Background: an optimization exercise with open tools, aiming at small area. Do not read the settings as production practice. The RTL was checked by simulation tests, not by an equivalence proof against the original design. Not every run is shown, and edits may drop behaviour that the tests do not exercise. No driver is modelled on the clock port, so clocking that relies on it looks cheaper here than on a real chip.

==> design.v <==
`timescale 1ns/1ns
module sync1InvertPRBS(
	input iClk,
	input iClrn,
	input iValid,
	input[7:0] iData,
	input iPSync,
	input iCheck,
	output logic[7:0] oData
	);
	localparam INITIALBITS = 15'b000000010101001;
	logic[2:0] packCnt;	 
	logic[15:1] prbs;	 
	logic[7:0] serial;
	assign serial = prbs[15:8] ^ prbs[14:7];
	always_comb begin
		if (iPSync)
			oData = (packCnt == 3'b0) ? ~iData : iData;
		else
			oData = serial ^ iData;
	end
	always_ff @(posedge iClk or negedge iClrn) begin
		if (!iClrn)
			packCnt <= 3'b0;
		else if (iValid & ~iCheck & iPSync)
			packCnt <= packCnt + 3'b1;
	end
	always_ff @(posedge iClk) begin
		if (iValid & ~iCheck) begin
			if (iPSync & (packCnt == 3'b0))
				prbs <= INITIALBITS;
			else
				prbs <= {prbs[7:1], serial};
		end
	end
endmodule
`timescale 1ns/1ns
module rsenc(
	input iClk,
	input iValid,
	input iCheck,
	input[7:0] iData,
	output[7:0] oParity
	);
	localparam logic[127:0] G = {8'd59, 8'd13, 8'd104, 8'd189, 8'd68, 8'd209, 8'd30, 8'd8,
		8'd163, 8'd65, 8'd41, 8'd229, 8'd98, 8'd50, 8'd36, 8'd59};
	function automatic logic[7:0] gfmul(input logic[7:0] a, input logic[7:0] k);
		logic[7:0] p, s;
		p = 8'd0;
		s = a;
		for (int i = 0; i < 8; i++) begin
			if (k[i]) p = p ^ s;
			s = {s[6:0], 1'b0} ^ (s[7] ? 8'h1d : 8'h00);
		end
		gfmul = p;
	endfunction
	logic[127:0] rem;	 
	logic[7:0] fb;
	assign fb = iCheck ? 8'd0 : (iData ^ rem[127:120]);
	assign oParity = rem[127:120];
	always_ff @(posedge iClk) begin
		if (iValid) begin
			rem[7:0] <= gfmul(fb, G[7:0]);
			for (int k = 1; k < 16; k++)
				rem[8*k +: 8] <= rem[8*k-8 +: 8] ^ gfmul(fb, G[8*k +: 8]);
		end
	end
endmodule
`timescale 1ns/1ns
module cycleCounter(
	input iClk,
	input iClrn,
	input iEn,
	input iPSync,
	output logic[3:0] oCnt
	);
	always_ff @(posedge iClk or negedge iClrn) begin
		if (!iClrn)
			oCnt <= 4'd0;
		else if (iEn) begin
			if (iPSync)
				oCnt <= 4'd1;
			else if (oCnt == 4'd11)
				oCnt <= 4'd0;
			else
				oCnt <= oCnt + 4'd1;
		end
	end
endmodule
`timescale 1ns/1ns
module interleavor(
	input iClk,
	input iClrn,
	input[7:0] iData,
	input iValid,
	input iPSync,
	output logic[7:0] oData,
	output logic oValid,
	output logic oPSync
	);
	localparam LENGTH = 17;
	localparam INTER_B = 12;
	logic[7:0] d1, d2, d3;
	logic p1, p2, p3;
	logic v1, v2, v3;
	logic[3:0] branch;
	logic[7:0] tail[0:INTER_B-1];
	always_ff @(posedge iClk or negedge iClrn) begin
		if (!iClrn) begin
			v1 <= 1'b0;
			v2 <= 1'b0;
			v3 <= 1'b0;
			oValid <= 1'b0;
		end
		else begin
			v1 <= iValid;
			v2 <= v1;
			v3 <= v2;
			oValid <= v3;
		end
	end
	always_ff @(posedge iClk) begin
		d1 <= iData;
		d2 <= d1;
		d3 <= d2;
		p1 <= iPSync;
		p2 <= p1;
		p3 <= p2;
		oPSync <= p3;
	end
	cycleCounter branch_cnt(.iClk(iClk), .iClrn(iClrn), .iEn(v3), .iPSync(p3), .oCnt(branch));
	assign tail[0] = d3;
	genvar b;
	generate
		for (b = 1; b < INTER_B; b = b + 1) begin : gen_branch
			logic[8*LENGTH*b-1:0] sr;
			always_ff @(posedge iClk)
				if (v3 && branch == b)
					sr <= {sr[8*LENGTH*b-9:0], d3};
			assign tail[b] = sr[8*LENGTH*b-1 -: 8];
		end
	endgenerate
	always_ff @(posedge iClk)
		oData <= (branch < INTER_B) ? tail[branch] : 8'd0;
endmodule
`timescale 1ns/1ns
module dvbcFec(
	iClk, iClrn,
	iValid,
	iData,
	iPSync,
	iCheck,
	oData,
	oPSync,
	oValid);
	input iClk;
	input iClrn;
	input iValid;
	input[7:0] iData;
	input iPSync;
	input iCheck;
	output[7:0] oData;
	output oPSync;
	output oValid;
	logic[7:0] rndData;	 
	logic[7:0] parity;	 
	logic[7:0] coded;
	sync1InvertPRBS prbs_inst(
		.iClk(iClk), .iClrn(iClrn), .iCheck(iCheck),
		.iValid(iValid), .iData(iData), .iPSync(iPSync),
		.oData(rndData));
	rsenc rs_inst(
		.iClk(iClk), .iCheck(iCheck),
		.iData(rndData), .iValid(iValid),
		.oParity(parity));
	assign coded = iCheck ? parity : rndData;
	interleavor interleaver_inst(
		.iClk(iClk), .iClrn(iClrn),
		.iData(coded), .iValid(iValid), .iPSync(iPSync),
		.oData(oData), .oValid(oValid), .oPSync(oPSync));
endmodule
==> run.sh <==
#!/bin/bash
# synth_recipe.tcl (not shown) runs the flow's synth.tcl, then flattens the netlist and writes it again
# the make line also repeats each setting of config.mk as NAME=value (left out here)
make -C /OpenROAD-flow-scripts/flow DESIGN_CONFIG=/design/flow/config.mk WORK_HOME=/design/flow/orfs CLKGATE_MAP_FILE= SYNTH_SCRIPT=/design/flow/synth_recipe.tcl finish
==> config.mk <==
export PLATFORM = sky130hd
export DESIGN_NAME = dvbcFec
export DESIGN_NICKNAME = dvbcFec
export VERILOG_FILES = /design/flow/design.v
export SDC_FILE = /design/flow/constraint.sdc
export NUM_CORES = 4
export LEC_CHECK = 0
export CAP_MARGIN = 20
export CELL_PAD_IN_SITES_DETAIL_PLACEMENT = 1
export CELL_PAD_IN_SITES_GLOBAL_PLACEMENT = 1
export CORE_MARGIN = 2
export CORE_UTILIZATION = 30
export PLACE_DENSITY = 0.35
export SLEW_MARGIN = 20
export SYNTH_MEMORY_MAX_BITS = 16384
==> constraint.sdc <==
create_clock -name core_clock -period 10.0 [get_ports {iClk}]
set_input_delay 2.0000 -clock core_clock [delete_from_list [all_inputs] [get_ports {iClk}]]
set_output_delay 2.0000 -clock core_clock [all_outputs]
set_load 0.01 [all_outputs]
### Floorplan with the power grid, run 1

(0.5 px per um) Pins as bars on the die edge.
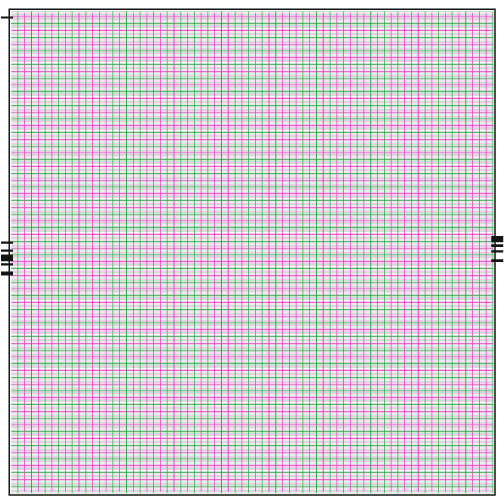
| net | color |
|---|---|
| VSS | green |
| VDD | magenta |
rows: 354
met4 straps: 71
met1 rails: 355
signal pins: 23
met5 straps: 70
Die W: 969 um
die span in y: 969 um
Core Area: 928000 um2

### Placed cells, one color a class, run 1

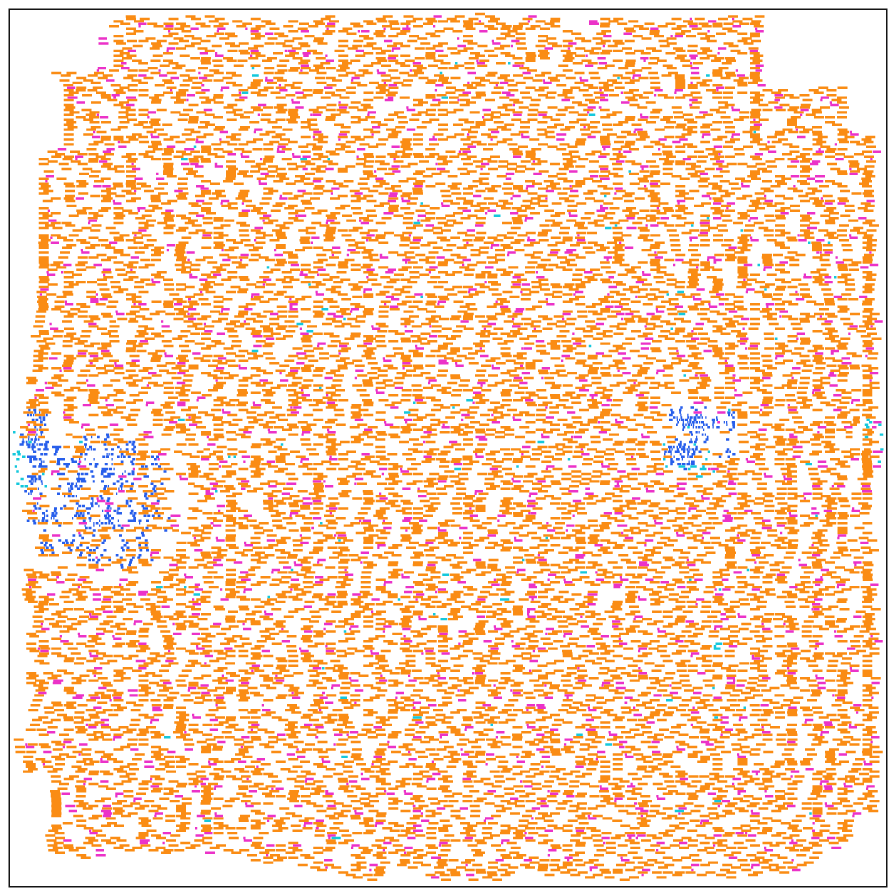
| class | color | cells | share of their area |
|---|---|---|---|
| remaining buffers and delay cells | cyan | 140 | 0.54% |
| registers | orange | 9166 | 88% |
| remaining logic cells | blue | 526 | 1.4% |
| clock drivers and dummy loads | magenta | 1874 | 10% |
Final Cell Area: 329000 um2
Final Core Density: 35.4%
sequential share of cell area: 83.5%

==> reports/metrics.cfg, run 1 <==
[outcome]
outcome = complete, no violations

[timing]
hold_violations = 0
setup_tns_ns = 0
maxSlewHeadroom_pct = 17.8
fin_crit_ns = 4.97
whs_ns = 0.334
final.setup.worst_slack_ns = 5.03
fin_crit_sh_pct = 49.7
max_freq_mhz = 201
drv_slew = 0
rsz0062_at_grt = no
setup_viol = 0

[logic_synthesis]
synth.mux.area_fraction_pct = 0.0771
synth_area_leader_cell = edfxtp_1
synthAdderAreaFrac_pct = 0.0269
ys_ff_latch = 9166
async_flop_share_pct = 0.120
syn_avg_cell_area_um2 = 28.7
syn_nets = 9741
synthTopCellsByArea = edfxtp_1 98%, xnor2_1 0.52%, xor2_1 0.28%
yosys.area_share.simple_pct = 0.217
syn_area_um2 = 279000
yosysWarnings = 5
synth_xor_area_share_pct = 0.944
netlist_instances = 9722
synth_compound_area_share_pct = 0.229
synth_top_area_share_pct = 98.1
synth_cell_types = 56
yosysSeqAreaShare_pct = 98.4
synth_top_flop_cell = edfxtp_1

[setup_path]
path_buf_inv = 5
crit_family = buffers and inverters
crit_path_end = interleaver_inst.gen_branch[10].sr[478]
start_kind = flop
critPathKind = reg -> reg
critPathLaunch = interleaver_inst.branch_cnt.oCnt[0]
regToRegSetupSlack_ns = 5.03
worstReg2RegEnd = interleaver_inst.gen_branch[10].sr[478]
max_stage_delay_ns = 0.77
worstRegToRegCells = 8
cp_cell_sequence = inv_1 -> ha_1 -> nand2_1 -> nor2_4 -> buf_4 -> buf_12 -> buf_16 -> buf_12
slowest_stage = ha_1
crit_cells = 8
crit_arrival_ns = 5.62
required_ns = 10.65
crit_fanout = 189
worstReg2RegStart = interleaver_inst.branch_cnt.oCnt[0]

[placement]
dp_hpwl_mm = 178
post-place-ws_ns = 4.21
place_congestion = 0.697
io_buffers = 22
dpl_cell_area_um2 = 296000

[grt]
grt.busiest_layer = met1
use_met1_pct = 13.1
grt_pass1_vias = 101000
use_met3_pct = 2.41
grt-ovfl-total = 0
grt_max_degree = 201
grtUsageTotal_pct = 8.71

[cells_and_area]
nClkBuffers = 1379
insertedDiodeCount = 12
multi_input_area_share_pct = 1.30
largest_reg_flops = 8976
regArea_um2 = 275000
buffer_area_share_pct = 0.512
multi_input_area_um2 = 4270
clock_area_share_pct = 9.97
final_cells = 24000
seq_cell_count = 9166
area_dominant_class = sequential cells
regMostFlops = interleaver_inst.gen_branch.sr
reg.largest.list = interleaver_inst.gen_branch.sr (8976), rs_inst.rem (128), prbs_inst.prbs (15)

[worst_hold_path]
min_delay_path_depth = 0
holdPathEnd = interleaver_inst.d3[7]
hold_path.class = reg -> reg

[drt]
wl_met1_mm = 197
via_count = 94700
drc = 0
drt_wl_total_mm = 409
wl_met2_mm = 175
wl_met3_mm = 23.3
ant_nets = 0
drt_iter0_markers = 7857

[floorplan]
taps = 12300
design.die.area_um2 = 938000
rows = 354
ios = 23

[clocking]
cts_setup_buffers = 0
cts_root_buffer = clkbuf_16
clk_path_buf_depth = 5
numCtsBuffers = 1062
cts_tree = built
h-tree-depth = 7

[run]
drv_cap = 0

### Clock network drawn from the DEF, run 1

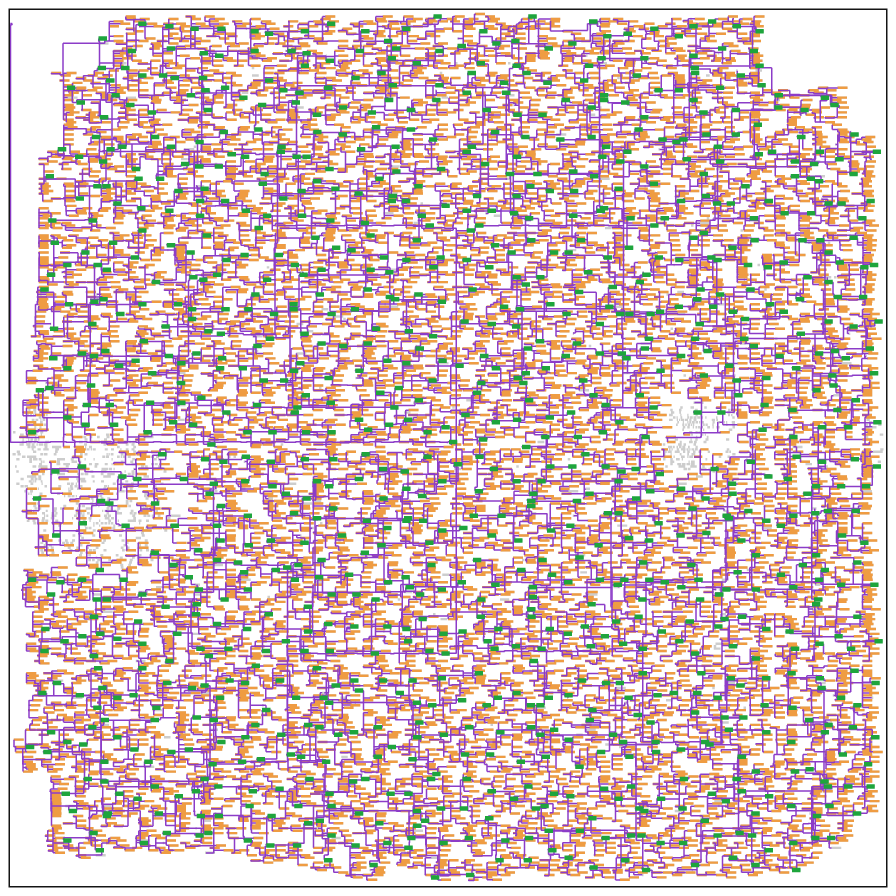
[clock-net drivers] green | count: 1062
[flip-flops] orange | count: 9166
[clock wires] purple | length: 128 mm
flops lie: all over the die
routed clock nets: 1063
Worst Skew: 0.0452 ns
Worst-Skew Late Latency: 1.05 ns

## run 1: cells in the mapped netlist, types with 3 or more instances
cell / number
a21oi_1: 17
a221oi_1: 4
a222oi_1: 7
a22o_1: 10
a22oi_1: 17
and2_1: 8
buf_1: 6
clkbuf_1: 20
dfrtp_1: 11
dfxtp_1: 36
edfxtp_1: 9119
ha_1: 6
inv_1: 10
mux2_2: 8
mux2i_1: 7
mux2i_2: 4
nand2_1: 30
nand2b_1: 4
nor2_1: 61
nor2_2: 3
nor2b_1: 7
nor3b_1: 3
o21ai_0: 13
o22ai_1: 4
xnor2_1: 165
xnor2_2: 7
xnor2_4: 5
xor2_1: 90
## run 1: cell usage in the layout (no fill, tap or decap), drive strengths merged, types with 10 or more instances in the layout
| cell | n |
|---|---|
| edfxtp | 9119 |
| o21ai | 14 |
| xnor2 | 177 |
| buf | 121 |
| a21oi | 20 |
| diode | 12 |
| clkdlybuf4s50 | 19 |
| dfrtp | 11 |
| bufinv | 58 |
| a22o | 10 |
| inv | 50 |
| clkbuf | 1379 |
| nand2 | 30 |
| clkinv | 392 |
| dfxtp | 36 |
| mux2i | 11 |
| a22oi | 17 |
| nor2 | 67 |
| xor2 | 92 |
### Wiring by layer, run 1

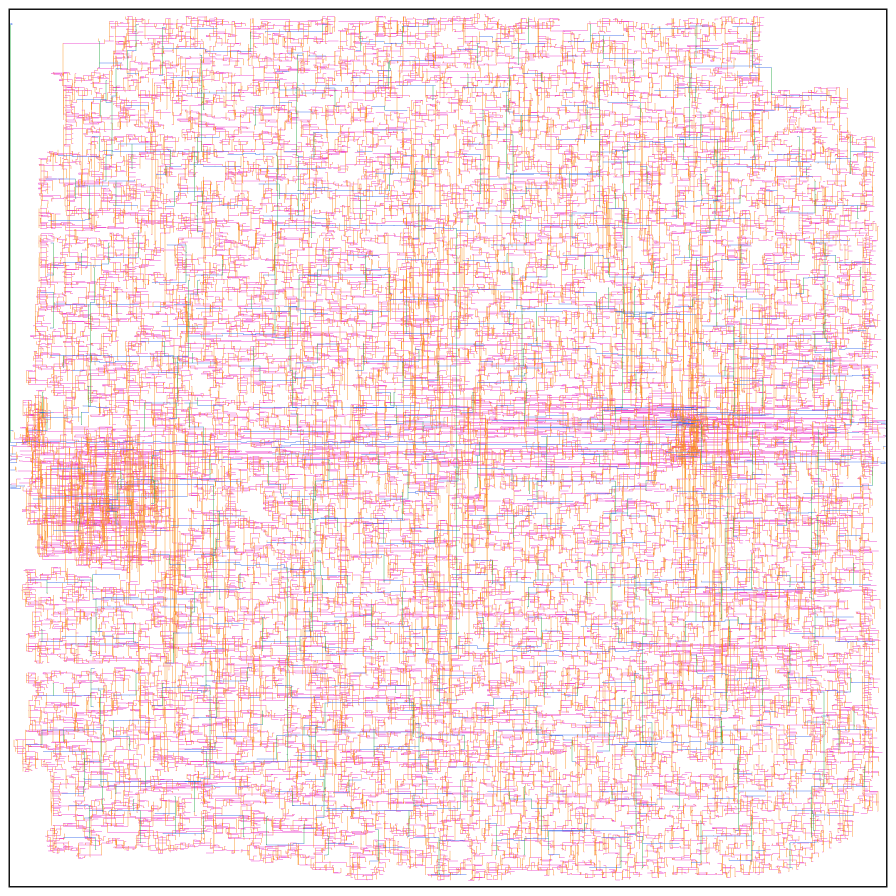

==> inputs of run 2 (changes only) <==
==> config.mk (replaced) <==
export PLATFORM = sky130hd
export DESIGN_NAME = dvbcFec
export DESIGN_NICKNAME = dvbcFec
export VERILOG_FILES = /design/flow/design.v
export SDC_FILE = /design/flow/constraint.sdc
export NUM_CORES = 4
export LEC_CHECK = 0
export CAP_MARGIN = 20
export CELL_PAD_IN_SITES_DETAIL_PLACEMENT = 0
export CELL_PAD_IN_SITES_GLOBAL_PLACEMENT = 0
export CORE_MARGIN = 2
export CORE_UTILIZATION = 60
export PLACE_DENSITY = 0.7
export SLEW_MARGIN = 20
export SYNTH_MEMORY_MAX_BITS = 16384
### Wiring by layer, run 2

(1 px per um)
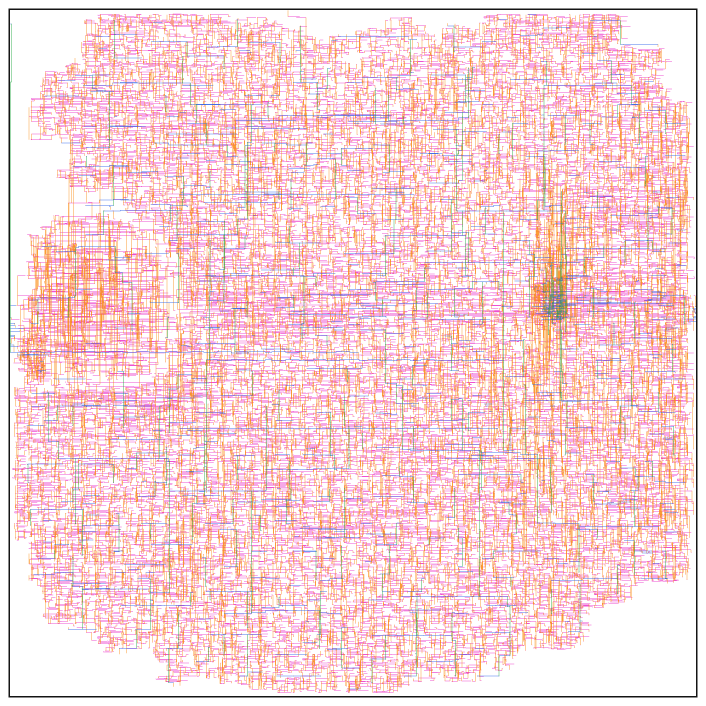
| layer | color | wire length |
|---|---|---|
| M4 | green | 8660 um |
| M2 | orange | 149 mm |
| M3 | blue | 15600 um |
| M1 | magenta | 166 mm |
Vias: 90.3k
drt total wl: 338 mm
GRT Resource Usage Total: 14.0%
Wirelength per Cell: 19.3 um

### Routing view, run 2

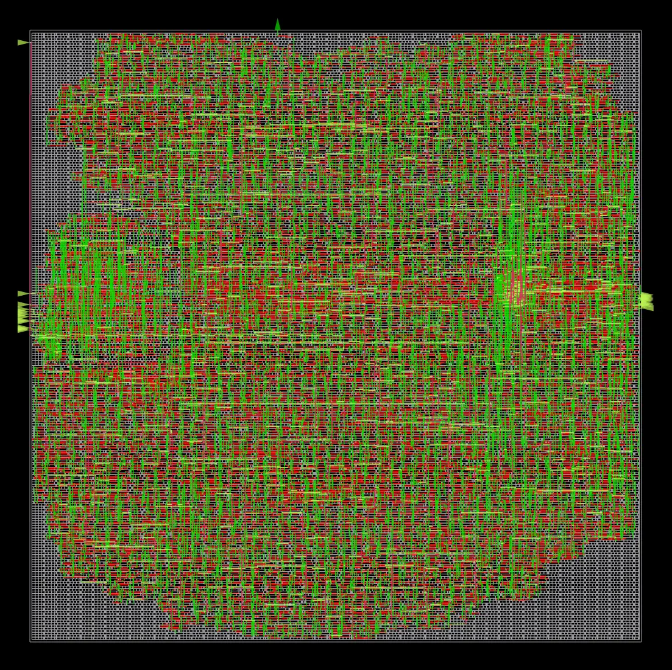
met3 routed WL: 15.6 mm
wl on met1: 166 mm
met2 WL: 149 mm
DR top layer: met4

### Floorplan with the power grid, run 2

Pins as bars on the die edge.
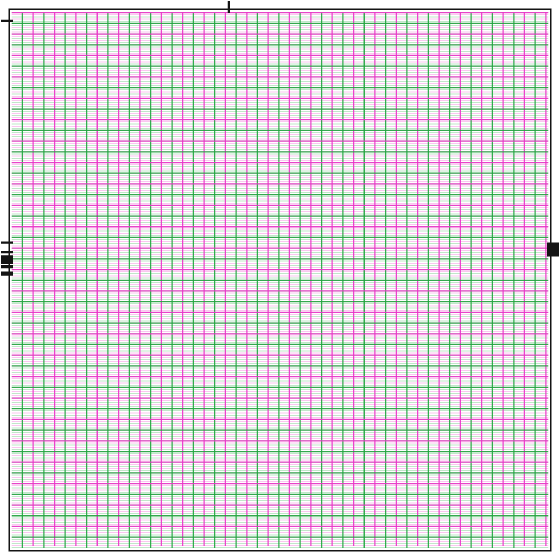
| net | color |
|---|---|
| VSS | green |
| VDD | magenta |
rows: 250
met4 straps: 50
die span in y: 686 um
Core Area: 464000 um2
Die W: 686 um

### Placed cells, one color a class, run 2

(1 px per um)
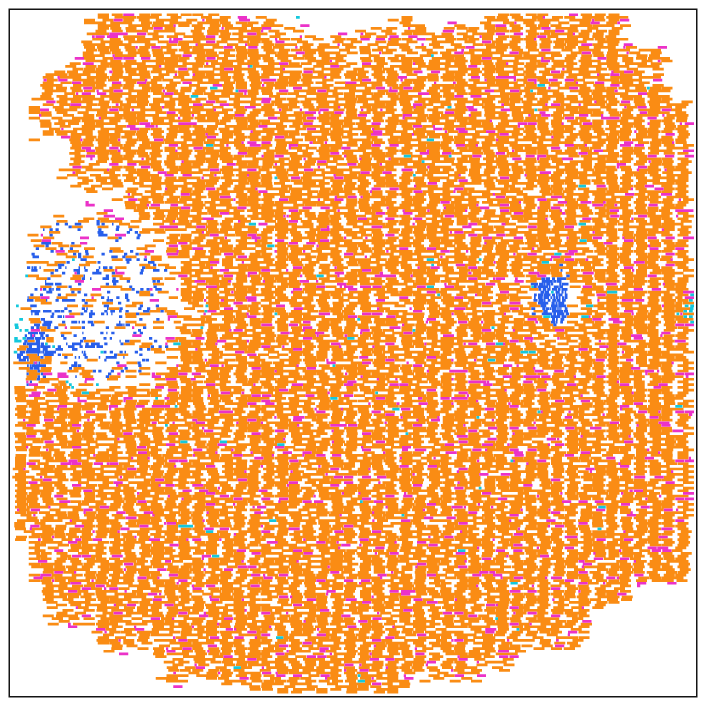
| class | color | cells | share of their area |
|---|---|---|---|
| remaining buffers and delay cells | cyan | 115 | 0.48% |
| remaining logic cells | blue | 526 | 1.4% |
| clock drivers and dummy loads | magenta | 1518 | 8.4% |
| registers | orange | 9166 | 90% |
sequential share of cell area: 87.5%
Final Core Density: 67.8%
Cell Rows: 250
Final Cell Area: 314000 um2

==> run 2 against run 1 <==
  * Maximum frequency up 6.5%
  * Area after synthesis unchanged
  * Critical path depth increased by 1
  * Final cell count fell by 27%
  * Die area shrank 50%
  * Critical path type is now in -> reg
  * Highest routed layer unchanged
==> reports/metrics.cfg, run 2 <==
[setup_path]
start_kind = input pin
cp_cell_sequence = clkdlybuf4s50_1 -> nand3b_1 -> o21ai_1 -> xnor2_4 -> xor2_1 -> nor2_8 -> xor3_2 -> xor2_2 -> xor2_1
critPathKind = in -> reg
crit_family = XOR/XNOR gates
path_buf_inv = 1  ; -4
cp-end-kind = flop
slowest_stage = xor3_2
crit_fanout = 15  ; -92%
crit_arrival_ns = 5.42  ; -0.20 ns
worstRegToRegCells = 7  ; -1
required_ns = 10.75  ; +0.10 ns
max_stage_delay_ns = 0.59  ; -0.18 ns
crit_cells = 9  ; +1

[clocking]
clock_latency_ns = 1.09  ; +0.04 ns
cts_setup_buffers = 0  ; unchanged
h-tree-depth = 6  ; -1
numCtsBuffers = 822  ; -23%
clk_path_buf_depth = 4  ; -1
cts_tree = built
cts_root_buffer = clkbuf_16

[logic_synthesis]
async_flop_share_pct = 0.120  ; unchanged
synthTopCellsByArea = edfxtp_1 98%, xnor2_1 0.52%, xor2_1 0.28%
syn_nets = 9741  ; unchanged
yosysWarnings = 5  ; unchanged
synth_top_area_share_pct = 98.1  ; unchanged
synthAdderAreaFrac_pct = 0.0269  ; unchanged
yosys.area_share.simple_pct = 0.217  ; unchanged
syn_avg_cell_area_um2 = 28.7  ; unchanged
synth_compound_area_share_pct = 0.229  ; unchanged
syn_area_um2 = 279000  ; unchanged
yosysMostFrequentCell = edfxtp_1
synth_cell_types = 56  ; unchanged
synth_top_flop_cell = edfxtp_1
ys_ff_latch = 9166  ; unchanged
synth_commonest_cells = 9119 x edfxtp_1, 165 x xnor2_1, 90 x xor2_1
netlist_instances = 9722  ; unchanged
yosysSeqAreaShare_pct = 98.4  ; unchanged
synth_area_leader_cell = edfxtp_1

[grt]
grt-ovfl-total = 0  ; unchanged
grt_pass1_vias = 89100  ; -12%
grt_max_degree = 243  ; +21%
use_met1_pct = 22.9  ; +9.9 points
use_met3_pct = 2.50  ; +0.096 points
grt.busiest_layer = met1

[cells_and_area]
regMostFlops = interleaver_inst.gen_branch.sr
final_common_cell = edfxtp_1
reg.largest.list = interleaver_inst.gen_branch.sr (8976), rs_inst.rem (128), prbs_inst.prbs (15)
final_cells = 17500  ; -27%
final_cell_mix = 9119 x edfxtp_1, 838 x clkbuf_16, 213 x clkinv_1
largest_reg_flops = 8976  ; unchanged

[timing]
setup_viol = 0  ; unchanged
drv_slew = 0  ; unchanged
final.setup.worst_slack_ns = 5.33  ; +0.304 ns
rsz0062_at_grt = no
fin_crit_sh_pct = 46.7  ; -3.0 points
maxSlewHeadroom_pct = 20.9  ; +3.1 points
fin_skew_ns = 0.0701  ; +0.0250 ns
whs_ns = 0.326  ; -0.00784 ns
hold_violations = 0  ; unchanged
fin_crit_ns = 4.67  ; -0.304 ns
max_freq_mhz = 214  ; +6.5%

[floorplan]
design.die.area_um2 = 471000  ; -50%
ios = 23  ; unchanged

[worst_hold_path]
min_delay_path_depth = 0  ; unchanged
hold_path.class = reg -> reg

[drt]
ant_nets = 0  ; unchanged
drt_iter0_markers = 9459  ; +20%
drc = 0  ; unchanged

[run]
drv_cap = 0  ; unchanged

[placement]
dp_hpwl_mm = 145  ; -18%
dpl_cell_area_um2 = 288000  ; -2.6%
place_congestion = 0.763  ; +9.4%
io_buffers = 22  ; unchanged

[outcome]
outcome = complete, no violations

## run 2: cell counts after synthesis
Identical to the previous run, type by type.
## run 2: worst paths after layout
path	from	to	slack, ns
min in group asynchronous	iClrn	interleaver_inst.branch_cnt.oCnt[0]	1.37
max reg2reg	interleaver_inst.branch_cnt.oCnt[1]	interleaver_inst.gen_branch[5].sr[211]	5.44
min	interleaver_inst.d2[5]	interleaver_inst.d3[5]	0.33
max	iPSync	rs_inst.rem[102]	5.33
min reg2reg	interleaver_inst.d2[5]	interleaver_inst.d3[5]	0.33
max in group asynchronous	iClrn	interleaver_inst.v1	8.21
## run 2: layout make-up
| cell class | count | area (um2) | area share, % |
|---|---|---|---|
| antenna | 12 | 30.0 | 0.00956 |
| clock buffer | 1039 | 21800 | 6.93 |
| clock inverter | 479 | 4000 | 1.27 |
| inverter | 11 | 43.8 | 0.0139 |
| multi-input combinational | 515 | 4270 | 1.36 |
| sequential | 9166 | 275000 | 87.5 |
| tap | 6174 | 7720 | 2.46 |
| timing repair buffer | 115 | 1480 | 0.470 |
### Clock network drawn from the DEF, run 2

(1 px per um)
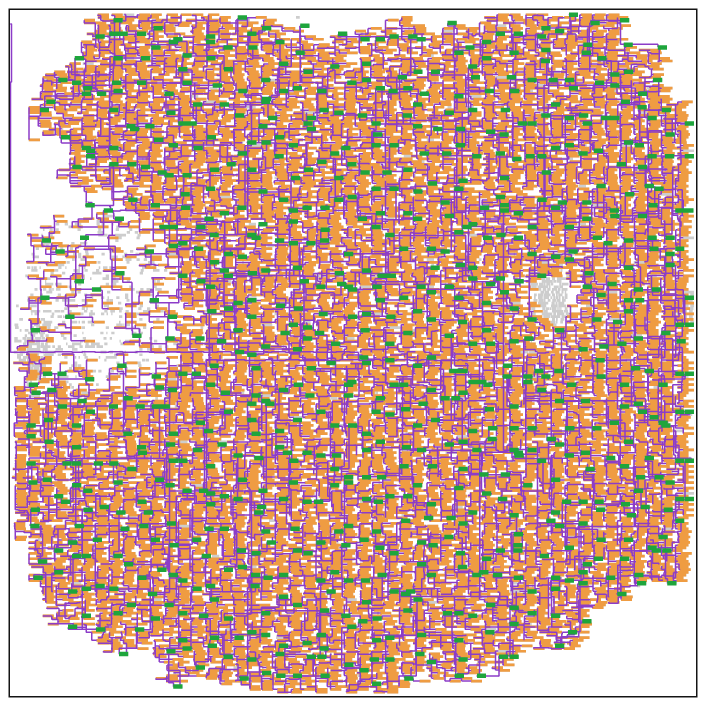

==> inputs of run 3 (changes only) <==
--- a/config.mk
+++ b/config.mk
@@ -10,6 +10,8 @@
 export CELL_PAD_IN_SITES_GLOBAL_PLACEMENT = 0
 export CORE_MARGIN = 2
 export CORE_UTILIZATION = 60
+export CTS_CLUSTER_DIAMETER = 80
+export CTS_CLUSTER_SIZE = 30
 export PLACE_DENSITY = 0.7
 export SLEW_MARGIN = 20
 export SYNTH_MEMORY_MAX_BITS = 16384
### Clock network drawn from the DEF, run 3

(1 px per um)
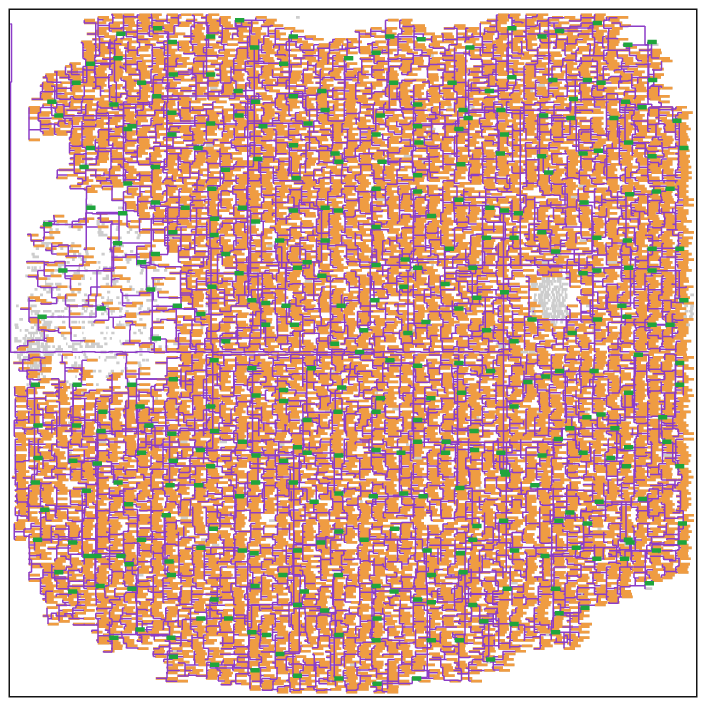
[clock wires] purple | length: 77.7 mm
[clock-net drivers] green | count: 357
[flip-flops] orange | count: 9166
flops lie: all over the die
routed clock nets: 358
Worst-Skew Late Latency: 0.96 ns
Worst Skew: 0.0365 ns

### Placed cells, one color a class, run 3

(1 px per um)
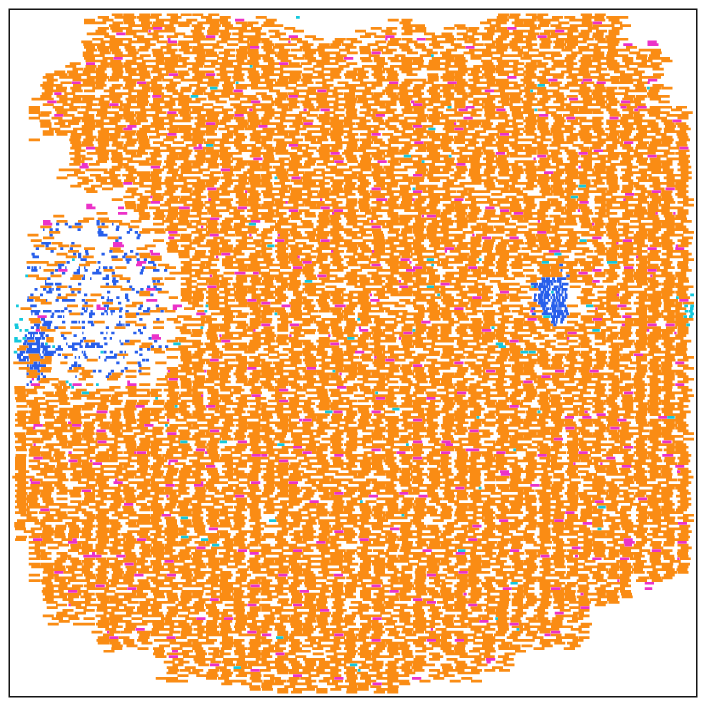
| class | color | cells | share of their area |
|---|---|---|---|
| clock drivers and dummy loads | magenta | 493 | 3.5% |
| registers | orange | 9166 | 95% |
| remaining buffers and delay cells | cyan | 115 | 0.51% |
| remaining logic cells | blue | 526 | 1.5% |
Final Cell Area: 299000 um2
sequential share of cell area: 92.1%
Final Core Density: 64.4%

==> run 3 against run 2 <==
  * Still clean on timing, DRC and antenna
  * Setup slack worse by 0.071 ns
  * Design area down 5.0%
  * Final cell count decreased by 5.9%
  * Synthesized cell count unchanged
  * Largest cell class unchanged
  * Critical path depth is the same
  * Die area is the same
==> reports/metrics.cfg, run 3 <==
[cells_and_area]
multi_input_area_um2 = 4270  ; unchanged
multi_input_area_share_pct = 1.43  ; +0.071 points
inv_count = 11  ; unchanged
drive_gt1_share_pct = 5.52
largest_reg_flops = 8976  ; unchanged
area_dominant_class = sequential cells
final_common_cell = edfxtp_1
fill_cells = 28700
clock_area_share_pct = 3.40  ; -4.8 points
nClkBuffers = 430  ; -59%
insertedDiodeCount = 9  ; -3
regArea_um2 = 275000  ; unchanged
final_cells = 16500  ; -5.9%
reg.largest.list = interleaver_inst.gen_branch.sr (8976), rs_inst.rem (128), prbs_inst.prbs (15)
nNonClkBuffers = 115  ; unchanged
multi_input_cells = 515  ; unchanged
seq_cell_count = 9166  ; unchanged
final_cell_mix = 9119 x edfxtp_1, 365 x clkbuf_16, 164 x xnor2_1
buffer_area_share_pct = 0.495  ; +0.025 points
regMostFlops = interleaver_inst.gen_branch.sr

[clocking]
cts_tree = built
cts_hold_buf = 0
cts_root_buffer = clkbuf_16
h-tree-depth = 5  ; -1
cts_resized = 0
clk_path_buf_depth = 4  ; unchanged
cts_setup_buffers = 0  ; unchanged
numCtsBuffers = 357  ; -57%

[logic_synthesis]
synth_commonest_cells = 9119 x edfxtp_1, 165 x xnor2_1, 90 x xor2_1
syn_area_um2 = 279000  ; unchanged
yosys.area_share.simple_pct = 0.217  ; unchanged
synthTopCellsByArea = edfxtp_1 98%, xnor2_1 0.52%, xor2_1 0.28%
synthAdderAreaFrac_pct = 0.0269  ; unchanged
synth_compound_area_share_pct = 0.229  ; unchanged
synth_top_area_share_pct = 98.1  ; unchanged
yosysWarnings = 5  ; unchanged
synth_area_leader_cell = edfxtp_1
yosysSeqAreaShare_pct = 98.4  ; unchanged
async_flop_share_pct = 0.120  ; unchanged
synth_xor_area_share_pct = 0.944
synth_edf_count = 9119
synth_top_family_by_area = XOR/XNOR gates
yosysMostFrequentCell = edfxtp_1
netlist_instances = 9722  ; unchanged
synth_top_flop_cell = edfxtp_1
ys_ff_latch = 9166  ; unchanged
syn_avg_cell_area_um2 = 28.7  ; unchanged
syn_nets = 9741  ; unchanged
synth_cell_types = 56  ; unchanged

[grt]
grt_pass1_vias = 82700  ; -7.3%
grt_max_degree = 243  ; unchanged
grt-ovfl-total = 0  ; unchanged
grt_pass1_wl_mm = 482

[worst_hold_path]
hold_path.class = reg -> reg

[timing]
setup_viol = 0  ; unchanged
fin_crit_ns = 4.74  ; +0.0706 ns
setup_tns_ns = 0
maxSlewHeadroom_pct = 19.1  ; -1.7 points
rsz0062_at_grt = no
hold_violations = 0  ; unchanged
fin_crit_sh_pct = 47.4  ; +0.71 points
max_freq_mhz = 211  ; -1.5%
final.setup.worst_slack_ns = 5.26  ; -0.0706 ns
drv_slew = 0  ; unchanged

[setup_path]
max_stage_delay_ns = 0.58  ; about the same
crit_arrival_ns = 5.43  ; about the same
required_ns = 10.69  ; -0.06 ns
cp_cell_sequence = clkdlybuf4s50_1 -> nand3b_1 -> o21ai_1 -> xnor2_4 -> xor2_1 -> nor2_8 -> xor3_2 -> xor2_2 -> xor2_1
path_buf_inv = 1  ; unchanged
crit_top_cell = xor2_1
slowest_stage = xor3_2
crit_family = XOR/XNOR gates
critPathKind = in -> reg
cp-end-kind = flop
crit_fanout = 15  ; unchanged
start_kind = input pin

[floorplan]
taps = 6174  ; unchanged
core-area_um2 = 464000  ; unchanged
die_y_um = 686  ; unchanged
rows = 250  ; unchanged
die_w_um = 686  ; unchanged
ios = 23  ; unchanged
initial_core_util_pct = 60.2
design.die.area_um2 = 471000  ; unchanged

[placement]
io_buffers = 22  ; unchanged
dp.cells = 16000
place_congestion = 0.763  ; unchanged
dpl_cell_area_um2 = 288000  ; unchanged
post-place-ws_ns = 4.23
dp_hpwl_mm = 145  ; unchanged

[drt]
wl_met3_mm = 12.0  ; -23%
top_layer_used = met4
wl_met1_mm = 158  ; -4.4%
dr.pass1.iters = 8
ant_nets = 0  ; unchanged
drt_iter0_markers = 9179  ; -3.0%
drc = 0  ; unchanged

[run]
drv_cap = 0  ; unchanged

[outcome]
outcome = complete, no violations

### Routing view, run 3

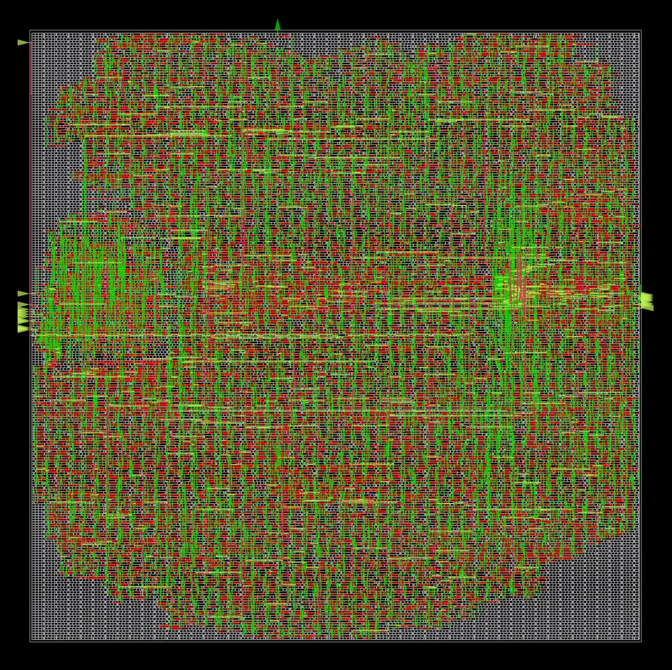
met2 WL: 136 mm
GRT Resource Usage Total: 12.9%
drt total wl: 314 mm

### Wiring by layer, run 3

(1 px per um)
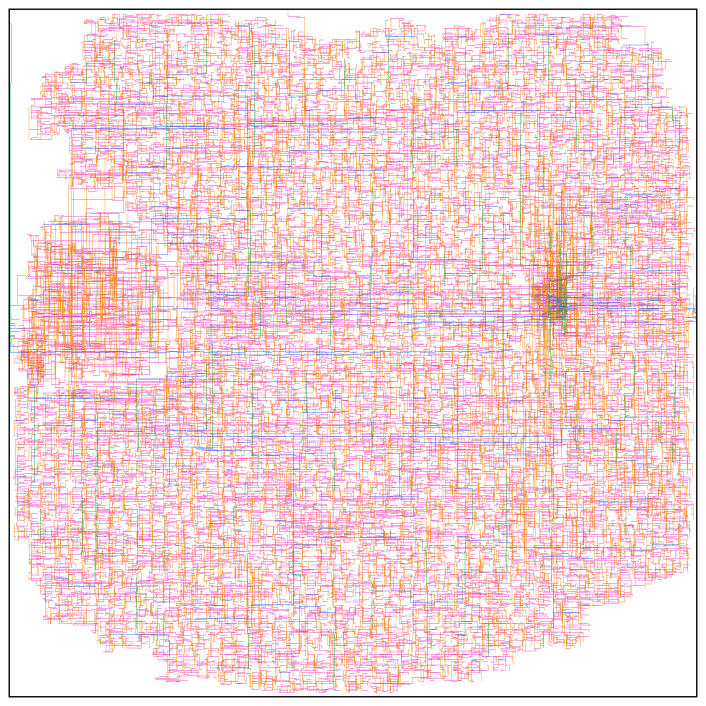
| layer | color | wire length |
|---|---|---|
| M3 | blue | 12000 um |
| M2 | orange | 136 mm |
| M4 | green | 7640 um |
| M1 | magenta | 158 mm |
Wirelength per Cell: 19.1 um
Vias: 86.4k

run 3: cell counts after synthesis:
Identical to the previous run, type by type.
run 3: per-layer routing:
layer  track usage, %  up-vias
met3             1.61      444
met4             3.28        0
met2             18.3     1196
met1             21.9    45000
met5                0        -
li1                 -    39700
run 3: final timing paths:
path | startpoint | end | slack [ns] | cells past startpoint
max reg2reg | interleaver_inst.branch_cnt.oCnt[1] | interleaver_inst.gen_branch[5].sr[444] | 5.43 | 7
max | iPSync | rs_inst.rem[102] | 5.26 | 9
max in group asynchronous | iClrn | prbs_inst.packCnt[0] | 8.10 | 2
min in group asynchronous | iClrn | interleaver_inst.branch_cnt.oCnt[2] | 1.50 | 2
min | interleaver_inst.d2[1] | interleaver_inst.d3[1] | 0.34 | 0
min reg2reg | interleaver_inst.d2[1] | interleaver_inst.d3[1] | 0.34 | 0
run 3: stage by stage:
step / hold slack (ns)
global route: 0.346
CTS: 0.339
detailed placement: 0.312
global placement: 0.317
floorplan: 0.310
finish: 0.339
==> inputs of run 4 (changes only) <==
==> flow/run.sh (new file) <==
#!/bin/bash
# Standard layout (standard.sh, unchanged synthesis) with one change:
# clock tree synthesis uses larger sink clusters and no dummy loads, which
# gives far fewer clock buffers for this flip-flop-dominated design.
set -euo pipefail
cd "$(dirname "$0")/.."
export CTS_ARGS="-sink_clustering_enable -repair_clock_nets -dont_use_dummy_load -sink_clustering_size 30 -sink_clustering_max_diameter 80"
bash standard.sh synth > synth.log 2>&1
bash standard.sh floorplan > floorplan.log 2>&1
bash standard.sh place > place.log 2>&1
bash standard.sh cts > cts.log 2>&1
bash standard.sh route > route.log 2>&1
bash standard.sh finish > finish.log 2>&1
==> standard.sh (new file) <==
#!/bin/bash
# synth_recipe.tcl (not shown) runs the flow's synth.tcl, then flattens the netlist and writes it again
# the make line also repeats each setting of config.mk as NAME=value (left out here)
make -C /OpenROAD-flow-scripts/flow DESIGN_CONFIG=/design/flow/config.mk WORK_HOME=/design/flow/orfs CLKGATE_MAP_FILE= SYNTH_SCRIPT=/design/flow/synth_recipe.tcl "${@:-finish}"
--- a/config.mk
+++ b/config.mk
@@ -10,8 +10,6 @@
 export CELL_PAD_IN_SITES_GLOBAL_PLACEMENT = 0
 export CORE_MARGIN = 2
 export CORE_UTILIZATION = 60
-export CTS_CLUSTER_DIAMETER = 80
-export CTS_CLUSTER_SIZE = 30
 export PLACE_DENSITY = 0.7
 export SLEW_MARGIN = 20
 export SYNTH_MEMORY_MAX_BITS = 16384
removed: run.sh
### Routing view, run 4

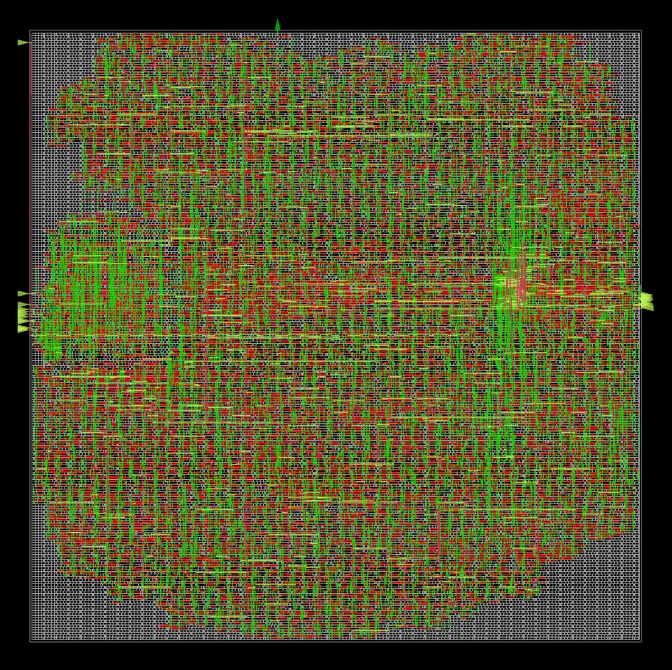
Wirelength per Cell: 19.2 um
met2 WL: 136 mm

### Placed cells, one color a class, run 4

(1 px per um)
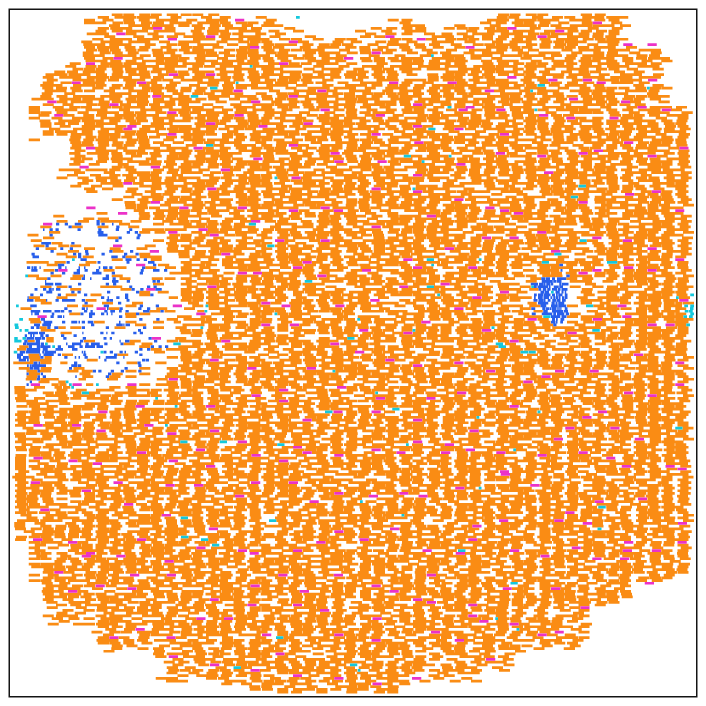
| class | color | cells | share of their area |
|---|---|---|---|
| clock-net drivers | magenta | 357 | 3.1% |
| remaining buffers and delay cells | cyan | 115 | 0.51% |
| remaining logic cells | blue | 526 | 1.5% |
| registers | orange | 9166 | 95% |
Final Core Density: 64.1%
sequential share of cell area: 92.4%
Final Cell Area: 297000 um2

==> run 4 against run 3 <==
  * Still clean on timing, DRC and antenna
  * Clock-buffer cell count down 73
  * Critical path depth stayed put
  * Maximum frequency fell by 1.1%
  * Final cell count is 0.84% lower
  * Critical endpoint unchanged
  * Largest cell class unchanged
  * Highest routed layer unchanged
==> reports/metrics.cfg, run 4 <==
[outcome]
outcome = complete, no violations

[floorplan]
die_y_um = 686  ; unchanged
initial_core_util_pct = 60.2  ; unchanged
design.die.area_um2 = 471000  ; unchanged
taps = 6174  ; unchanged
ios = 23  ; unchanged
die_w_um = 686  ; unchanged
rows = 250  ; unchanged

[cells_and_area]
reg.largest.list = interleaver_inst.gen_branch.sr (8976), rs_inst.rem (128), prbs_inst.prbs (15)
final_cells = 16300  ; -0.84%
final_cell_mix = 9119 x edfxtp_1, 357 x clkbuf_16, 164 x xnor2_1
insertedDiodeCount = 6  ; -3
nClkBuffers = 357  ; -17%
fill_cells = 28800  ; +0.29%
largest_reg_flops = 8976  ; unchanged
area_dominant_class = sequential cells
seq_cell_count = 9166  ; unchanged
drive_gt1_share_pct = 5.00  ; -0.53 points
final_common_cell = edfxtp_1
inv_count = 11  ; unchanged
nNonClkBuffers = 115  ; unchanged
multi_input_cells = 515  ; unchanged
clock_area_share_pct = 3.00  ; -0.39 points
regMostFlops = interleaver_inst.gen_branch.sr
multi_input_area_um2 = 4270  ; unchanged
regArea_um2 = 275000  ; unchanged
multi_input_area_share_pct = 1.44  ; +0.0058 points

[placement]
dpl_cell_area_um2 = 288000  ; unchanged
dp_hpwl_mm = 145  ; unchanged
place_congestion = 0.763  ; unchanged
io_buffers = 22  ; unchanged
dp.cells = 16000  ; unchanged

[setup_path]
path_buf_inv = 1  ; unchanged
critPathLaunch = iPSync
worstRegToRegCells = 7  ; unchanged
worstReg2RegStart = interleaver_inst.branch_cnt.oCnt[1]
max_stage_delay_ns = 0.58  ; about the same
critPathKind = in -> reg
crit_cells = 9  ; unchanged
start_kind = input pin
required_ns = 10.62  ; -0.07 ns
crit_arrival_ns = 5.41  ; -0.02 ns
cp_cell_sequence = clkdlybuf4s50_1 -> nand3b_1 -> o21ai_1 -> xnor2_4 -> xor2_1 -> nor2_8 -> xor3_2 -> xor2_2 -> xor2_1
crit_path_end = rs_inst.rem[102]
crit_family = XOR/XNOR gates
slowest_stage = xor3_2
crit_top_cell = xor2_1
cp-end-kind = flop
crit_fanout = 15  ; unchanged
worstReg2RegEnd = interleaver_inst.gen_branch[5].sr[677]
regToRegSetupSlack_ns = 5.47  ; +0.04 ns

[clocking]
clk_path_buf_depth = 4  ; unchanged
h-tree-depth = 5  ; unchanged
cts_tree = built
cts_setup_buffers = 0  ; unchanged
cts_root_buffer = clkbuf_16
cts_hold_buf = 0  ; unchanged
cts_resized = 0  ; unchanged
numCtsBuffers = 357  ; unchanged
clock_sinks = 9166

[timing]
max_freq_mhz = 209  ; -1.1%
fin_crit_sh_pct = 47.9  ; +0.51 points
drv_slew = 0  ; unchanged
maxSlewHeadroom_pct = 19.2  ; +0.065 points
setup_tns_ns = 0  ; unchanged
fin_skew_ns = 0.0896  ; +0.0531 ns
fin_crit_ns = 4.79  ; +0.0512 ns
rsz0062_at_grt = no
setup_viol = 0  ; unchanged
hold_violations = 0  ; unchanged

[grt]
use_met3_pct = 1.61  ; -0.0041 points
grt_pass1_vias = 82400  ; -0.33%
grt_pass1_wl_mm = 480  ; -0.28%
grt-ovfl-total = 0  ; unchanged
grt.busiest_layer = met1
grt_max_degree = 243  ; unchanged
use_met2_pct = 18.2  ; -0.082 points

[logic_synthesis]
netlist_instances = 9722  ; unchanged
yosysSeqAreaShare_pct = 98.4  ; unchanged
synthTopCellsByArea = edfxtp_1 98%, xnor2_1 0.52%, xor2_1 0.28%
syn_avg_cell_area_um2 = 28.7  ; unchanged
synth_edf_count = 9119  ; unchanged
syn_area_um2 = 279000  ; unchanged
syn_nets = 9741  ; unchanged
ys_ff_latch = 9166  ; unchanged
yosysMostFrequentCell = edfxtp_1
synth_top_flop_cell = edfxtp_1
async_flop_share_pct = 0.120  ; unchanged
synth_top_area_share_pct = 98.1  ; unchanged
synth_area_leader_cell = edfxtp_1
yosysWarnings = 5  ; unchanged
synth_cell_types = 56  ; unchanged

[drt]
dr.pass1.iters = 6  ; -2
top_layer_used = met4
wl_met1_mm = 159  ; +0.22%
ant_nets = 0  ; unchanged
wl_met3_mm = 11.6  ; -3.3%
drc = 0  ; unchanged

[run]
drv_cap = 0  ; unchanged

[worst_hold_path]
hold_path.class = reg -> reg
holdPathEnd = interleaver_inst.d2[1]
min_delay_path_depth = 0  ; unchanged
hp-start = interleaver_inst.d1[1]

### Wiring by layer, run 4

(1 px per um)
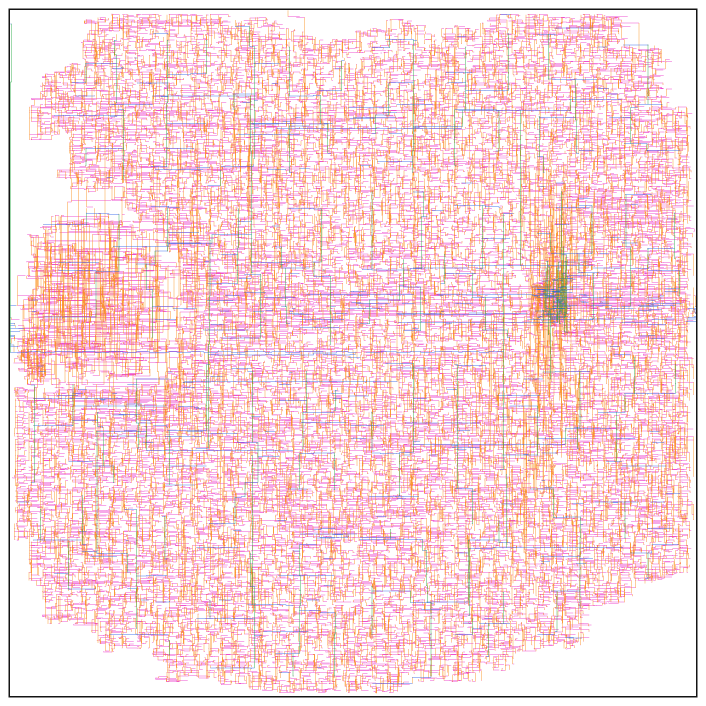
| layer | color | wire length |
|---|---|---|
| M1 | magenta | 159 mm |
| M2 | orange | 136 mm |
| M4 | green | 7670 um |
| M3 | blue | 11600 um |
GRT Resource Usage Total: 12.9%
drt total wl: 314 mm
Vias: 86.0k

### Clock network drawn from the DEF, run 4

(1 px per um)
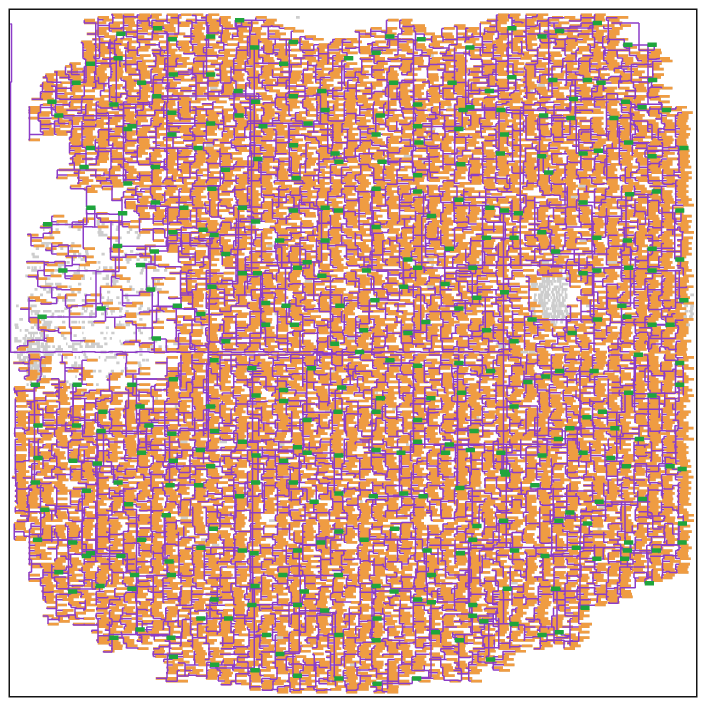
[clock-net drivers] green | count: 357
[clock wires] purple | length: 77.4 mm
[flip-flops] orange | count: 9166
routed clock nets: 358
flops lie: all over the die
Worst-Skew Late Latency: 0.94 ns

==> run 4: cell counts after synthesis <==
No cell type changed its count.
==> run 4: logic make-up (layout without fill, tap and decap cells) <==
group           Yosys count  count (layout)  synth area share (%)
mux                      19              19                0.0771
compound gates           89              89                 0.229
buf+inv                  41             483                0.0610
other cells               0               6                     0
simple gates            127             127                 0.217
flops                  9166            9166                  98.4
fa+ha+maj                 6               6                0.0269
xor+xnor                274             274                 0.944
==> run 4: per-stage QoR <==
stage / hold slack (ns) / setup slack, ns
3_3_place_gp: 0.317 / 4.33
6_report: 0.301 / 5.21
5_1_grt: 0.294 / 5.04
3_5_place_dp: 0.312 / 4.23
4_1_cts: 0.306 / 5.24
2_1_floorplan: 0.310 / -13.76
==> inputs of run 5 (changes only) <==
--- a/design.v
+++ b/design.v
@@ -100,10 +100,13 @@
 	);
 	localparam LENGTH = 17;
 	localparam INTER_B = 12;
+	logic[7:0] oNext;
 	logic[7:0] d1, d2, d3;
 	logic p1, p2, p3;
 	logic v1, v2, v3;
-	logic[3:0] branch;
+	logic[3:0] branch2;		 
+	logic[INTER_B-1:0] shift;	 
+	logic[INTER_B-1:1] hold;	 
 	logic[7:0] tail[0:INTER_B-1];
 	always_ff @(posedge iClk or negedge iClrn) begin
 		if (!iClrn) begin
@@ -128,20 +131,31 @@
 		p3 <= p2;
 		oPSync <= p3;
 	end
-	cycleCounter branch_cnt(.iClk(iClk), .iClrn(iClrn), .iEn(v3), .iPSync(p3), .oCnt(branch));
+	cycleCounter branch_cnt(.iClk(iClk), .iClrn(iClrn), .iEn(v2), .iPSync(p2), .oCnt(branch2));
+	always_ff @(posedge iClk) begin
+		for (int i = 0; i < INTER_B; i++)
+			shift[i] <= v2 && branch2 == i;
+		for (int i = 1; i < INTER_B; i++)
+			hold[i] <= !(v2 && branch2 == i);
+	end
 	assign tail[0] = d3;
 	genvar b;
 	generate
 		for (b = 1; b < INTER_B; b = b + 1) begin : gen_branch
 			logic[8*LENGTH*b-1:0] sr;
 			always_ff @(posedge iClk)
-				if (v3 && branch == b)
-					sr <= {sr[8*LENGTH*b-9:0], d3};
+				sr <= ({sr[8*LENGTH*b-9:0], d3} & {8*LENGTH*b{shift[b]}})
+					| (sr & {8*LENGTH*b{hold[b]}});
 			assign tail[b] = sr[8*LENGTH*b-1 -: 8];
 		end
 	endgenerate
+	always_comb begin
+		oNext = 8'd0;
+		for (int i = 0; i < INTER_B; i++)
+			oNext = oNext | (tail[i] & {8{shift[i]}});
+	end
 	always_ff @(posedge iClk)
-		oData <= (branch < INTER_B) ? tail[branch] : 8'd0;
+		oData <= oNext;
 endmodule
 `timescale 1ns/1ns
 module dvbcFec(
### Placed cells, one color a class, run 5

(1 px per um)
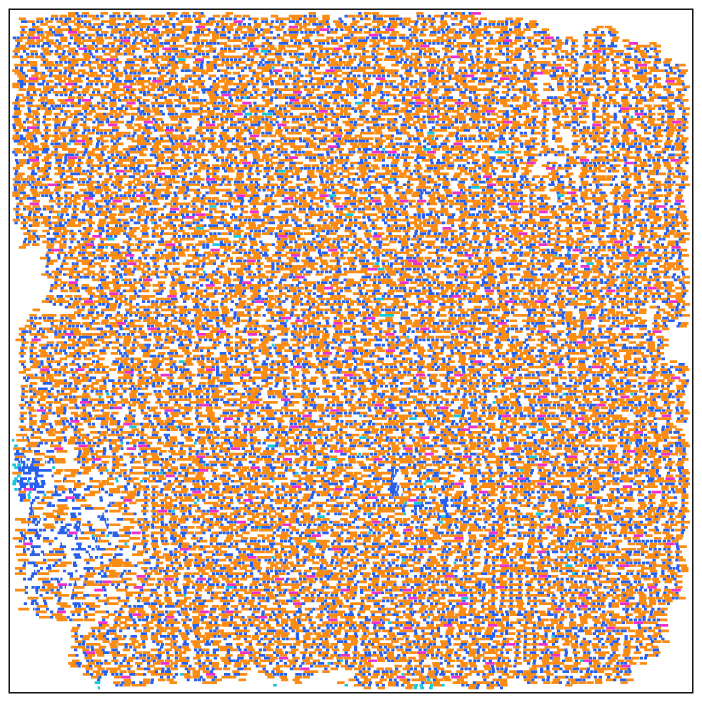
| class | color | cells | share of their area |
|---|---|---|---|
| remaining logic cells | blue | 9474 | 30% |
| clock-net drivers | magenta | 357 | 3.2% |
| remaining buffers and delay cells | cyan | 176 | 0.69% |
| registers | orange | 9189 | 66% |
Final Cell Area: 287000 um2
Cell Rows: 249

### Clock network drawn from the DEF, run 5

(1 px per um)
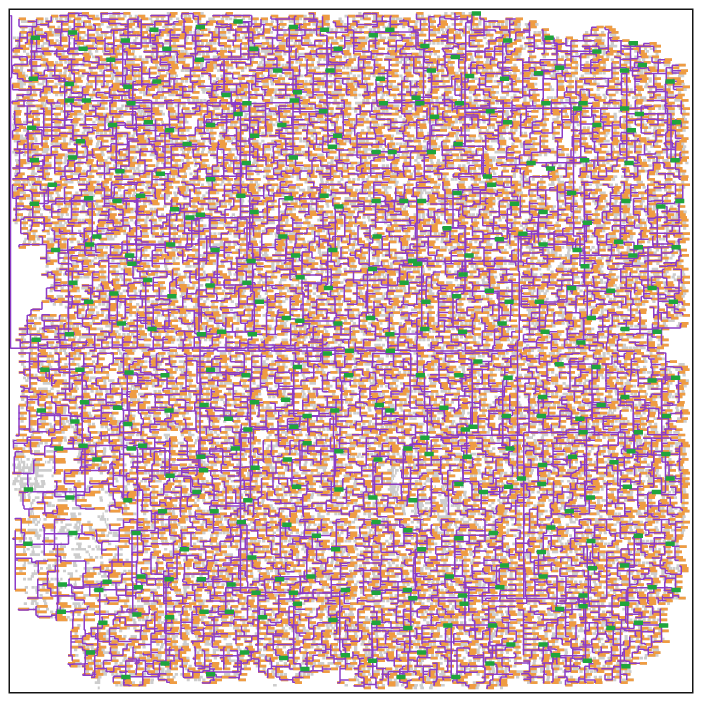
[flip-flops] orange | count: 9189
[clock wires] purple | length: 80.9 mm
[clock-net drivers] green | count: 357
flops lie: all over the die
routed clock nets: 358
Worst Skew: 0.0791 ns
Worst-Skew Late Latency: 0.96 ns

### Wiring by layer, run 5

(1 px per um)
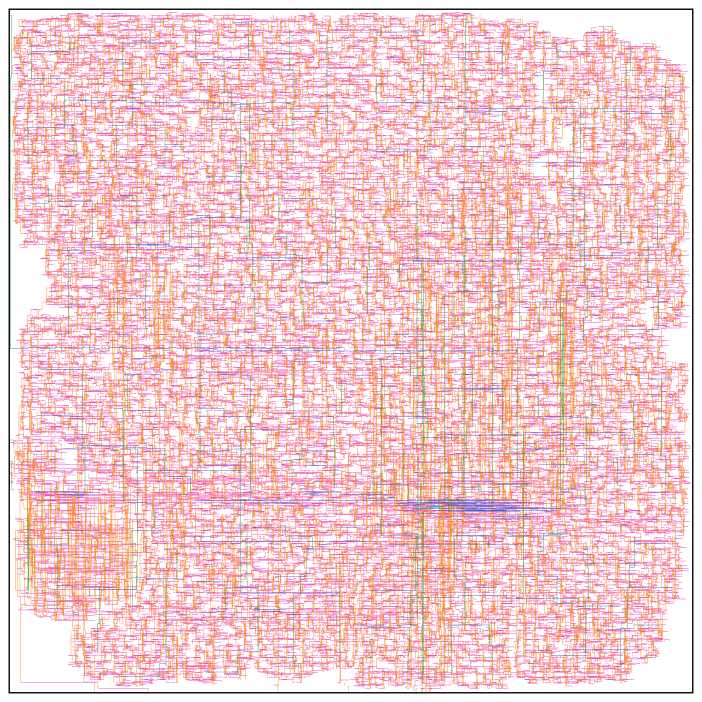
| layer | color | wire length |
|---|---|---|
| M1 | magenta | 219 mm |
| M5 | cyan | 22.1 um |
| M3 | blue | 11600 um |
| M2 | orange | 180 mm |
| M4 | green | 9760 um |
Wirelength per Cell: 16.6 um
drt total wl: 420 mm
Vias: 152k
GRT Resource Usage Total: 17.3%

### Routing view, run 5

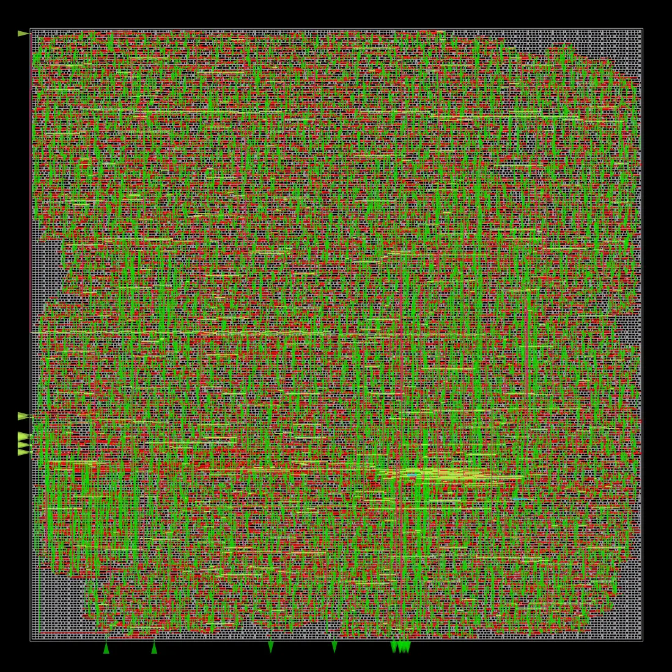
wl on met1: 219 mm
met2 WL: 180 mm
DR top layer: met5
met3 routed WL: 11.6 mm

==> run 5 against run 4 <==
  * Area after synthesis shrank 1.2%
  * First-iteration DRC count grew 24%
  * Clock skew fell by 0.010 ns
  * Final cell count increased by 55%
  * Hold slack gained 0.026 ns
  * Die area fell by 1.2%
  * Critical path type unchanged
  * Largest cell class unchanged
  * Clock-buffer cell count unchanged
  * Still clean on timing, DRC and antenna
  * Synthesized cell count increased by 110%
  * Utilization decreased by 1.6 points
==> reports/metrics.cfg, run 5 <==
[cells_and_area]
utilization_pct = 62.5  ; -1.6 points
clock_area_share_pct = 3.11  ; +0.11 points
sh_seq_area_pct = 64.7  ; -28 points
regMostFlops = interleaver_inst.gen_branch.sr
reg.largest.list = interleaver_inst.gen_branch.sr (8976), rs_inst.rem (128), prbs_inst.prbs (15)
fill_cells = 35200  ; +22%
largest_reg_flops = 8976  ; unchanged
final_cell_mix = 9013 x dfxtp_1, 9000 x a22o_1, 357 x clkbuf_16
inv_count = 19  ; +8
drive_gt1_share_pct = 3.02  ; -2.0 points
final_common_cell = dfxtp_1
multi_input_area_share_pct = 28.8  ; +27 points
area_dominant_class = sequential cells
multi_input_cells = 9455  ; +1700%
seq_cell_count = 9189  ; +0.25%
nNonClkBuffers = 176  ; +53%
regArea_um2 = 186000  ; -32%
insertedDiodeCount = 2  ; -4

[logic_synthesis]
synth_edf_count = 143  ; -98%
synth_top_family_by_area = compound AO/OA/AOI/OAI gates
synth_compound_area_share_pct = 28.7  ; +28 points
synth_top_area_share_pct = 65.6  ; -33 points
synth_area_leader_cell = dfxtp_1
synth_cell_types = 40  ; -29%
yosys.area_share.simple_pct = 0.212  ; -0.0046 points
synth_xor_area_share_pct = 0.979  ; +0.035 points
synth_top_flop_cell = dfxtp_1
netlist_instances = 20700  ; +110%
ys_ff_latch = 9189  ; +0.25%
syn_nets = 20700  ; +110%
synthAdderAreaFrac_pct = 0.0272  ; +0.00032 points
yosysWarnings = 5  ; unchanged
synth.mux.area_fraction_pct = 0.0631  ; -0.014 points
async_flop_share_pct = 0.120  ; -0.00030 points
yosysSeqAreaShare_pct = 67.2  ; -31 points
syn_area_um2 = 276000  ; -1.2%

[setup_path]
worstRegToRegCells = 9  ; +2
worstReg2RegStart = prbs_inst.packCnt[0]
max_stage_delay_ns = 0.65  ; +0.07 ns
slowest_stage = clkdlybuf4s50_1
critPathLaunch = iPSync
worstReg2RegEnd = rs_inst.rem[75]
crit_path_end = rs_inst.rem[107]
critPathKind = in -> reg
crit_fanout = 12  ; -3
required_ns = 10.67  ; +0.05 ns
start_kind = input pin
regToRegSetupSlack_ns = 6.21  ; +0.74 ns
crit_cells = 10  ; +1
cp-end-kind = flop
cp_cell_sequence = clkdlybuf4s50_1 -> nand3b_1 -> o21ai_1 -> xnor2_2 -> buf_4 -> xnor2_2 -> nand2_1 -> a21oi_4 -> xnor3_1 -> xor2_1
crit_family = XOR/XNOR gates
crit_top_cell = xnor2_2

[drt]
drc = 0  ; unchanged
dr.pass1.iters = 5  ; -1
ant_nets = 0  ; unchanged

[clocking]
cts_root_buffer = clkbuf_16
numCtsBuffers = 357  ; unchanged
cts_tree = built
cts_setup_buffers = 0  ; unchanged
clk_path_buf_depth = 4  ; unchanged
clock_sinks = 9189  ; +0.25%
h-tree-depth = 5  ; unchanged

[floorplan]
design.die.area_um2 = 465000  ; -1.2%
ios = 23  ; unchanged
initial_core_util_pct = 60.1  ; -0.11 points
die_w_um = 682  ; -0.59%
taps = 6149  ; -0.40%
die_y_um = 682  ; -0.59%

[placement]
io_buffers = 22  ; unchanged
place_congestion = 0.744  ; -2.4%
dp_hpwl_mm = 223  ; +53%
dp.cells = 25000  ; +56%

[worst_hold_path]
min_delay_path_depth = 0  ; unchanged
holdPathEnd = interleaver_inst.d2[3]
hold_path.class = reg -> reg
hp-start = interleaver_inst.d1[3]

[timing]
rsz0062_at_grt = no
hold_violations = 0  ; unchanged
max_freq_mhz = 209  ; about the same
setup_viol = 0  ; unchanged
final.setup.worst_slack_ns = 5.21  ; -0.00105 ns
drv_slew = 0  ; unchanged
setup_tns_ns = 0  ; unchanged
maxSlewHeadroom_pct = 15.6  ; -3.6 points

[grt]
grt_max_degree = 277  ; +14%
grt-ovfl-total = 0  ; unchanged
grt_pass1_wl_mm = 710  ; +48%
grt_pass1_vias = 145000  ; +77%

[run]
drv_cap = 0  ; unchanged

[outcome]
outcome = complete, no violations

==> run 5: cell count changes after synthesis, sizes merged, moves of 19 or more <==
cell	previous run	this run
nand3	2	21
xnor2	177	149
xor2	92	119
nand2	30	9
a221oi	4	24
a22o	10	9000
dfxtp	36	9035
buf	10	172
clkbuf	20	1862
edfxtp	9119	143
==> run 5: worst register-to-register path: stages, from the launching register on <==
cell and delay [ns]:
dfrtp_1 0.38, inv_1 0.06, ha_1 0.20, nand2b_1 0.31
mux2i_1 0.29, xnor2_4 0.80, xnor2_2 0.26, xor2_1 0.21
nor2_2 0.51, xnor3_1 0.50
==> run 5: per-layer routing <==
layer / vias to the layer above / track usage [%] / share of wire (%)
li1: 76100 / - / -
met1: 74900 / 24.9 / 52
met2: 1039 / 28.0 / 43
met3: 469 / 1.87 / 2.8
met4: 4 / 4.01 / 2.3
met5: - / 0 / 0.0052
==> run 5: metrics by stage <==
step	hold slack, ns	instance area (um2)
floorplan	0.310	276000
global placement	0.310	278000
detailed placement	0.312	278000
CTS	0.324	287000
global route	0.328	287000
finish	0.327	287000
### Floorplan with the power grid, run 5

Pins as bars on the die edge.
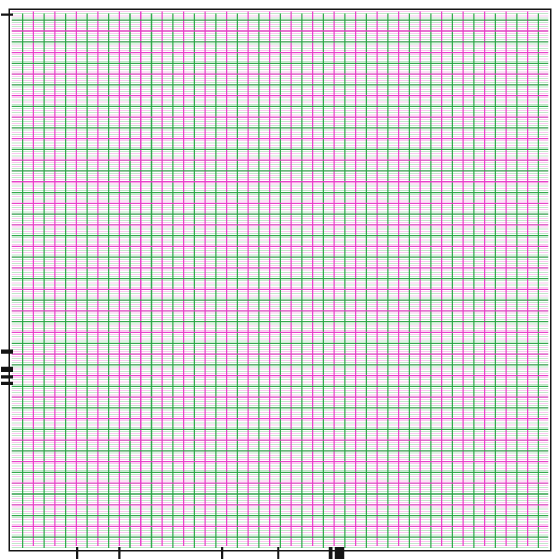

==> inputs of run 6 (changes only) <==
--- a/flow/run.sh
+++ b/flow/run.sh
@@ -4,7 +4,7 @@
 # gives far fewer clock buffers for this flip-flop-dominated design.
 set -euo pipefail
 cd "$(dirname "$0")/.."
-export CTS_ARGS="-sink_clustering_enable -repair_clock_nets -dont_use_dummy_load -sink_clustering_size 30 -sink_clustering_max_diameter 80"
+export CTS_ARGS="-sink_clustering_enable -repair_clock_nets -dont_use_dummy_load -sink_clustering_size 33 -sink_clustering_max_diameter 75"
 bash standard.sh synth > synth.log 2>&1
 bash standard.sh floorplan > floorplan.log 2>&1
 bash standard.sh place > place.log 2>&1
--- a/config.mk
+++ b/config.mk
@@ -9,7 +9,7 @@
 export CELL_PAD_IN_SITES_DETAIL_PLACEMENT = 0
 export CELL_PAD_IN_SITES_GLOBAL_PLACEMENT = 0
 export CORE_MARGIN = 2
-export CORE_UTILIZATION = 60
-export PLACE_DENSITY = 0.7
+export CORE_UTILIZATION = 70
+export PLACE_DENSITY = 0.78
 export SLEW_MARGIN = 20
 export SYNTH_MEMORY_MAX_BITS = 16384
### Floorplan with the power grid, run 6

Pins as bars on the die edge.
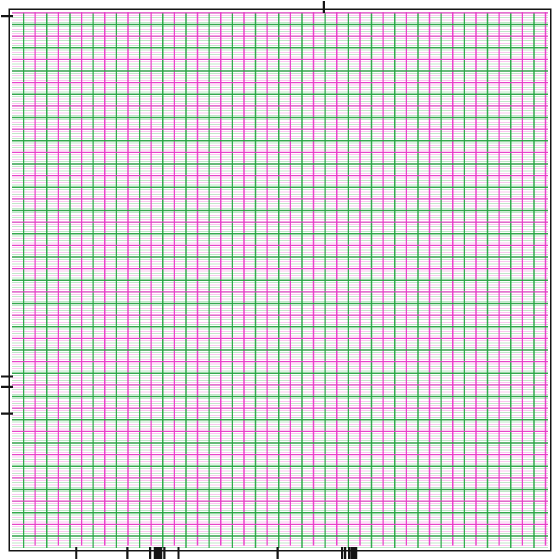
| net | color |
|---|---|
| VSS | green |
| VDD | magenta |
rows: 230
met5 straps: 46
met4 straps: 46
signal pins: 23
met1 rails: 231
Die W: 632 um
Core Area: 392000 um2
die span in y: 632 um

### Wiring by layer, run 6

(1 px per um)
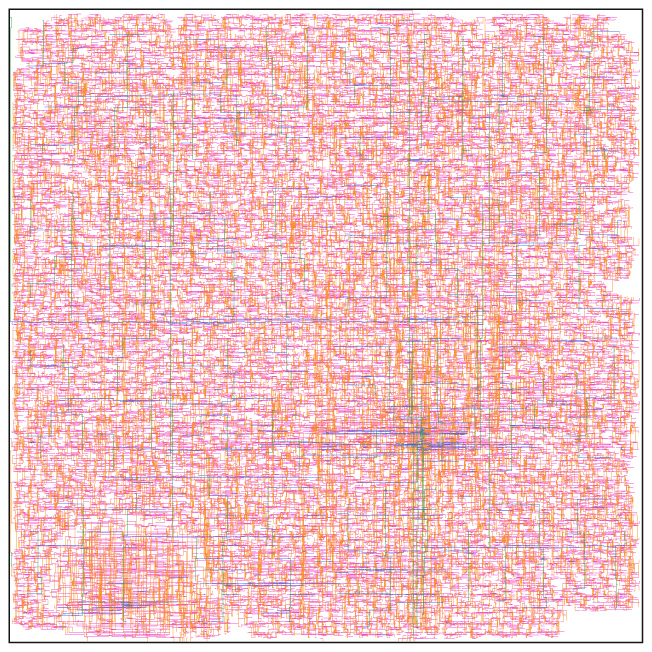
| layer | color | wire length |
|---|---|---|
| M4 | green | 7990 um |
| M2 | orange | 183 mm |
| M1 | magenta | 219 mm |
| M3 | blue | 11300 um |
Wirelength per Cell: 17.3 um
drt total wl: 422 mm
Vias: 153k
GRT Resource Usage Total: 20.3%

==> run 6 against run 5 <==
  * Still clean on timing, DRC and antenna
  * Area after synthesis unchanged
  * Sequential share of layout area increased by 0.43 points
  * Hold slack improved by 0.0025 ns
  * Critical endpoint unchanged
  * Highest routed layer is now met4
==> reports/metrics.cfg, run 6 <==
[setup_path]
crit_path_end = rs_inst.rem[107]
worstReg2RegEnd = rs_inst.rem[59]
worstReg2RegStart = prbs_inst.packCnt[0]
worstRegToRegCells = 10  ; +1
slowest_stage = clkdlybuf4s50_1
cp-end-kind = flop
max_stage_delay_ns = 0.67  ; +0.02 ns
crit_top_cell = xnor2_2
start_kind = input pin
critPathLaunch = iPSync
crit_cells = 10  ; unchanged

[clocking]
cts_setup_buffers = 0  ; unchanged
cts_tree = built
clock_sinks = 9189  ; unchanged
clock_latency_ns = 0.94  ; -0.02 ns
h-tree-depth = 5  ; unchanged

[drt]
ant_nets = 0  ; unchanged
drc = 0  ; unchanged

[run]
drv_cap = 0  ; unchanged

[logic_synthesis]
synth_cell_types = 40  ; unchanged
syn_nets = 20700  ; unchanged
ys_ff_latch = 9189  ; unchanged
synth_edf_count = 143  ; unchanged
yosysWarnings = 5  ; unchanged
synth_area_leader_cell = dfxtp_1
synth_top_flop_cell = dfxtp_1
async_flop_share_pct = 0.120  ; unchanged

[outcome]
outcome = complete, no violations

[timing]
max_freq_mhz = 211  ; +1.2%
maxSlewHeadroom_pct = 16.5  ; +0.92 points
rsz0062_at_grt = no
fin_skew_ns = 0.0505  ; -0.0286 ns
hold_violations = 0  ; unchanged

[cells_and_area]
final_cell_mix = 9010 x dfxtp_1, 9000 x a22o_1, 326 x clkbuf_16
drive_gt1_share_pct = 2.87  ; -0.15 points

[floorplan]
initial_core_util_pct = 70.3  ; +10 points
taps = 5220  ; -15%

[worst_hold_path]
holdPathEnd = interleaver_inst.d3[5]
hp-start = interleaver_inst.d2[5]

[grt]
grt_pass1_wl_mm = 716  ; +0.74%

### Placed cells, one color a class, run 6

(1 px per um)
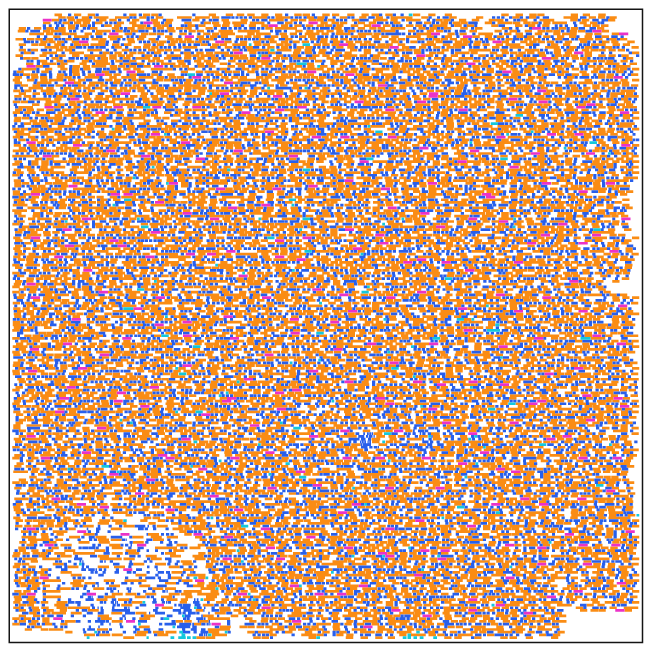
| class | color | cells | share of their area |
|---|---|---|---|
| clock-net drivers | magenta | 326 | 2.9% |
| remaining logic cells | blue | 9474 | 30% |
| remaining buffers and delay cells | cyan | 174 | 0.69% |
| registers | orange | 9189 | 67% |
Cell Rows: 230
Final Core Density: 72.6%
Final Cell Area: 285000 um2
sequential share of cell area: 65.1%

### Routing view, run 6

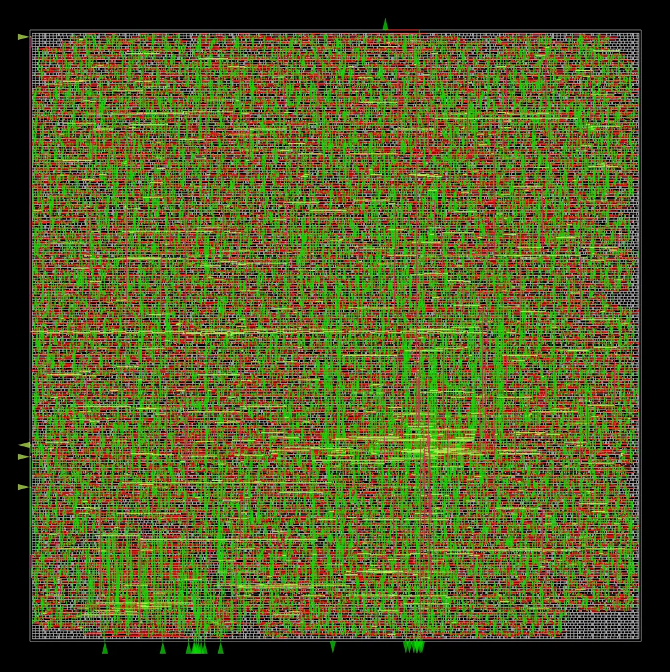
DR top layer: met4
met2 WL: 183 mm
met3 routed WL: 11.3 mm
wl on met1: 219 mm

[run 6: cell counts after synthesis]
Identical to the previous run, type by type.
[run 6: per-layer routing]
layer / wire length (um) / vias up / global-route usage, %
li1: - / 76000 / -
met1: 219000 / 75100 / 30.8
met2: 183000 / 1215 / 32.0
met3: 11300 / 427 / 1.86
met4: 7990 / 0 / 4.09
met5: 0 / - / 0
[run 6: logic make-up (layout without fill, tap and decap cells)]
kind of cell	after synthesis	after routing	synth area share, %
compound gates	9039	9039	28.7
xor+xnor	274	274	0.979
fa+ha+maj	6	6	0.0272
buf+inv	2053	519	2.80
flops	9189	9189	67.2
mux	14	14	0.0631
other cells	0	17	0
simple gates	122	122	0.212
[run 6: through the flow]
stage	util (%)	hold slack (ns)	cell area (um2)	setup WS (ns)
detailed placement	70.5	0.312	277000	4.30
global placement	70.5	0.311	277000	4.30
floorplan	-	0.310	276000	5.73
CTS	72.6	0.330	285000	5.37
finish	72.6	0.330	285000	5.27
global route	72.6	0.333	285000	5.19
### Clock network drawn from the DEF, run 6

(1 px per um)
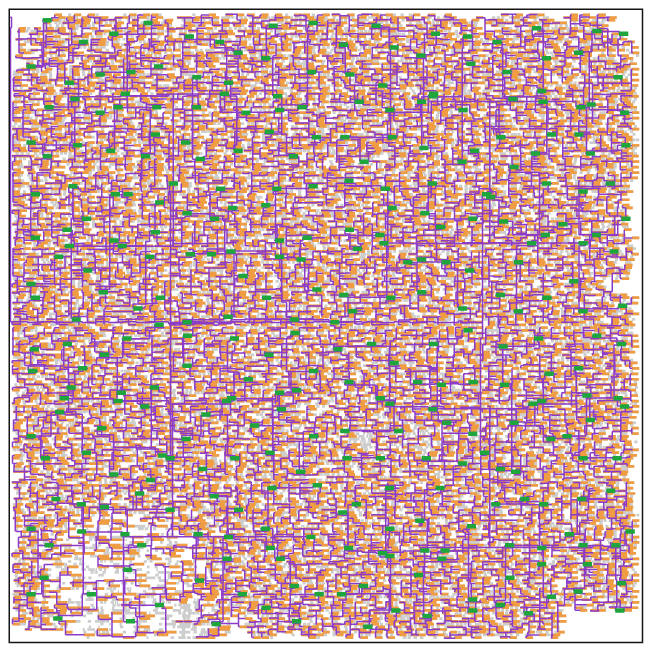

==> inputs of run 7 (changes only) <==
==> run.sh (new file) <==
#!/bin/bash
# synth_recipe.tcl (not shown) runs the flow's synth.tcl, then flattens the netlist and writes it again
# the make line also repeats each setting of config.mk as NAME=value (left out here)
make -C /OpenROAD-flow-scripts/flow DESIGN_CONFIG=/design/flow/config.mk WORK_HOME=/design/flow/orfs CLKGATE_MAP_FILE= SYNTH_SCRIPT=/design/flow/synth_recipe.tcl finish
--- a/config.mk
+++ b/config.mk
@@ -9,7 +9,9 @@
 export CELL_PAD_IN_SITES_DETAIL_PLACEMENT = 0
 export CELL_PAD_IN_SITES_GLOBAL_PLACEMENT = 0
 export CORE_MARGIN = 2
-export CORE_UTILIZATION = 70
-export PLACE_DENSITY = 0.78
+export CORE_UTILIZATION = 60
+export CTS_CLUSTER_DIAMETER = 80
+export CTS_CLUSTER_SIZE = 30
+export PLACE_DENSITY = 0.7
 export SLEW_MARGIN = 20
 export SYNTH_MEMORY_MAX_BITS = 16384
removed: flow/run.sh
removed: standard.sh
### Clock network drawn from the DEF, run 7

(1 px per um)
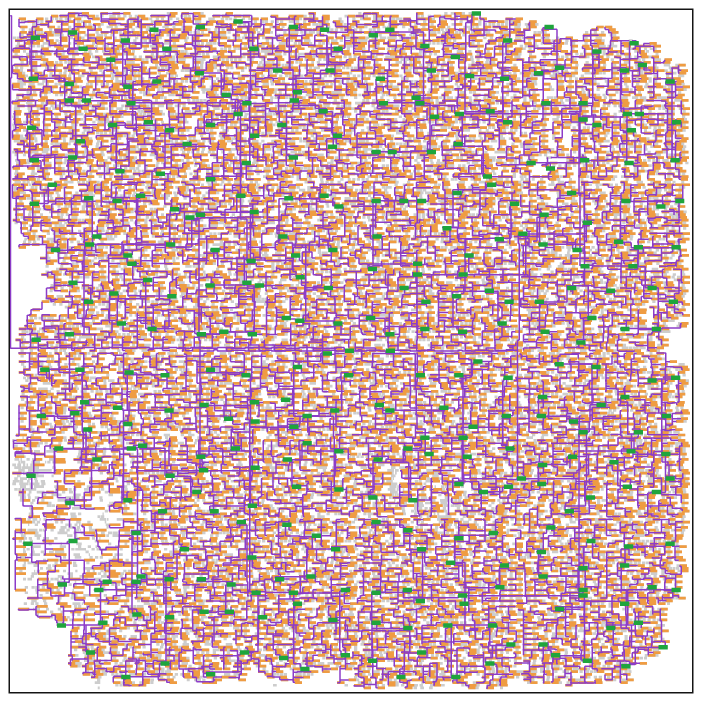
[flip-flops] orange | count: 9189
[clock wires] purple | length: 81.1 mm
[clock-net drivers] green | count: 357
routed clock nets: 358
Worst-Skew Late Latency: 0.97 ns
Worst Skew: 0.0353 ns

### Wiring by layer, run 7

(1 px per um)
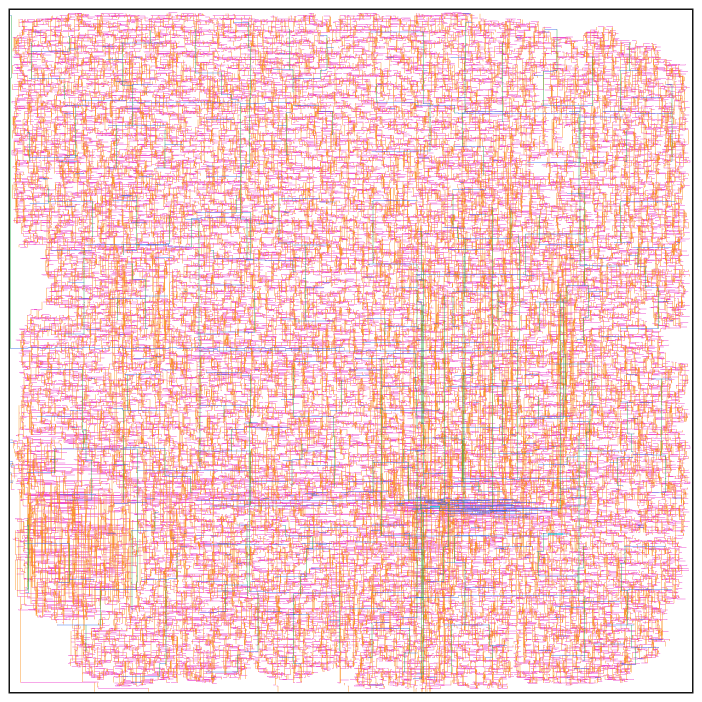
| layer | color | wire length |
|---|---|---|
| M4 | green | 9570 um |
| M2 | orange | 180 mm |
| M5 | cyan | 22.1 um |
| M3 | blue | 11200 um |
| M1 | magenta | 220 mm |
GRT Resource Usage Total: 17.3%
drt total wl: 421 mm
Vias: 153k
Wirelength per Cell: 16.5 um

### Routing view, run 7

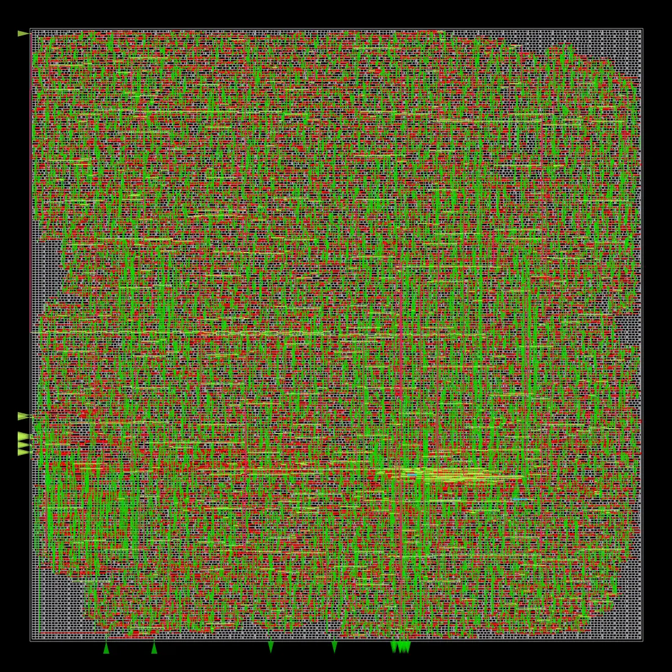
met2 WL: 180 mm
DR top layer: met5
met3 routed WL: 11.2 mm
wl on met1: 220 mm

### Placed cells, one color a class, run 7

(1 px per um)
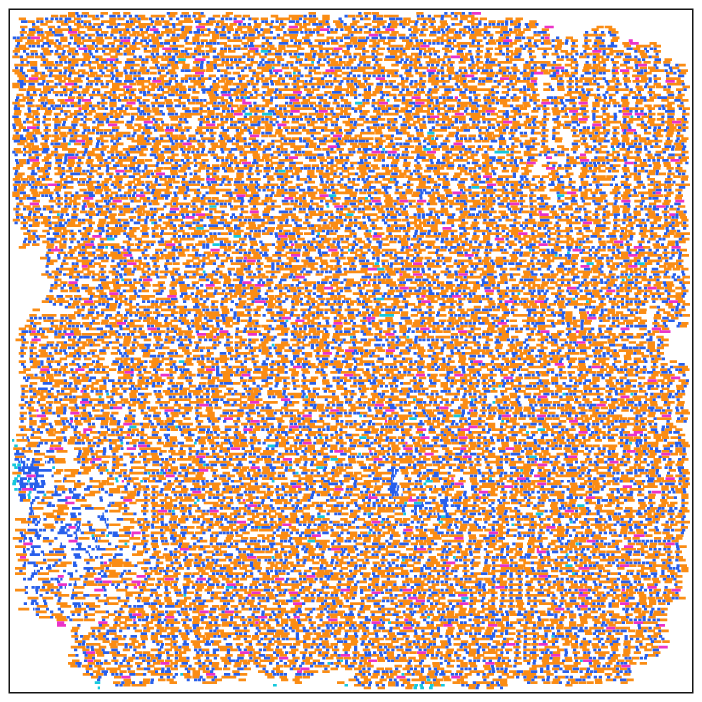
| class | color | cells | share of their area |
|---|---|---|---|
| remaining logic cells | blue | 9474 | 30% |
| registers | orange | 9189 | 66% |
| remaining buffers and delay cells | cyan | 176 | 0.69% |
| clock drivers and dummy loads | magenta | 447 | 3.6% |
Core Area: 459000 um2
sequential share of cell area: 64.4%
Final Core Density: 62.7%
Cell Rows: 249
Final Cell Area: 288000 um2

==> run 7 against run 6 <==
  * Still clean
  * Critical path depth did not move
  * Register-to-register slack got worse by 0.16 ns
  * Flip-flop and latch count did not move
  * Clock-buffer cell count rose by 63
  * Via count barely moved
  * Synthesized cell count did not move
  * Design area rose by 1.0%
  * Global-route usage fell by 3.0 points
  * Maximum frequency fell by 0.28%
  * Critical endpoint unchanged
==> reports/metrics.cfg, run 7 <==
[timing]
hold_violations = 0  ; unchanged
final.setup.worst_slack_ns = 5.26  ; -0.0132 ns
maxSlewHeadroom_pct = 20.2  ; +3.7 points
whs_ns = 0.339  ; +0.00925 ns
max_freq_mhz = 211  ; -0.28%
rsz0062_at_grt = no

[logic_synthesis]
yosysWarnings = 5  ; unchanged
synthAdderAreaFrac_pct = 0.0272  ; unchanged
synth_xor_area_share_pct = 0.979  ; unchanged
yosysSeqAreaShare_pct = 67.2
syn_nets = 20700  ; unchanged
synth_cell_types = 40  ; unchanged
async_flop_share_pct = 0.120  ; unchanged
synth_edf_count = 143  ; unchanged
ys_ff_latch = 9189  ; unchanged
synth_compound_area_share_pct = 28.7  ; unchanged
synth_top_flop_cell = dfxtp_1
yosys.area_share.simple_pct = 0.212  ; unchanged
synth_top_family_by_area = compound AO/OA/AOI/OAI gates
synth_area_leader_cell = dfxtp_1

[setup_path]
crit_top_cell = xnor2_2
start_kind = input pin
cp-end-kind = flop
crit_path_end = rs_inst.rem[107]
worstReg2RegStart = prbs_inst.packCnt[0]
slowest_stage = clkdlybuf4s50_1
critPathLaunch = iPSync
worstReg2RegEnd = rs_inst.rem[75]
max_stage_delay_ns = 0.64  ; -0.03 ns
worstRegToRegCells = 9  ; -1

[floorplan]
die_w_um = 682  ; +8.0%
initial_core_util_pct = 60.1  ; -10 points
ios = 23

[outcome]
outcome = complete, no violations

[clocking]
cts_tree = built
clock_sinks = 9189  ; unchanged
cts_setup_buffers = 0  ; unchanged
h-tree-depth = 5  ; unchanged

[run]
drv_cap = 0  ; unchanged

[grt]
use_met1_pct = 24.9  ; -5.9 points
grt_pass1_wl_mm = 711  ; -0.64%
grt.busiest_layer = met2
use_met2_pct = 28.0  ; -4.0 points
use_met3_pct = 1.93  ; +0.068 points

[drt]
ant_nets = 0  ; unchanged
drc = 0  ; unchanged

[cells_and_area]
final_cell_mix = 9013 x dfxtp_1, 9000 x a22o_1, 366 x clkbuf_16
drive_gt1_share_pct = 3.37  ; +0.50 points

[placement]
dpl_cell_area_um2 = 278000  ; +0.45%

run 7: worst min path at each step:
stage	startpoint	depth (start not counted)	slack [ns]	to
after global placement	interleaver_inst.d2[5]	0	0.31	interleaver_inst.d3[5]
after detailed placement	interleaver_inst.d2[0]	0	0.31	interleaver_inst.d3[0]
final	interleaver_inst.d2[2]	0	0.34	interleaver_inst.d3[2]
after global routing	interleaver_inst.d1[3]	0	0.35	interleaver_inst.d2[3]
after CTS	interleaver_inst.d2[2]	0	0.34	interleaver_inst.d3[2]
after floorplan	interleaver_inst.d1[0]	0	0.31	interleaver_inst.d2[0]
run 7: layout make-up:
cell class	count	area, um2	area share, %
multi-input combinational	9455	82700	28.7
tap	6149	7690	2.67
clock buffer	389	9280	3.22
sequential	9189	186000	64.4
antenna	2	5.00	0.00174
inverter	19	76.3	0.0265
clock inverter	58	743	0.258
timing repair buffer	176	1920	0.667
run 7: worst max-delay path: cells and delay by family:
kind	cells	cell delay [ns]
XOR/XNOR	4	1.28
buffers and inverters	2	0.89
AO/OA/AOI/OAI	2	0.70
AND/OR/NAND/NOR	2	0.58
## Run 8: files that changed since run 7, shown whole
removed: run.sh
==> design.v <==
`timescale 1ns/1ns
module sync1InvertPRBS(
	input iClk,
	input iClrn,
	input iValid,
	input[7:0] iData,
	input iPSync,
	input iCheck,
	output logic[7:0] oData
	);
	localparam INITIALBITS = 15'b000000010101001;
	logic[2:0] packCnt;	 
	logic[15:1] prbs;	 
	logic[7:0] serial;
	assign serial = prbs[15:8] ^ prbs[14:7];
	always_comb begin
		if (iPSync)
			oData = (packCnt == 3'b0) ? ~iData : iData;
		else
			oData = serial ^ iData;
	end
	always_ff @(posedge iClk or negedge iClrn) begin
		if (!iClrn)
			packCnt <= 3'b0;
		else if (iValid & ~iCheck & iPSync)
			packCnt <= packCnt + 3'b1;
	end
	always_ff @(posedge iClk) begin
		if (iValid & ~iCheck) begin
			if (iPSync & (packCnt == 3'b0))
				prbs <= INITIALBITS;
			else
				prbs <= {prbs[7:1], serial};
		end
	end
endmodule
`timescale 1ns/1ns
module rsenc(
	input iClk,
	input iValid,
	input iCheck,
	input[7:0] iData,
	output[7:0] oParity
	);
	logic[127:0] rem;	 
	logic[7:0] fb;
	logic[127:0] prod;	 
	logic t8;
	logic t9;
	logic t10;
	logic t11;
	logic t12;
	logic t13;
	logic t14;
	logic t15;
	logic t16;
	logic t17;
	logic t18;
	logic t19;
	logic t20;
	logic t21;
	logic t22;
	logic t23;
	logic t24;
	logic t25;
	logic t26;
	logic t27;
	logic t28;
	logic t29;
	logic t30;
	logic t31;
	logic t32;
	logic t33;
	logic t34;
	logic t35;
	logic t36;
	logic t37;
	logic t38;
	logic t39;
	logic t40;
	logic t41;
	logic t42;
	logic t43;
	logic t44;
	logic t45;
	logic t46;
	logic t47;
	logic t48;
	logic t49;
	logic t50;
	assign t8 = fb[6] ^ fb[7];
	assign t9 = fb[1] ^ fb[5];
	assign t10 = fb[0] ^ fb[4];
	assign t11 = fb[2] ^ fb[3];
	assign t12 = t8 ^ t11;
	assign t13 = fb[2] ^ t8;
	assign t14 = fb[3] ^ t8;
	assign t15 = fb[6] ^ t9;
	assign t16 = fb[5] ^ t10;
	assign t17 = t9 ^ t10;
	assign t18 = fb[0] ^ fb[5];
	assign t19 = fb[1] ^ t10;
	assign t20 = fb[3] ^ fb[7];
	assign t21 = fb[4] ^ fb[5];
	assign t22 = fb[4] ^ t9;
	assign t23 = fb[7] ^ t11;
	assign t24 = fb[2] ^ fb[7];
	assign t25 = fb[1] ^ fb[4];
	assign t26 = fb[0] ^ t9;
	assign t27 = fb[2] ^ fb[6];
	assign t28 = fb[2] ^ t15;
	assign t29 = fb[6] ^ t11;
	assign t30 = fb[2] ^ t22;
	assign t31 = fb[3] ^ fb[4];
	assign t32 = fb[4] ^ t14;
	assign t33 = fb[6] ^ t18;
	assign t34 = t12 ^ t25;
	assign t35 = fb[0] ^ t23;
	assign t36 = fb[0] ^ t24;
	assign t37 = fb[0] ^ t28;
	assign t38 = fb[1] ^ t8;
	assign t39 = fb[1] ^ t12;
	assign t40 = fb[1] ^ t13;
	assign t41 = fb[3] ^ fb[6];
	assign t42 = fb[3] ^ t16;
	assign t43 = fb[3] ^ t19;
	assign t44 = fb[4] ^ t23;
	assign t45 = fb[5] ^ t29;
	assign t46 = fb[7] ^ t21;
	assign t47 = t8 ^ t9;
	assign t48 = t10 ^ t15;
	assign t49 = t10 ^ t24;
	assign t50 = t11 ^ t15;
	assign prod[0] = t42;
	assign prod[1] = t48;
	assign prod[2] = t34;
	assign prod[3] = t36;
	assign prod[4] = t17;
	assign prod[5] = t37;
	assign prod[6] = t39;
	assign prod[7] = t44;
	assign prod[8] = t14;
	assign prod[9] = fb[4] ^ fb[7];
	assign prod[10] = t14 ^ t18;
	assign prod[11] = fb[3] ^ t25;
	assign prod[12] = t12 ^ t21;
	assign prod[13] = t14 ^ t16;
	assign prod[14] = t8 ^ t22;
	assign prod[15] = fb[5] ^ t13;
	assign prod[16] = t31;
	assign prod[17] = t16;
	assign prod[18] = t15 ^ t31;
	assign prod[19] = fb[5] ^ t12;
	assign prod[20] = fb[0] ^ t8;
	assign prod[21] = fb[0] ^ fb[1] ^ fb[7];
	assign prod[22] = fb[1] ^ fb[2];
	assign prod[23] = t11;
	assign prod[24] = t12;
	assign prod[25] = t10 ^ t20;
	assign prod[26] = t12 ^ t22;
	assign prod[27] = t21;
	assign prod[28] = fb[5] ^ t23;
	assign prod[29] = t10 ^ t41;
	assign prod[30] = fb[7] ^ t17;
	assign prod[31] = t28;
	assign prod[32] = t12 ^ t26;
	assign prod[33] = t34;
	assign prod[34] = fb[6] ^ t19;
	assign prod[35] = t41;
	assign prod[36] = fb[4] ^ t50;
	assign prod[37] = t12 ^ t16;
	assign prod[38] = t14 ^ t17;
	assign prod[39] = t13 ^ t17;
	assign prod[40] = t18 ^ t20;
	assign prod[41] = fb[6] ^ t25;
	assign prod[42] = t11;
	assign prod[43] = fb[7] ^ t16;
	assign prod[44] = fb[1] ^ t14;
	assign prod[45] = t49;
	assign prod[46] = fb[3] ^ t9;
	assign prod[47] = fb[4] ^ t27;
	assign prod[48] = fb[0] ^ t13;
	assign prod[49] = fb[1] ^ t20;
	assign prod[50] = fb[4] ^ t8;
	assign prod[51] = fb[5] ^ t27;
	assign prod[52] = t11;
	assign prod[53] = t31;
	assign prod[54] = t16;
	assign prod[55] = t15;
	assign prod[56] = t14 ^ t26;
	assign prod[57] = t13 ^ t19;
	assign prod[58] = t27;
	assign prod[59] = t15;
	assign prod[60] = t9 ^ t11;
	assign prod[61] = t10 ^ t29;
	assign prod[62] = t20 ^ t22;
	assign prod[63] = t16 ^ t27;
	assign prod[64] = fb[5];
	assign prod[65] = fb[6];
	assign prod[66] = fb[5] ^ fb[7];
	assign prod[67] = t33;
	assign prod[68] = t47;
	assign prod[69] = t13;
	assign prod[70] = t20;
	assign prod[71] = fb[4];
	assign prod[72] = t8 ^ t21;
	assign prod[73] = t8 ^ t18;
	assign prod[74] = t17;
	assign prod[75] = t19 ^ t24;
	assign prod[76] = t12 ^ t19;
	assign prod[77] = t22 ^ t23;
	assign prod[78] = t21 ^ t29;
	assign prod[79] = t14 ^ t21;
	assign prod[80] = fb[2] ^ t17;
	assign prod[81] = t50;
	assign prod[82] = t9 ^ t14;
	assign prod[83] = t47;
	assign prod[84] = t8 ^ t17;
	assign prod[85] = t9 ^ t13;
	assign prod[86] = fb[0] ^ t12;
	assign prod[87] = t19 ^ t20;
	assign prod[88] = t24;
	assign prod[89] = fb[3];
	assign prod[90] = t49;
	assign prod[91] = t9 ^ t23;
	assign prod[92] = t32;
	assign prod[93] = t46;
	assign prod[94] = t33;
	assign prod[95] = t38;
	assign prod[96] = t43;
	assign prod[97] = t30;
	assign prod[98] = t10 ^ t28;
	assign prod[99] = t13 ^ t16;
	assign prod[100] = t8 ^ t16;
	assign prod[101] = t8 ^ t26;
	assign prod[102] = t40;
	assign prod[103] = t35;
	assign prod[104] = t45;
	assign prod[105] = t32;
	assign prod[106] = fb[4] ^ t12;
	assign prod[107] = t10 ^ t13;
	assign prod[108] = t40;
	assign prod[109] = t35;
	assign prod[110] = t43;
	assign prod[111] = t30;
	assign prod[112] = t33;
	assign prod[113] = t38;
	assign prod[114] = t13 ^ t18;
	assign prod[115] = t20 ^ t26;
	assign prod[116] = t30;
	assign prod[117] = t45;
	assign prod[118] = t32;
	assign prod[119] = t46;
	assign prod[120] = t42;
	assign prod[121] = t48;
	assign prod[122] = t34;
	assign prod[123] = t36;
	assign prod[124] = t17;
	assign prod[125] = t37;
	assign prod[126] = t39;
	assign prod[127] = t44;
	assign fb = iCheck ? 8'd0 : (iData ^ rem[127:120]);
	assign oParity = rem[127:120];
	always_ff @(posedge iClk) begin
		if (iValid) begin
			rem <= {rem[119:0], 8'd0} ^ prod;
		end
	end
endmodule
`timescale 1ns/1ns
module cycleCounter(
	input iClk,
	input iClrn,
	input iEn,
	input iPSync,
	output logic[3:0] oCnt
	);
	always_ff @(posedge iClk or negedge iClrn) begin
		if (!iClrn)
			oCnt <= 4'd0;
		else if (iEn) begin
			if (iPSync)
				oCnt <= 4'd1;
			else if (oCnt == 4'd11)
				oCnt <= 4'd0;
			else
				oCnt <= oCnt + 4'd1;
		end
	end
endmodule
`timescale 1ns/1ns
module interleavor(
	input iClk,
	input iClrn,
	input[7:0] iData,
	input iValid,
	input iPSync,
	output logic[7:0] oData,
	output logic oValid,
	output logic oPSync
	);
	localparam LENGTH = 17;
	localparam INTER_B = 12;
	logic[7:0] oNext;
	logic[7:0] d1, d2, d3;
	logic p1, p2, p3;
	logic v1, v2, v3;
	logic[3:0] branch2;		 
	logic[INTER_B-1:0] shift;	 
	logic[INTER_B-1:1] hold;	 
	logic[7:0] tail[0:INTER_B-1];
	always_ff @(posedge iClk or negedge iClrn) begin
		if (!iClrn) begin
			v1 <= 1'b0;
			v2 <= 1'b0;
			v3 <= 1'b0;
			oValid <= 1'b0;
		end
		else begin
			v1 <= iValid;
			v2 <= v1;
			v3 <= v2;
			oValid <= v3;
		end
	end
	always_ff @(posedge iClk) begin
		d1 <= iData;
		d2 <= d1;
		d3 <= d2;
		p1 <= iPSync;
		p2 <= p1;
		p3 <= p2;
		oPSync <= p3;
	end
	cycleCounter branch_cnt(.iClk(iClk), .iClrn(iClrn), .iEn(v2), .iPSync(p2), .oCnt(branch2));
	always_ff @(posedge iClk) begin
		for (int i = 0; i < INTER_B; i++)
			shift[i] <= v2 && branch2 == i;
		for (int i = 1; i < INTER_B; i++)
			hold[i] <= !(v2 && branch2 == i);
	end
	assign tail[0] = d3;
	genvar b;
	generate
		for (b = 1; b < INTER_B; b = b + 1) begin : gen_branch
			logic[8*LENGTH*b-1:0] sr;
			always_ff @(posedge iClk)
				sr <= ({sr[8*LENGTH*b-9:0], d3} & {8*LENGTH*b{shift[b]}})
					| (sr & {8*LENGTH*b{hold[b]}});
			assign tail[b] = sr[8*LENGTH*b-1 -: 8];
		end
	endgenerate
	always_comb begin
		oNext = 8'd0;
		for (int i = 0; i < INTER_B; i++)
			oNext = oNext | (tail[i] & {8{shift[i]}});
	end
	always_ff @(posedge iClk)
		oData <= oNext;
endmodule
`timescale 1ns/1ns
module dvbcFec(
	iClk, iClrn,
	iValid,
	iData,
	iPSync,
	iCheck,
	oData,
	oPSync,
	oValid);
	input iClk;
	input iClrn;
	input iValid;
	input[7:0] iData;
	input iPSync;
	input iCheck;
	output[7:0] oData;
	output oPSync;
	output oValid;
	logic[7:0] rndData;	 
	logic[7:0] parity;	 
	logic[7:0] coded;
	sync1InvertPRBS prbs_inst(
		.iClk(iClk), .iClrn(iClrn), .iCheck(iCheck),
		.iValid(iValid), .iData(iData), .iPSync(iPSync),
		.oData(rndData));
	rsenc rs_inst(
		.iClk(iClk), .iCheck(iCheck),
		.iData(rndData), .iValid(iValid),
		.oParity(parity));
	assign coded = iCheck ? parity : rndData;
	interleavor interleaver_inst(
		.iClk(iClk), .iClrn(iClrn),
		.iData(coded), .iValid(iValid), .iPSync(iPSync),
		.oData(oData), .oValid(oValid), .oPSync(oPSync));
endmodule
==> flow/run.sh <==
#!/bin/bash
# Standard layout (standard.sh, unchanged synthesis) with one change:
# clock tree synthesis uses larger sink clusters and no dummy loads, which
# gives far fewer clock buffers for this flip-flop-dominated design.
set -euo pipefail
cd "$(dirname "$0")/.."
export CTS_ARGS="-sink_clustering_enable -repair_clock_nets -dont_use_dummy_load -sink_clustering_size 33 -sink_clustering_max_diameter 75"
bash standard.sh synth > synth.log 2>&1
bash standard.sh floorplan > floorplan.log 2>&1
bash standard.sh place > place.log 2>&1
bash standard.sh cts > cts.log 2>&1
bash standard.sh route > route.log 2>&1
bash standard.sh finish > finish.log 2>&1
==> standard.sh <==
#!/bin/bash
# synth_recipe.tcl (not shown) runs the flow's synth.tcl, then flattens the netlist and writes it again
# the make line also repeats each setting of config.mk as NAME=value (left out here)
make -C /OpenROAD-flow-scripts/flow DESIGN_CONFIG=/design/flow/config.mk WORK_HOME=/design/flow/orfs CLKGATE_MAP_FILE= SYNTH_SCRIPT=/design/flow/synth_recipe.tcl "${@:-finish}"
==> config.mk <==
export PLATFORM = sky130hd
export DESIGN_NAME = dvbcFec
export DESIGN_NICKNAME = dvbcFec
export VERILOG_FILES = /design/flow/design.v
export SDC_FILE = /design/flow/constraint.sdc
export NUM_CORES = 4
export LEC_CHECK = 0
export CAP_MARGIN = 20
export CELL_PAD_IN_SITES_DETAIL_PLACEMENT = 0
export CELL_PAD_IN_SITES_GLOBAL_PLACEMENT = 0
export CORE_MARGIN = 2
export CORE_UTILIZATION = 70
export PLACE_DENSITY = 0.78
export SLEW_MARGIN = 20
export SYNTH_MEMORY_MAX_BITS = 16384
### Wiring by layer, run 8

(1 px per um)
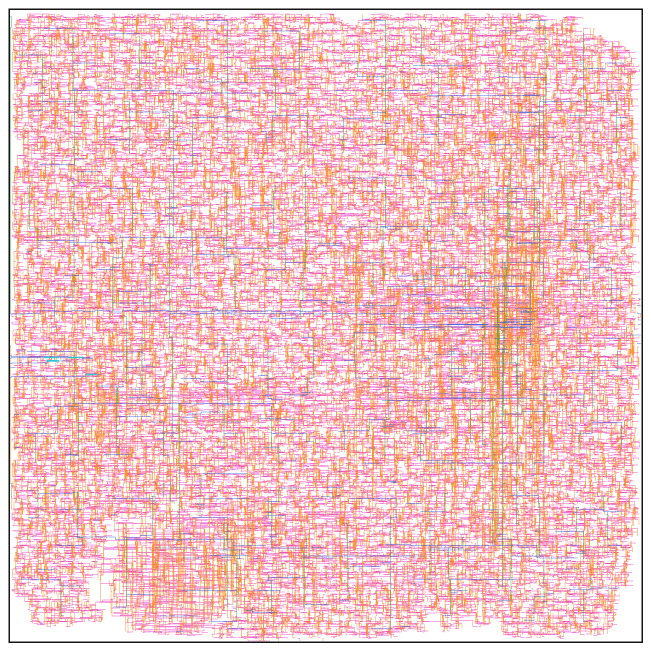
| layer | color | wire length |
|---|---|---|
| M3 | blue | 10200 um |
| M5 | cyan | 48.8 um |
| M4 | green | 7990 um |
| M2 | orange | 184 mm |
| M1 | magenta | 217 mm |
drt total wl: 419 mm
Vias: 153k
GRT Resource Usage Total: 20.2%
Wirelength per Cell: 17.2 um

### Floorplan with the power grid, run 8

Pins as bars on the die edge.
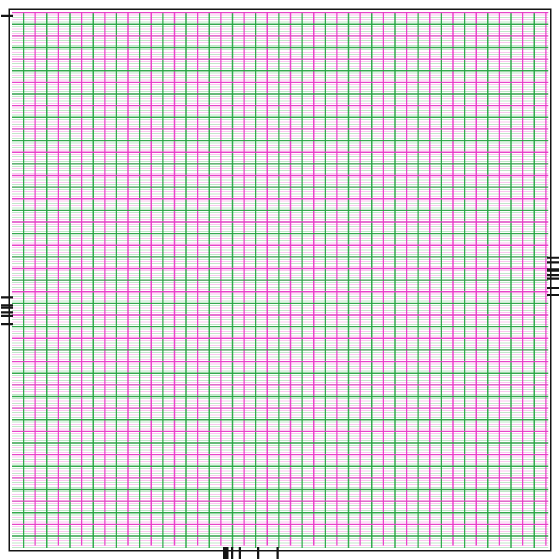
| net | color |
|---|---|
| VDD | magenta |
| VSS | green |
met5 straps: 46
met1 rails: 231
met4 straps: 46
rows: 230
signal pins: 23
Core Area: 392000 um2
Die W: 631 um
die span in y: 631 um

==> run 8 against run 7 <==
  * Sequential share of layout area rose by 0.74 points
  * Flip-flop and latch count did not move
  * Highest routed layer unchanged
  * Critical path type unchanged
  * Synthesized cell count fell by 0.21%
  * Clock skew rose by 0.036 ns
  * Clock-buffer cell count fell by 62
  * Global-route usage rose by 2.9 points
  * First-iteration DRC count fell by 1.9%
  * Die area fell by 14%
==> reports/metrics.cfg, run 8 <==
[logic_synthesis]
synth_commonest_cells = 9035 x dfxtp_1, 9000 x a22o_1, 1888 x clkbuf_1
synth_compound_area_share_pct = 28.7  ; about the same
ys_ff_latch = 9189  ; unchanged
synth_cell_types = 37  ; -7.5%
synth_top_family_by_area = compound AO/OA/AOI/OAI gates
synth_top_area_share_pct = 65.6
yosysWarnings = 5  ; unchanged
synth_top_flop_cell = dfxtp_1
yosys.area_share.simple_pct = 0.166  ; -0.047 points
syn_area_um2 = 276000
synth_edf_count = 143  ; unchanged
yosysSeqAreaShare_pct = 67.3  ; +0.074 points
netlist_instances = 20700
yosysMostFrequentCell = dfxtp_1
synthAdderAreaFrac_pct = 0.0272  ; +0.000030 points
synthTopCellsByArea = dfxtp_1 66%, a22o_1 29%, clkbuf_1 2.6%
async_flop_share_pct = 0.120  ; unchanged
synth_area_leader_cell = dfxtp_1
syn_avg_cell_area_um2 = 13.3
synth_xor_area_share_pct = 0.921  ; -0.057 points
synth.mux.area_fraction_pct = 0.0727
syn_nets = 20700  ; -0.21%

[worst_hold_path]
holdPathEnd = interleaver_inst.d3[0]
hp-start = interleaver_inst.d2[0]
min_delay_path_depth = 0  ; unchanged

[floorplan]
ios = 23  ; unchanged
design.die.area_um2 = 399000
taps = 5220  ; -15%
initial_core_util_pct = 70.2  ; +10 points

[grt]
grt-ovfl-total = 0
antenna_found_initial = 13
use_met2_pct = 32.8  ; +4.9 points
grt_max_degree = 285
use_met1_pct = 29.6  ; +4.7 points
grt.busiest_layer = met2
grt_pass1_wl_mm = 709  ; -0.25%
use_met3_pct = 1.79  ; -0.14 points

[drt]
drc = 0  ; unchanged
ant_nets = 0  ; unchanged
dr.pass1.iters = 5
viasPerCell = 6.27
top_layer_used = met5

[setup_path]
worstReg2RegStart = prbs_inst.packCnt[0]
cp-end-kind = flop
regToRegSetupSlack_ns = 6.43
worstRegToRegCells = 11  ; +2
worstReg2RegEnd = rs_inst.rem[33]
start_kind = input pin
critPathKind = in -> reg
critPathLaunch = iPSync
crit_fanout = 13
crit_path_end = rs_inst.rem[36]

[run]
drv_cap = 0  ; unchanged

[cells_and_area]
final_cell_area_um2 = 285000  ; -1.1%
multi_input_cells = 9412  ; -0.45%
drive_gt1_share_pct = 2.82  ; -0.55 points
nNetsFinal = 19100
final_cell_mix = 9013 x dfxtp_1, 9000 x a22o_1, 327 x clkbuf_16
largest_reg_flops = 8976
area_dominant_class = sequential cells
nNonClkBuffers = 171  ; -2.8%
multi_input_area_share_pct = 28.9  ; +0.21 points
seq_cell_count = 9189  ; unchanged
final_common_cell = dfxtp_1
clock_area_share_pct = 2.87  ; -0.61 points
nClkBuffers = 327  ; -16%
regMostFlops = interleaver_inst.gen_branch.sr
inv_count = 22  ; +3
multi_input_area_um2 = 82400  ; -0.39%
buffer_area_share_pct = 0.695  ; +0.028 points
insertedDiodeCount = 4  ; +2
syn_to_final_growth_pct = 3.32
regArea_um2 = 186000  ; unchanged

[clocking]
cts_setup_buffers = 0  ; unchanged
cts_hold_buf = 0
clk_path_buf_depth = 4
clock_latency_ns = 0.97  ; about the same
numCtsBuffers = 327
cts_root_buffer = clkbuf_16
cts_tree = built
cts_resized = 0
h-tree-depth = 5  ; unchanged
clock_sinks = 9189  ; unchanged
cts.clk_slew.worst_paths_ns = 0.09

[placement]
io_buffers = 22
place_congestion = 0.749
dpl_cell_area_um2 = 276000  ; -0.56%
dp_hpwl_mm = 226
dp.cells = 24000

[timing]
maxSlewHeadroom_pct = 25.3  ; +5.1 points
fin_crit_sh_pct = 48.7
max_freq_mhz = 205  ; -2.6%
rsz0062_at_grt = no
drv_slew = 0
hold_violations = 0  ; unchanged
setup_viol = 0
worst_pin_slew_ns = 1.12
fin_skew_ns = 0.0714  ; +0.0361 ns
fin_crit_ns = 4.87

[outcome]
outcome = complete, no violations

### Placed cells, one color a class, run 8

(1 px per um)
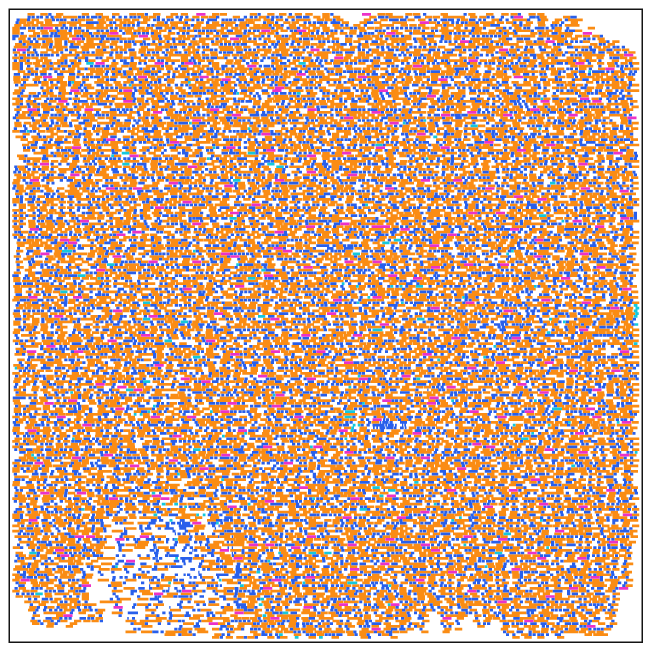
| class | color | cells | share of their area |
|---|---|---|---|
| remaining logic cells | blue | 9434 | 30% |
| remaining buffers and delay cells | cyan | 171 | 0.71% |
| clock-net drivers | magenta | 327 | 2.9% |
| registers | orange | 9189 | 67% |
Final Core Density: 72.6%
Cell Rows: 230
sequential share of cell area: 65.2%

### Routing view, run 8

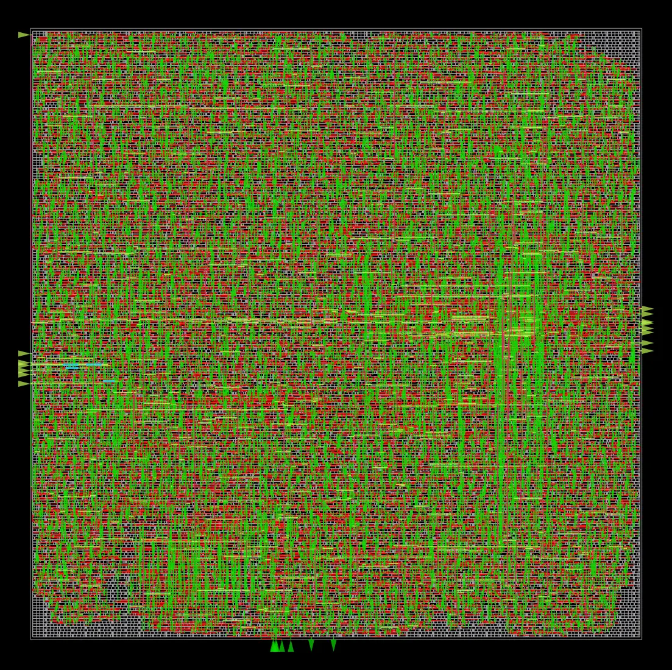
met3 routed WL: 10.2 mm
wl on met1: 217 mm
met2 WL: 184 mm

==> run 8: changes by cell type in the layout (fill, tap and decap cells not counted), sizes merged, moves of 4 or more <==
cell    previous run  this run
xnor2            149       177
clkbuf           389       327
clkinv            16         0
xnor3              6         1
buf              157       151
nor2              70        40
inv               55        22
xor2             119        88
bufinv             4         0
==> run 8: worst max-delay path, stage by stage <==
cell and delay, ns:
clkdlybuf4s50_1 1.03, mux2i_1 0.30, xnor2_2 0.55, xor2_1 0.15, nor2_2 0.51, buf_4 0.32
xnor2_2 0.23, xor2_1 0.30, xnor2_1 0.11
==> run 8: metrics by stage <==
| stage | setup slack [ns] | hold WS (ns) |
|---|---|---|
| 2_1_floorplan | 5.89 | 0.310 |
| 3_3_place_gp | 4.16 | 0.311 |
| 3_5_place_dp | 4.17 | 0.312 |
| 4_1_cts | 5.15 | 0.311 |
| 5_1_grt | 4.94 | 0.325 |
| 6_report | 5.13 | 0.318 |

[re-timing with driven ports]
Ports are ideal in the flow. The routed layouts listed here were re-timed in OpenROAD.
Step 1: set_driving_cell puts a clkbuf_16 on iClk and a buf_2 on each other input, an assumption about the parent block.
Step 2, shift: input delay + t, output delay - t, t = (earliest + latest rising clock arrival at the registers) / 2. This alone moves slack from input paths to output paths.
a / b / c = no drivers / after step 1 / after step 2; a / b = the first two.
run | t (ns) | slack for setup (ns) | worst data-port slew with drivers (ns)
run 1 | 1.161 | 5.030 / 5.030 / 4.288 | 0.16
run 2 | 1.158 | 5.334 / 5.426 / 4.268 | 0.04
run 3 | 1.054 | 5.263 / 5.351 / 4.297 | 0.03
run 4 | 1.022 | 5.212 / 5.301 / 4.278 | 0.03
run 5 | 1.040 | 5.211 / 5.298 / 4.257 | 0.05
run 6 | 1.042 | 5.270 / 5.161 / 4.118 | 0.23
run 7 | 1.067 | 5.257 / 5.344 / 4.276 | 0.05
run 8 | 1.043 | 5.130 / 5.196 / 4.153 | 0.26
After both steps every run listed still meets setup and hold. For run 6, which loses most, drivers alone change the setup slack by -0.109 ns; drivers and shift together by -1.152 ns.
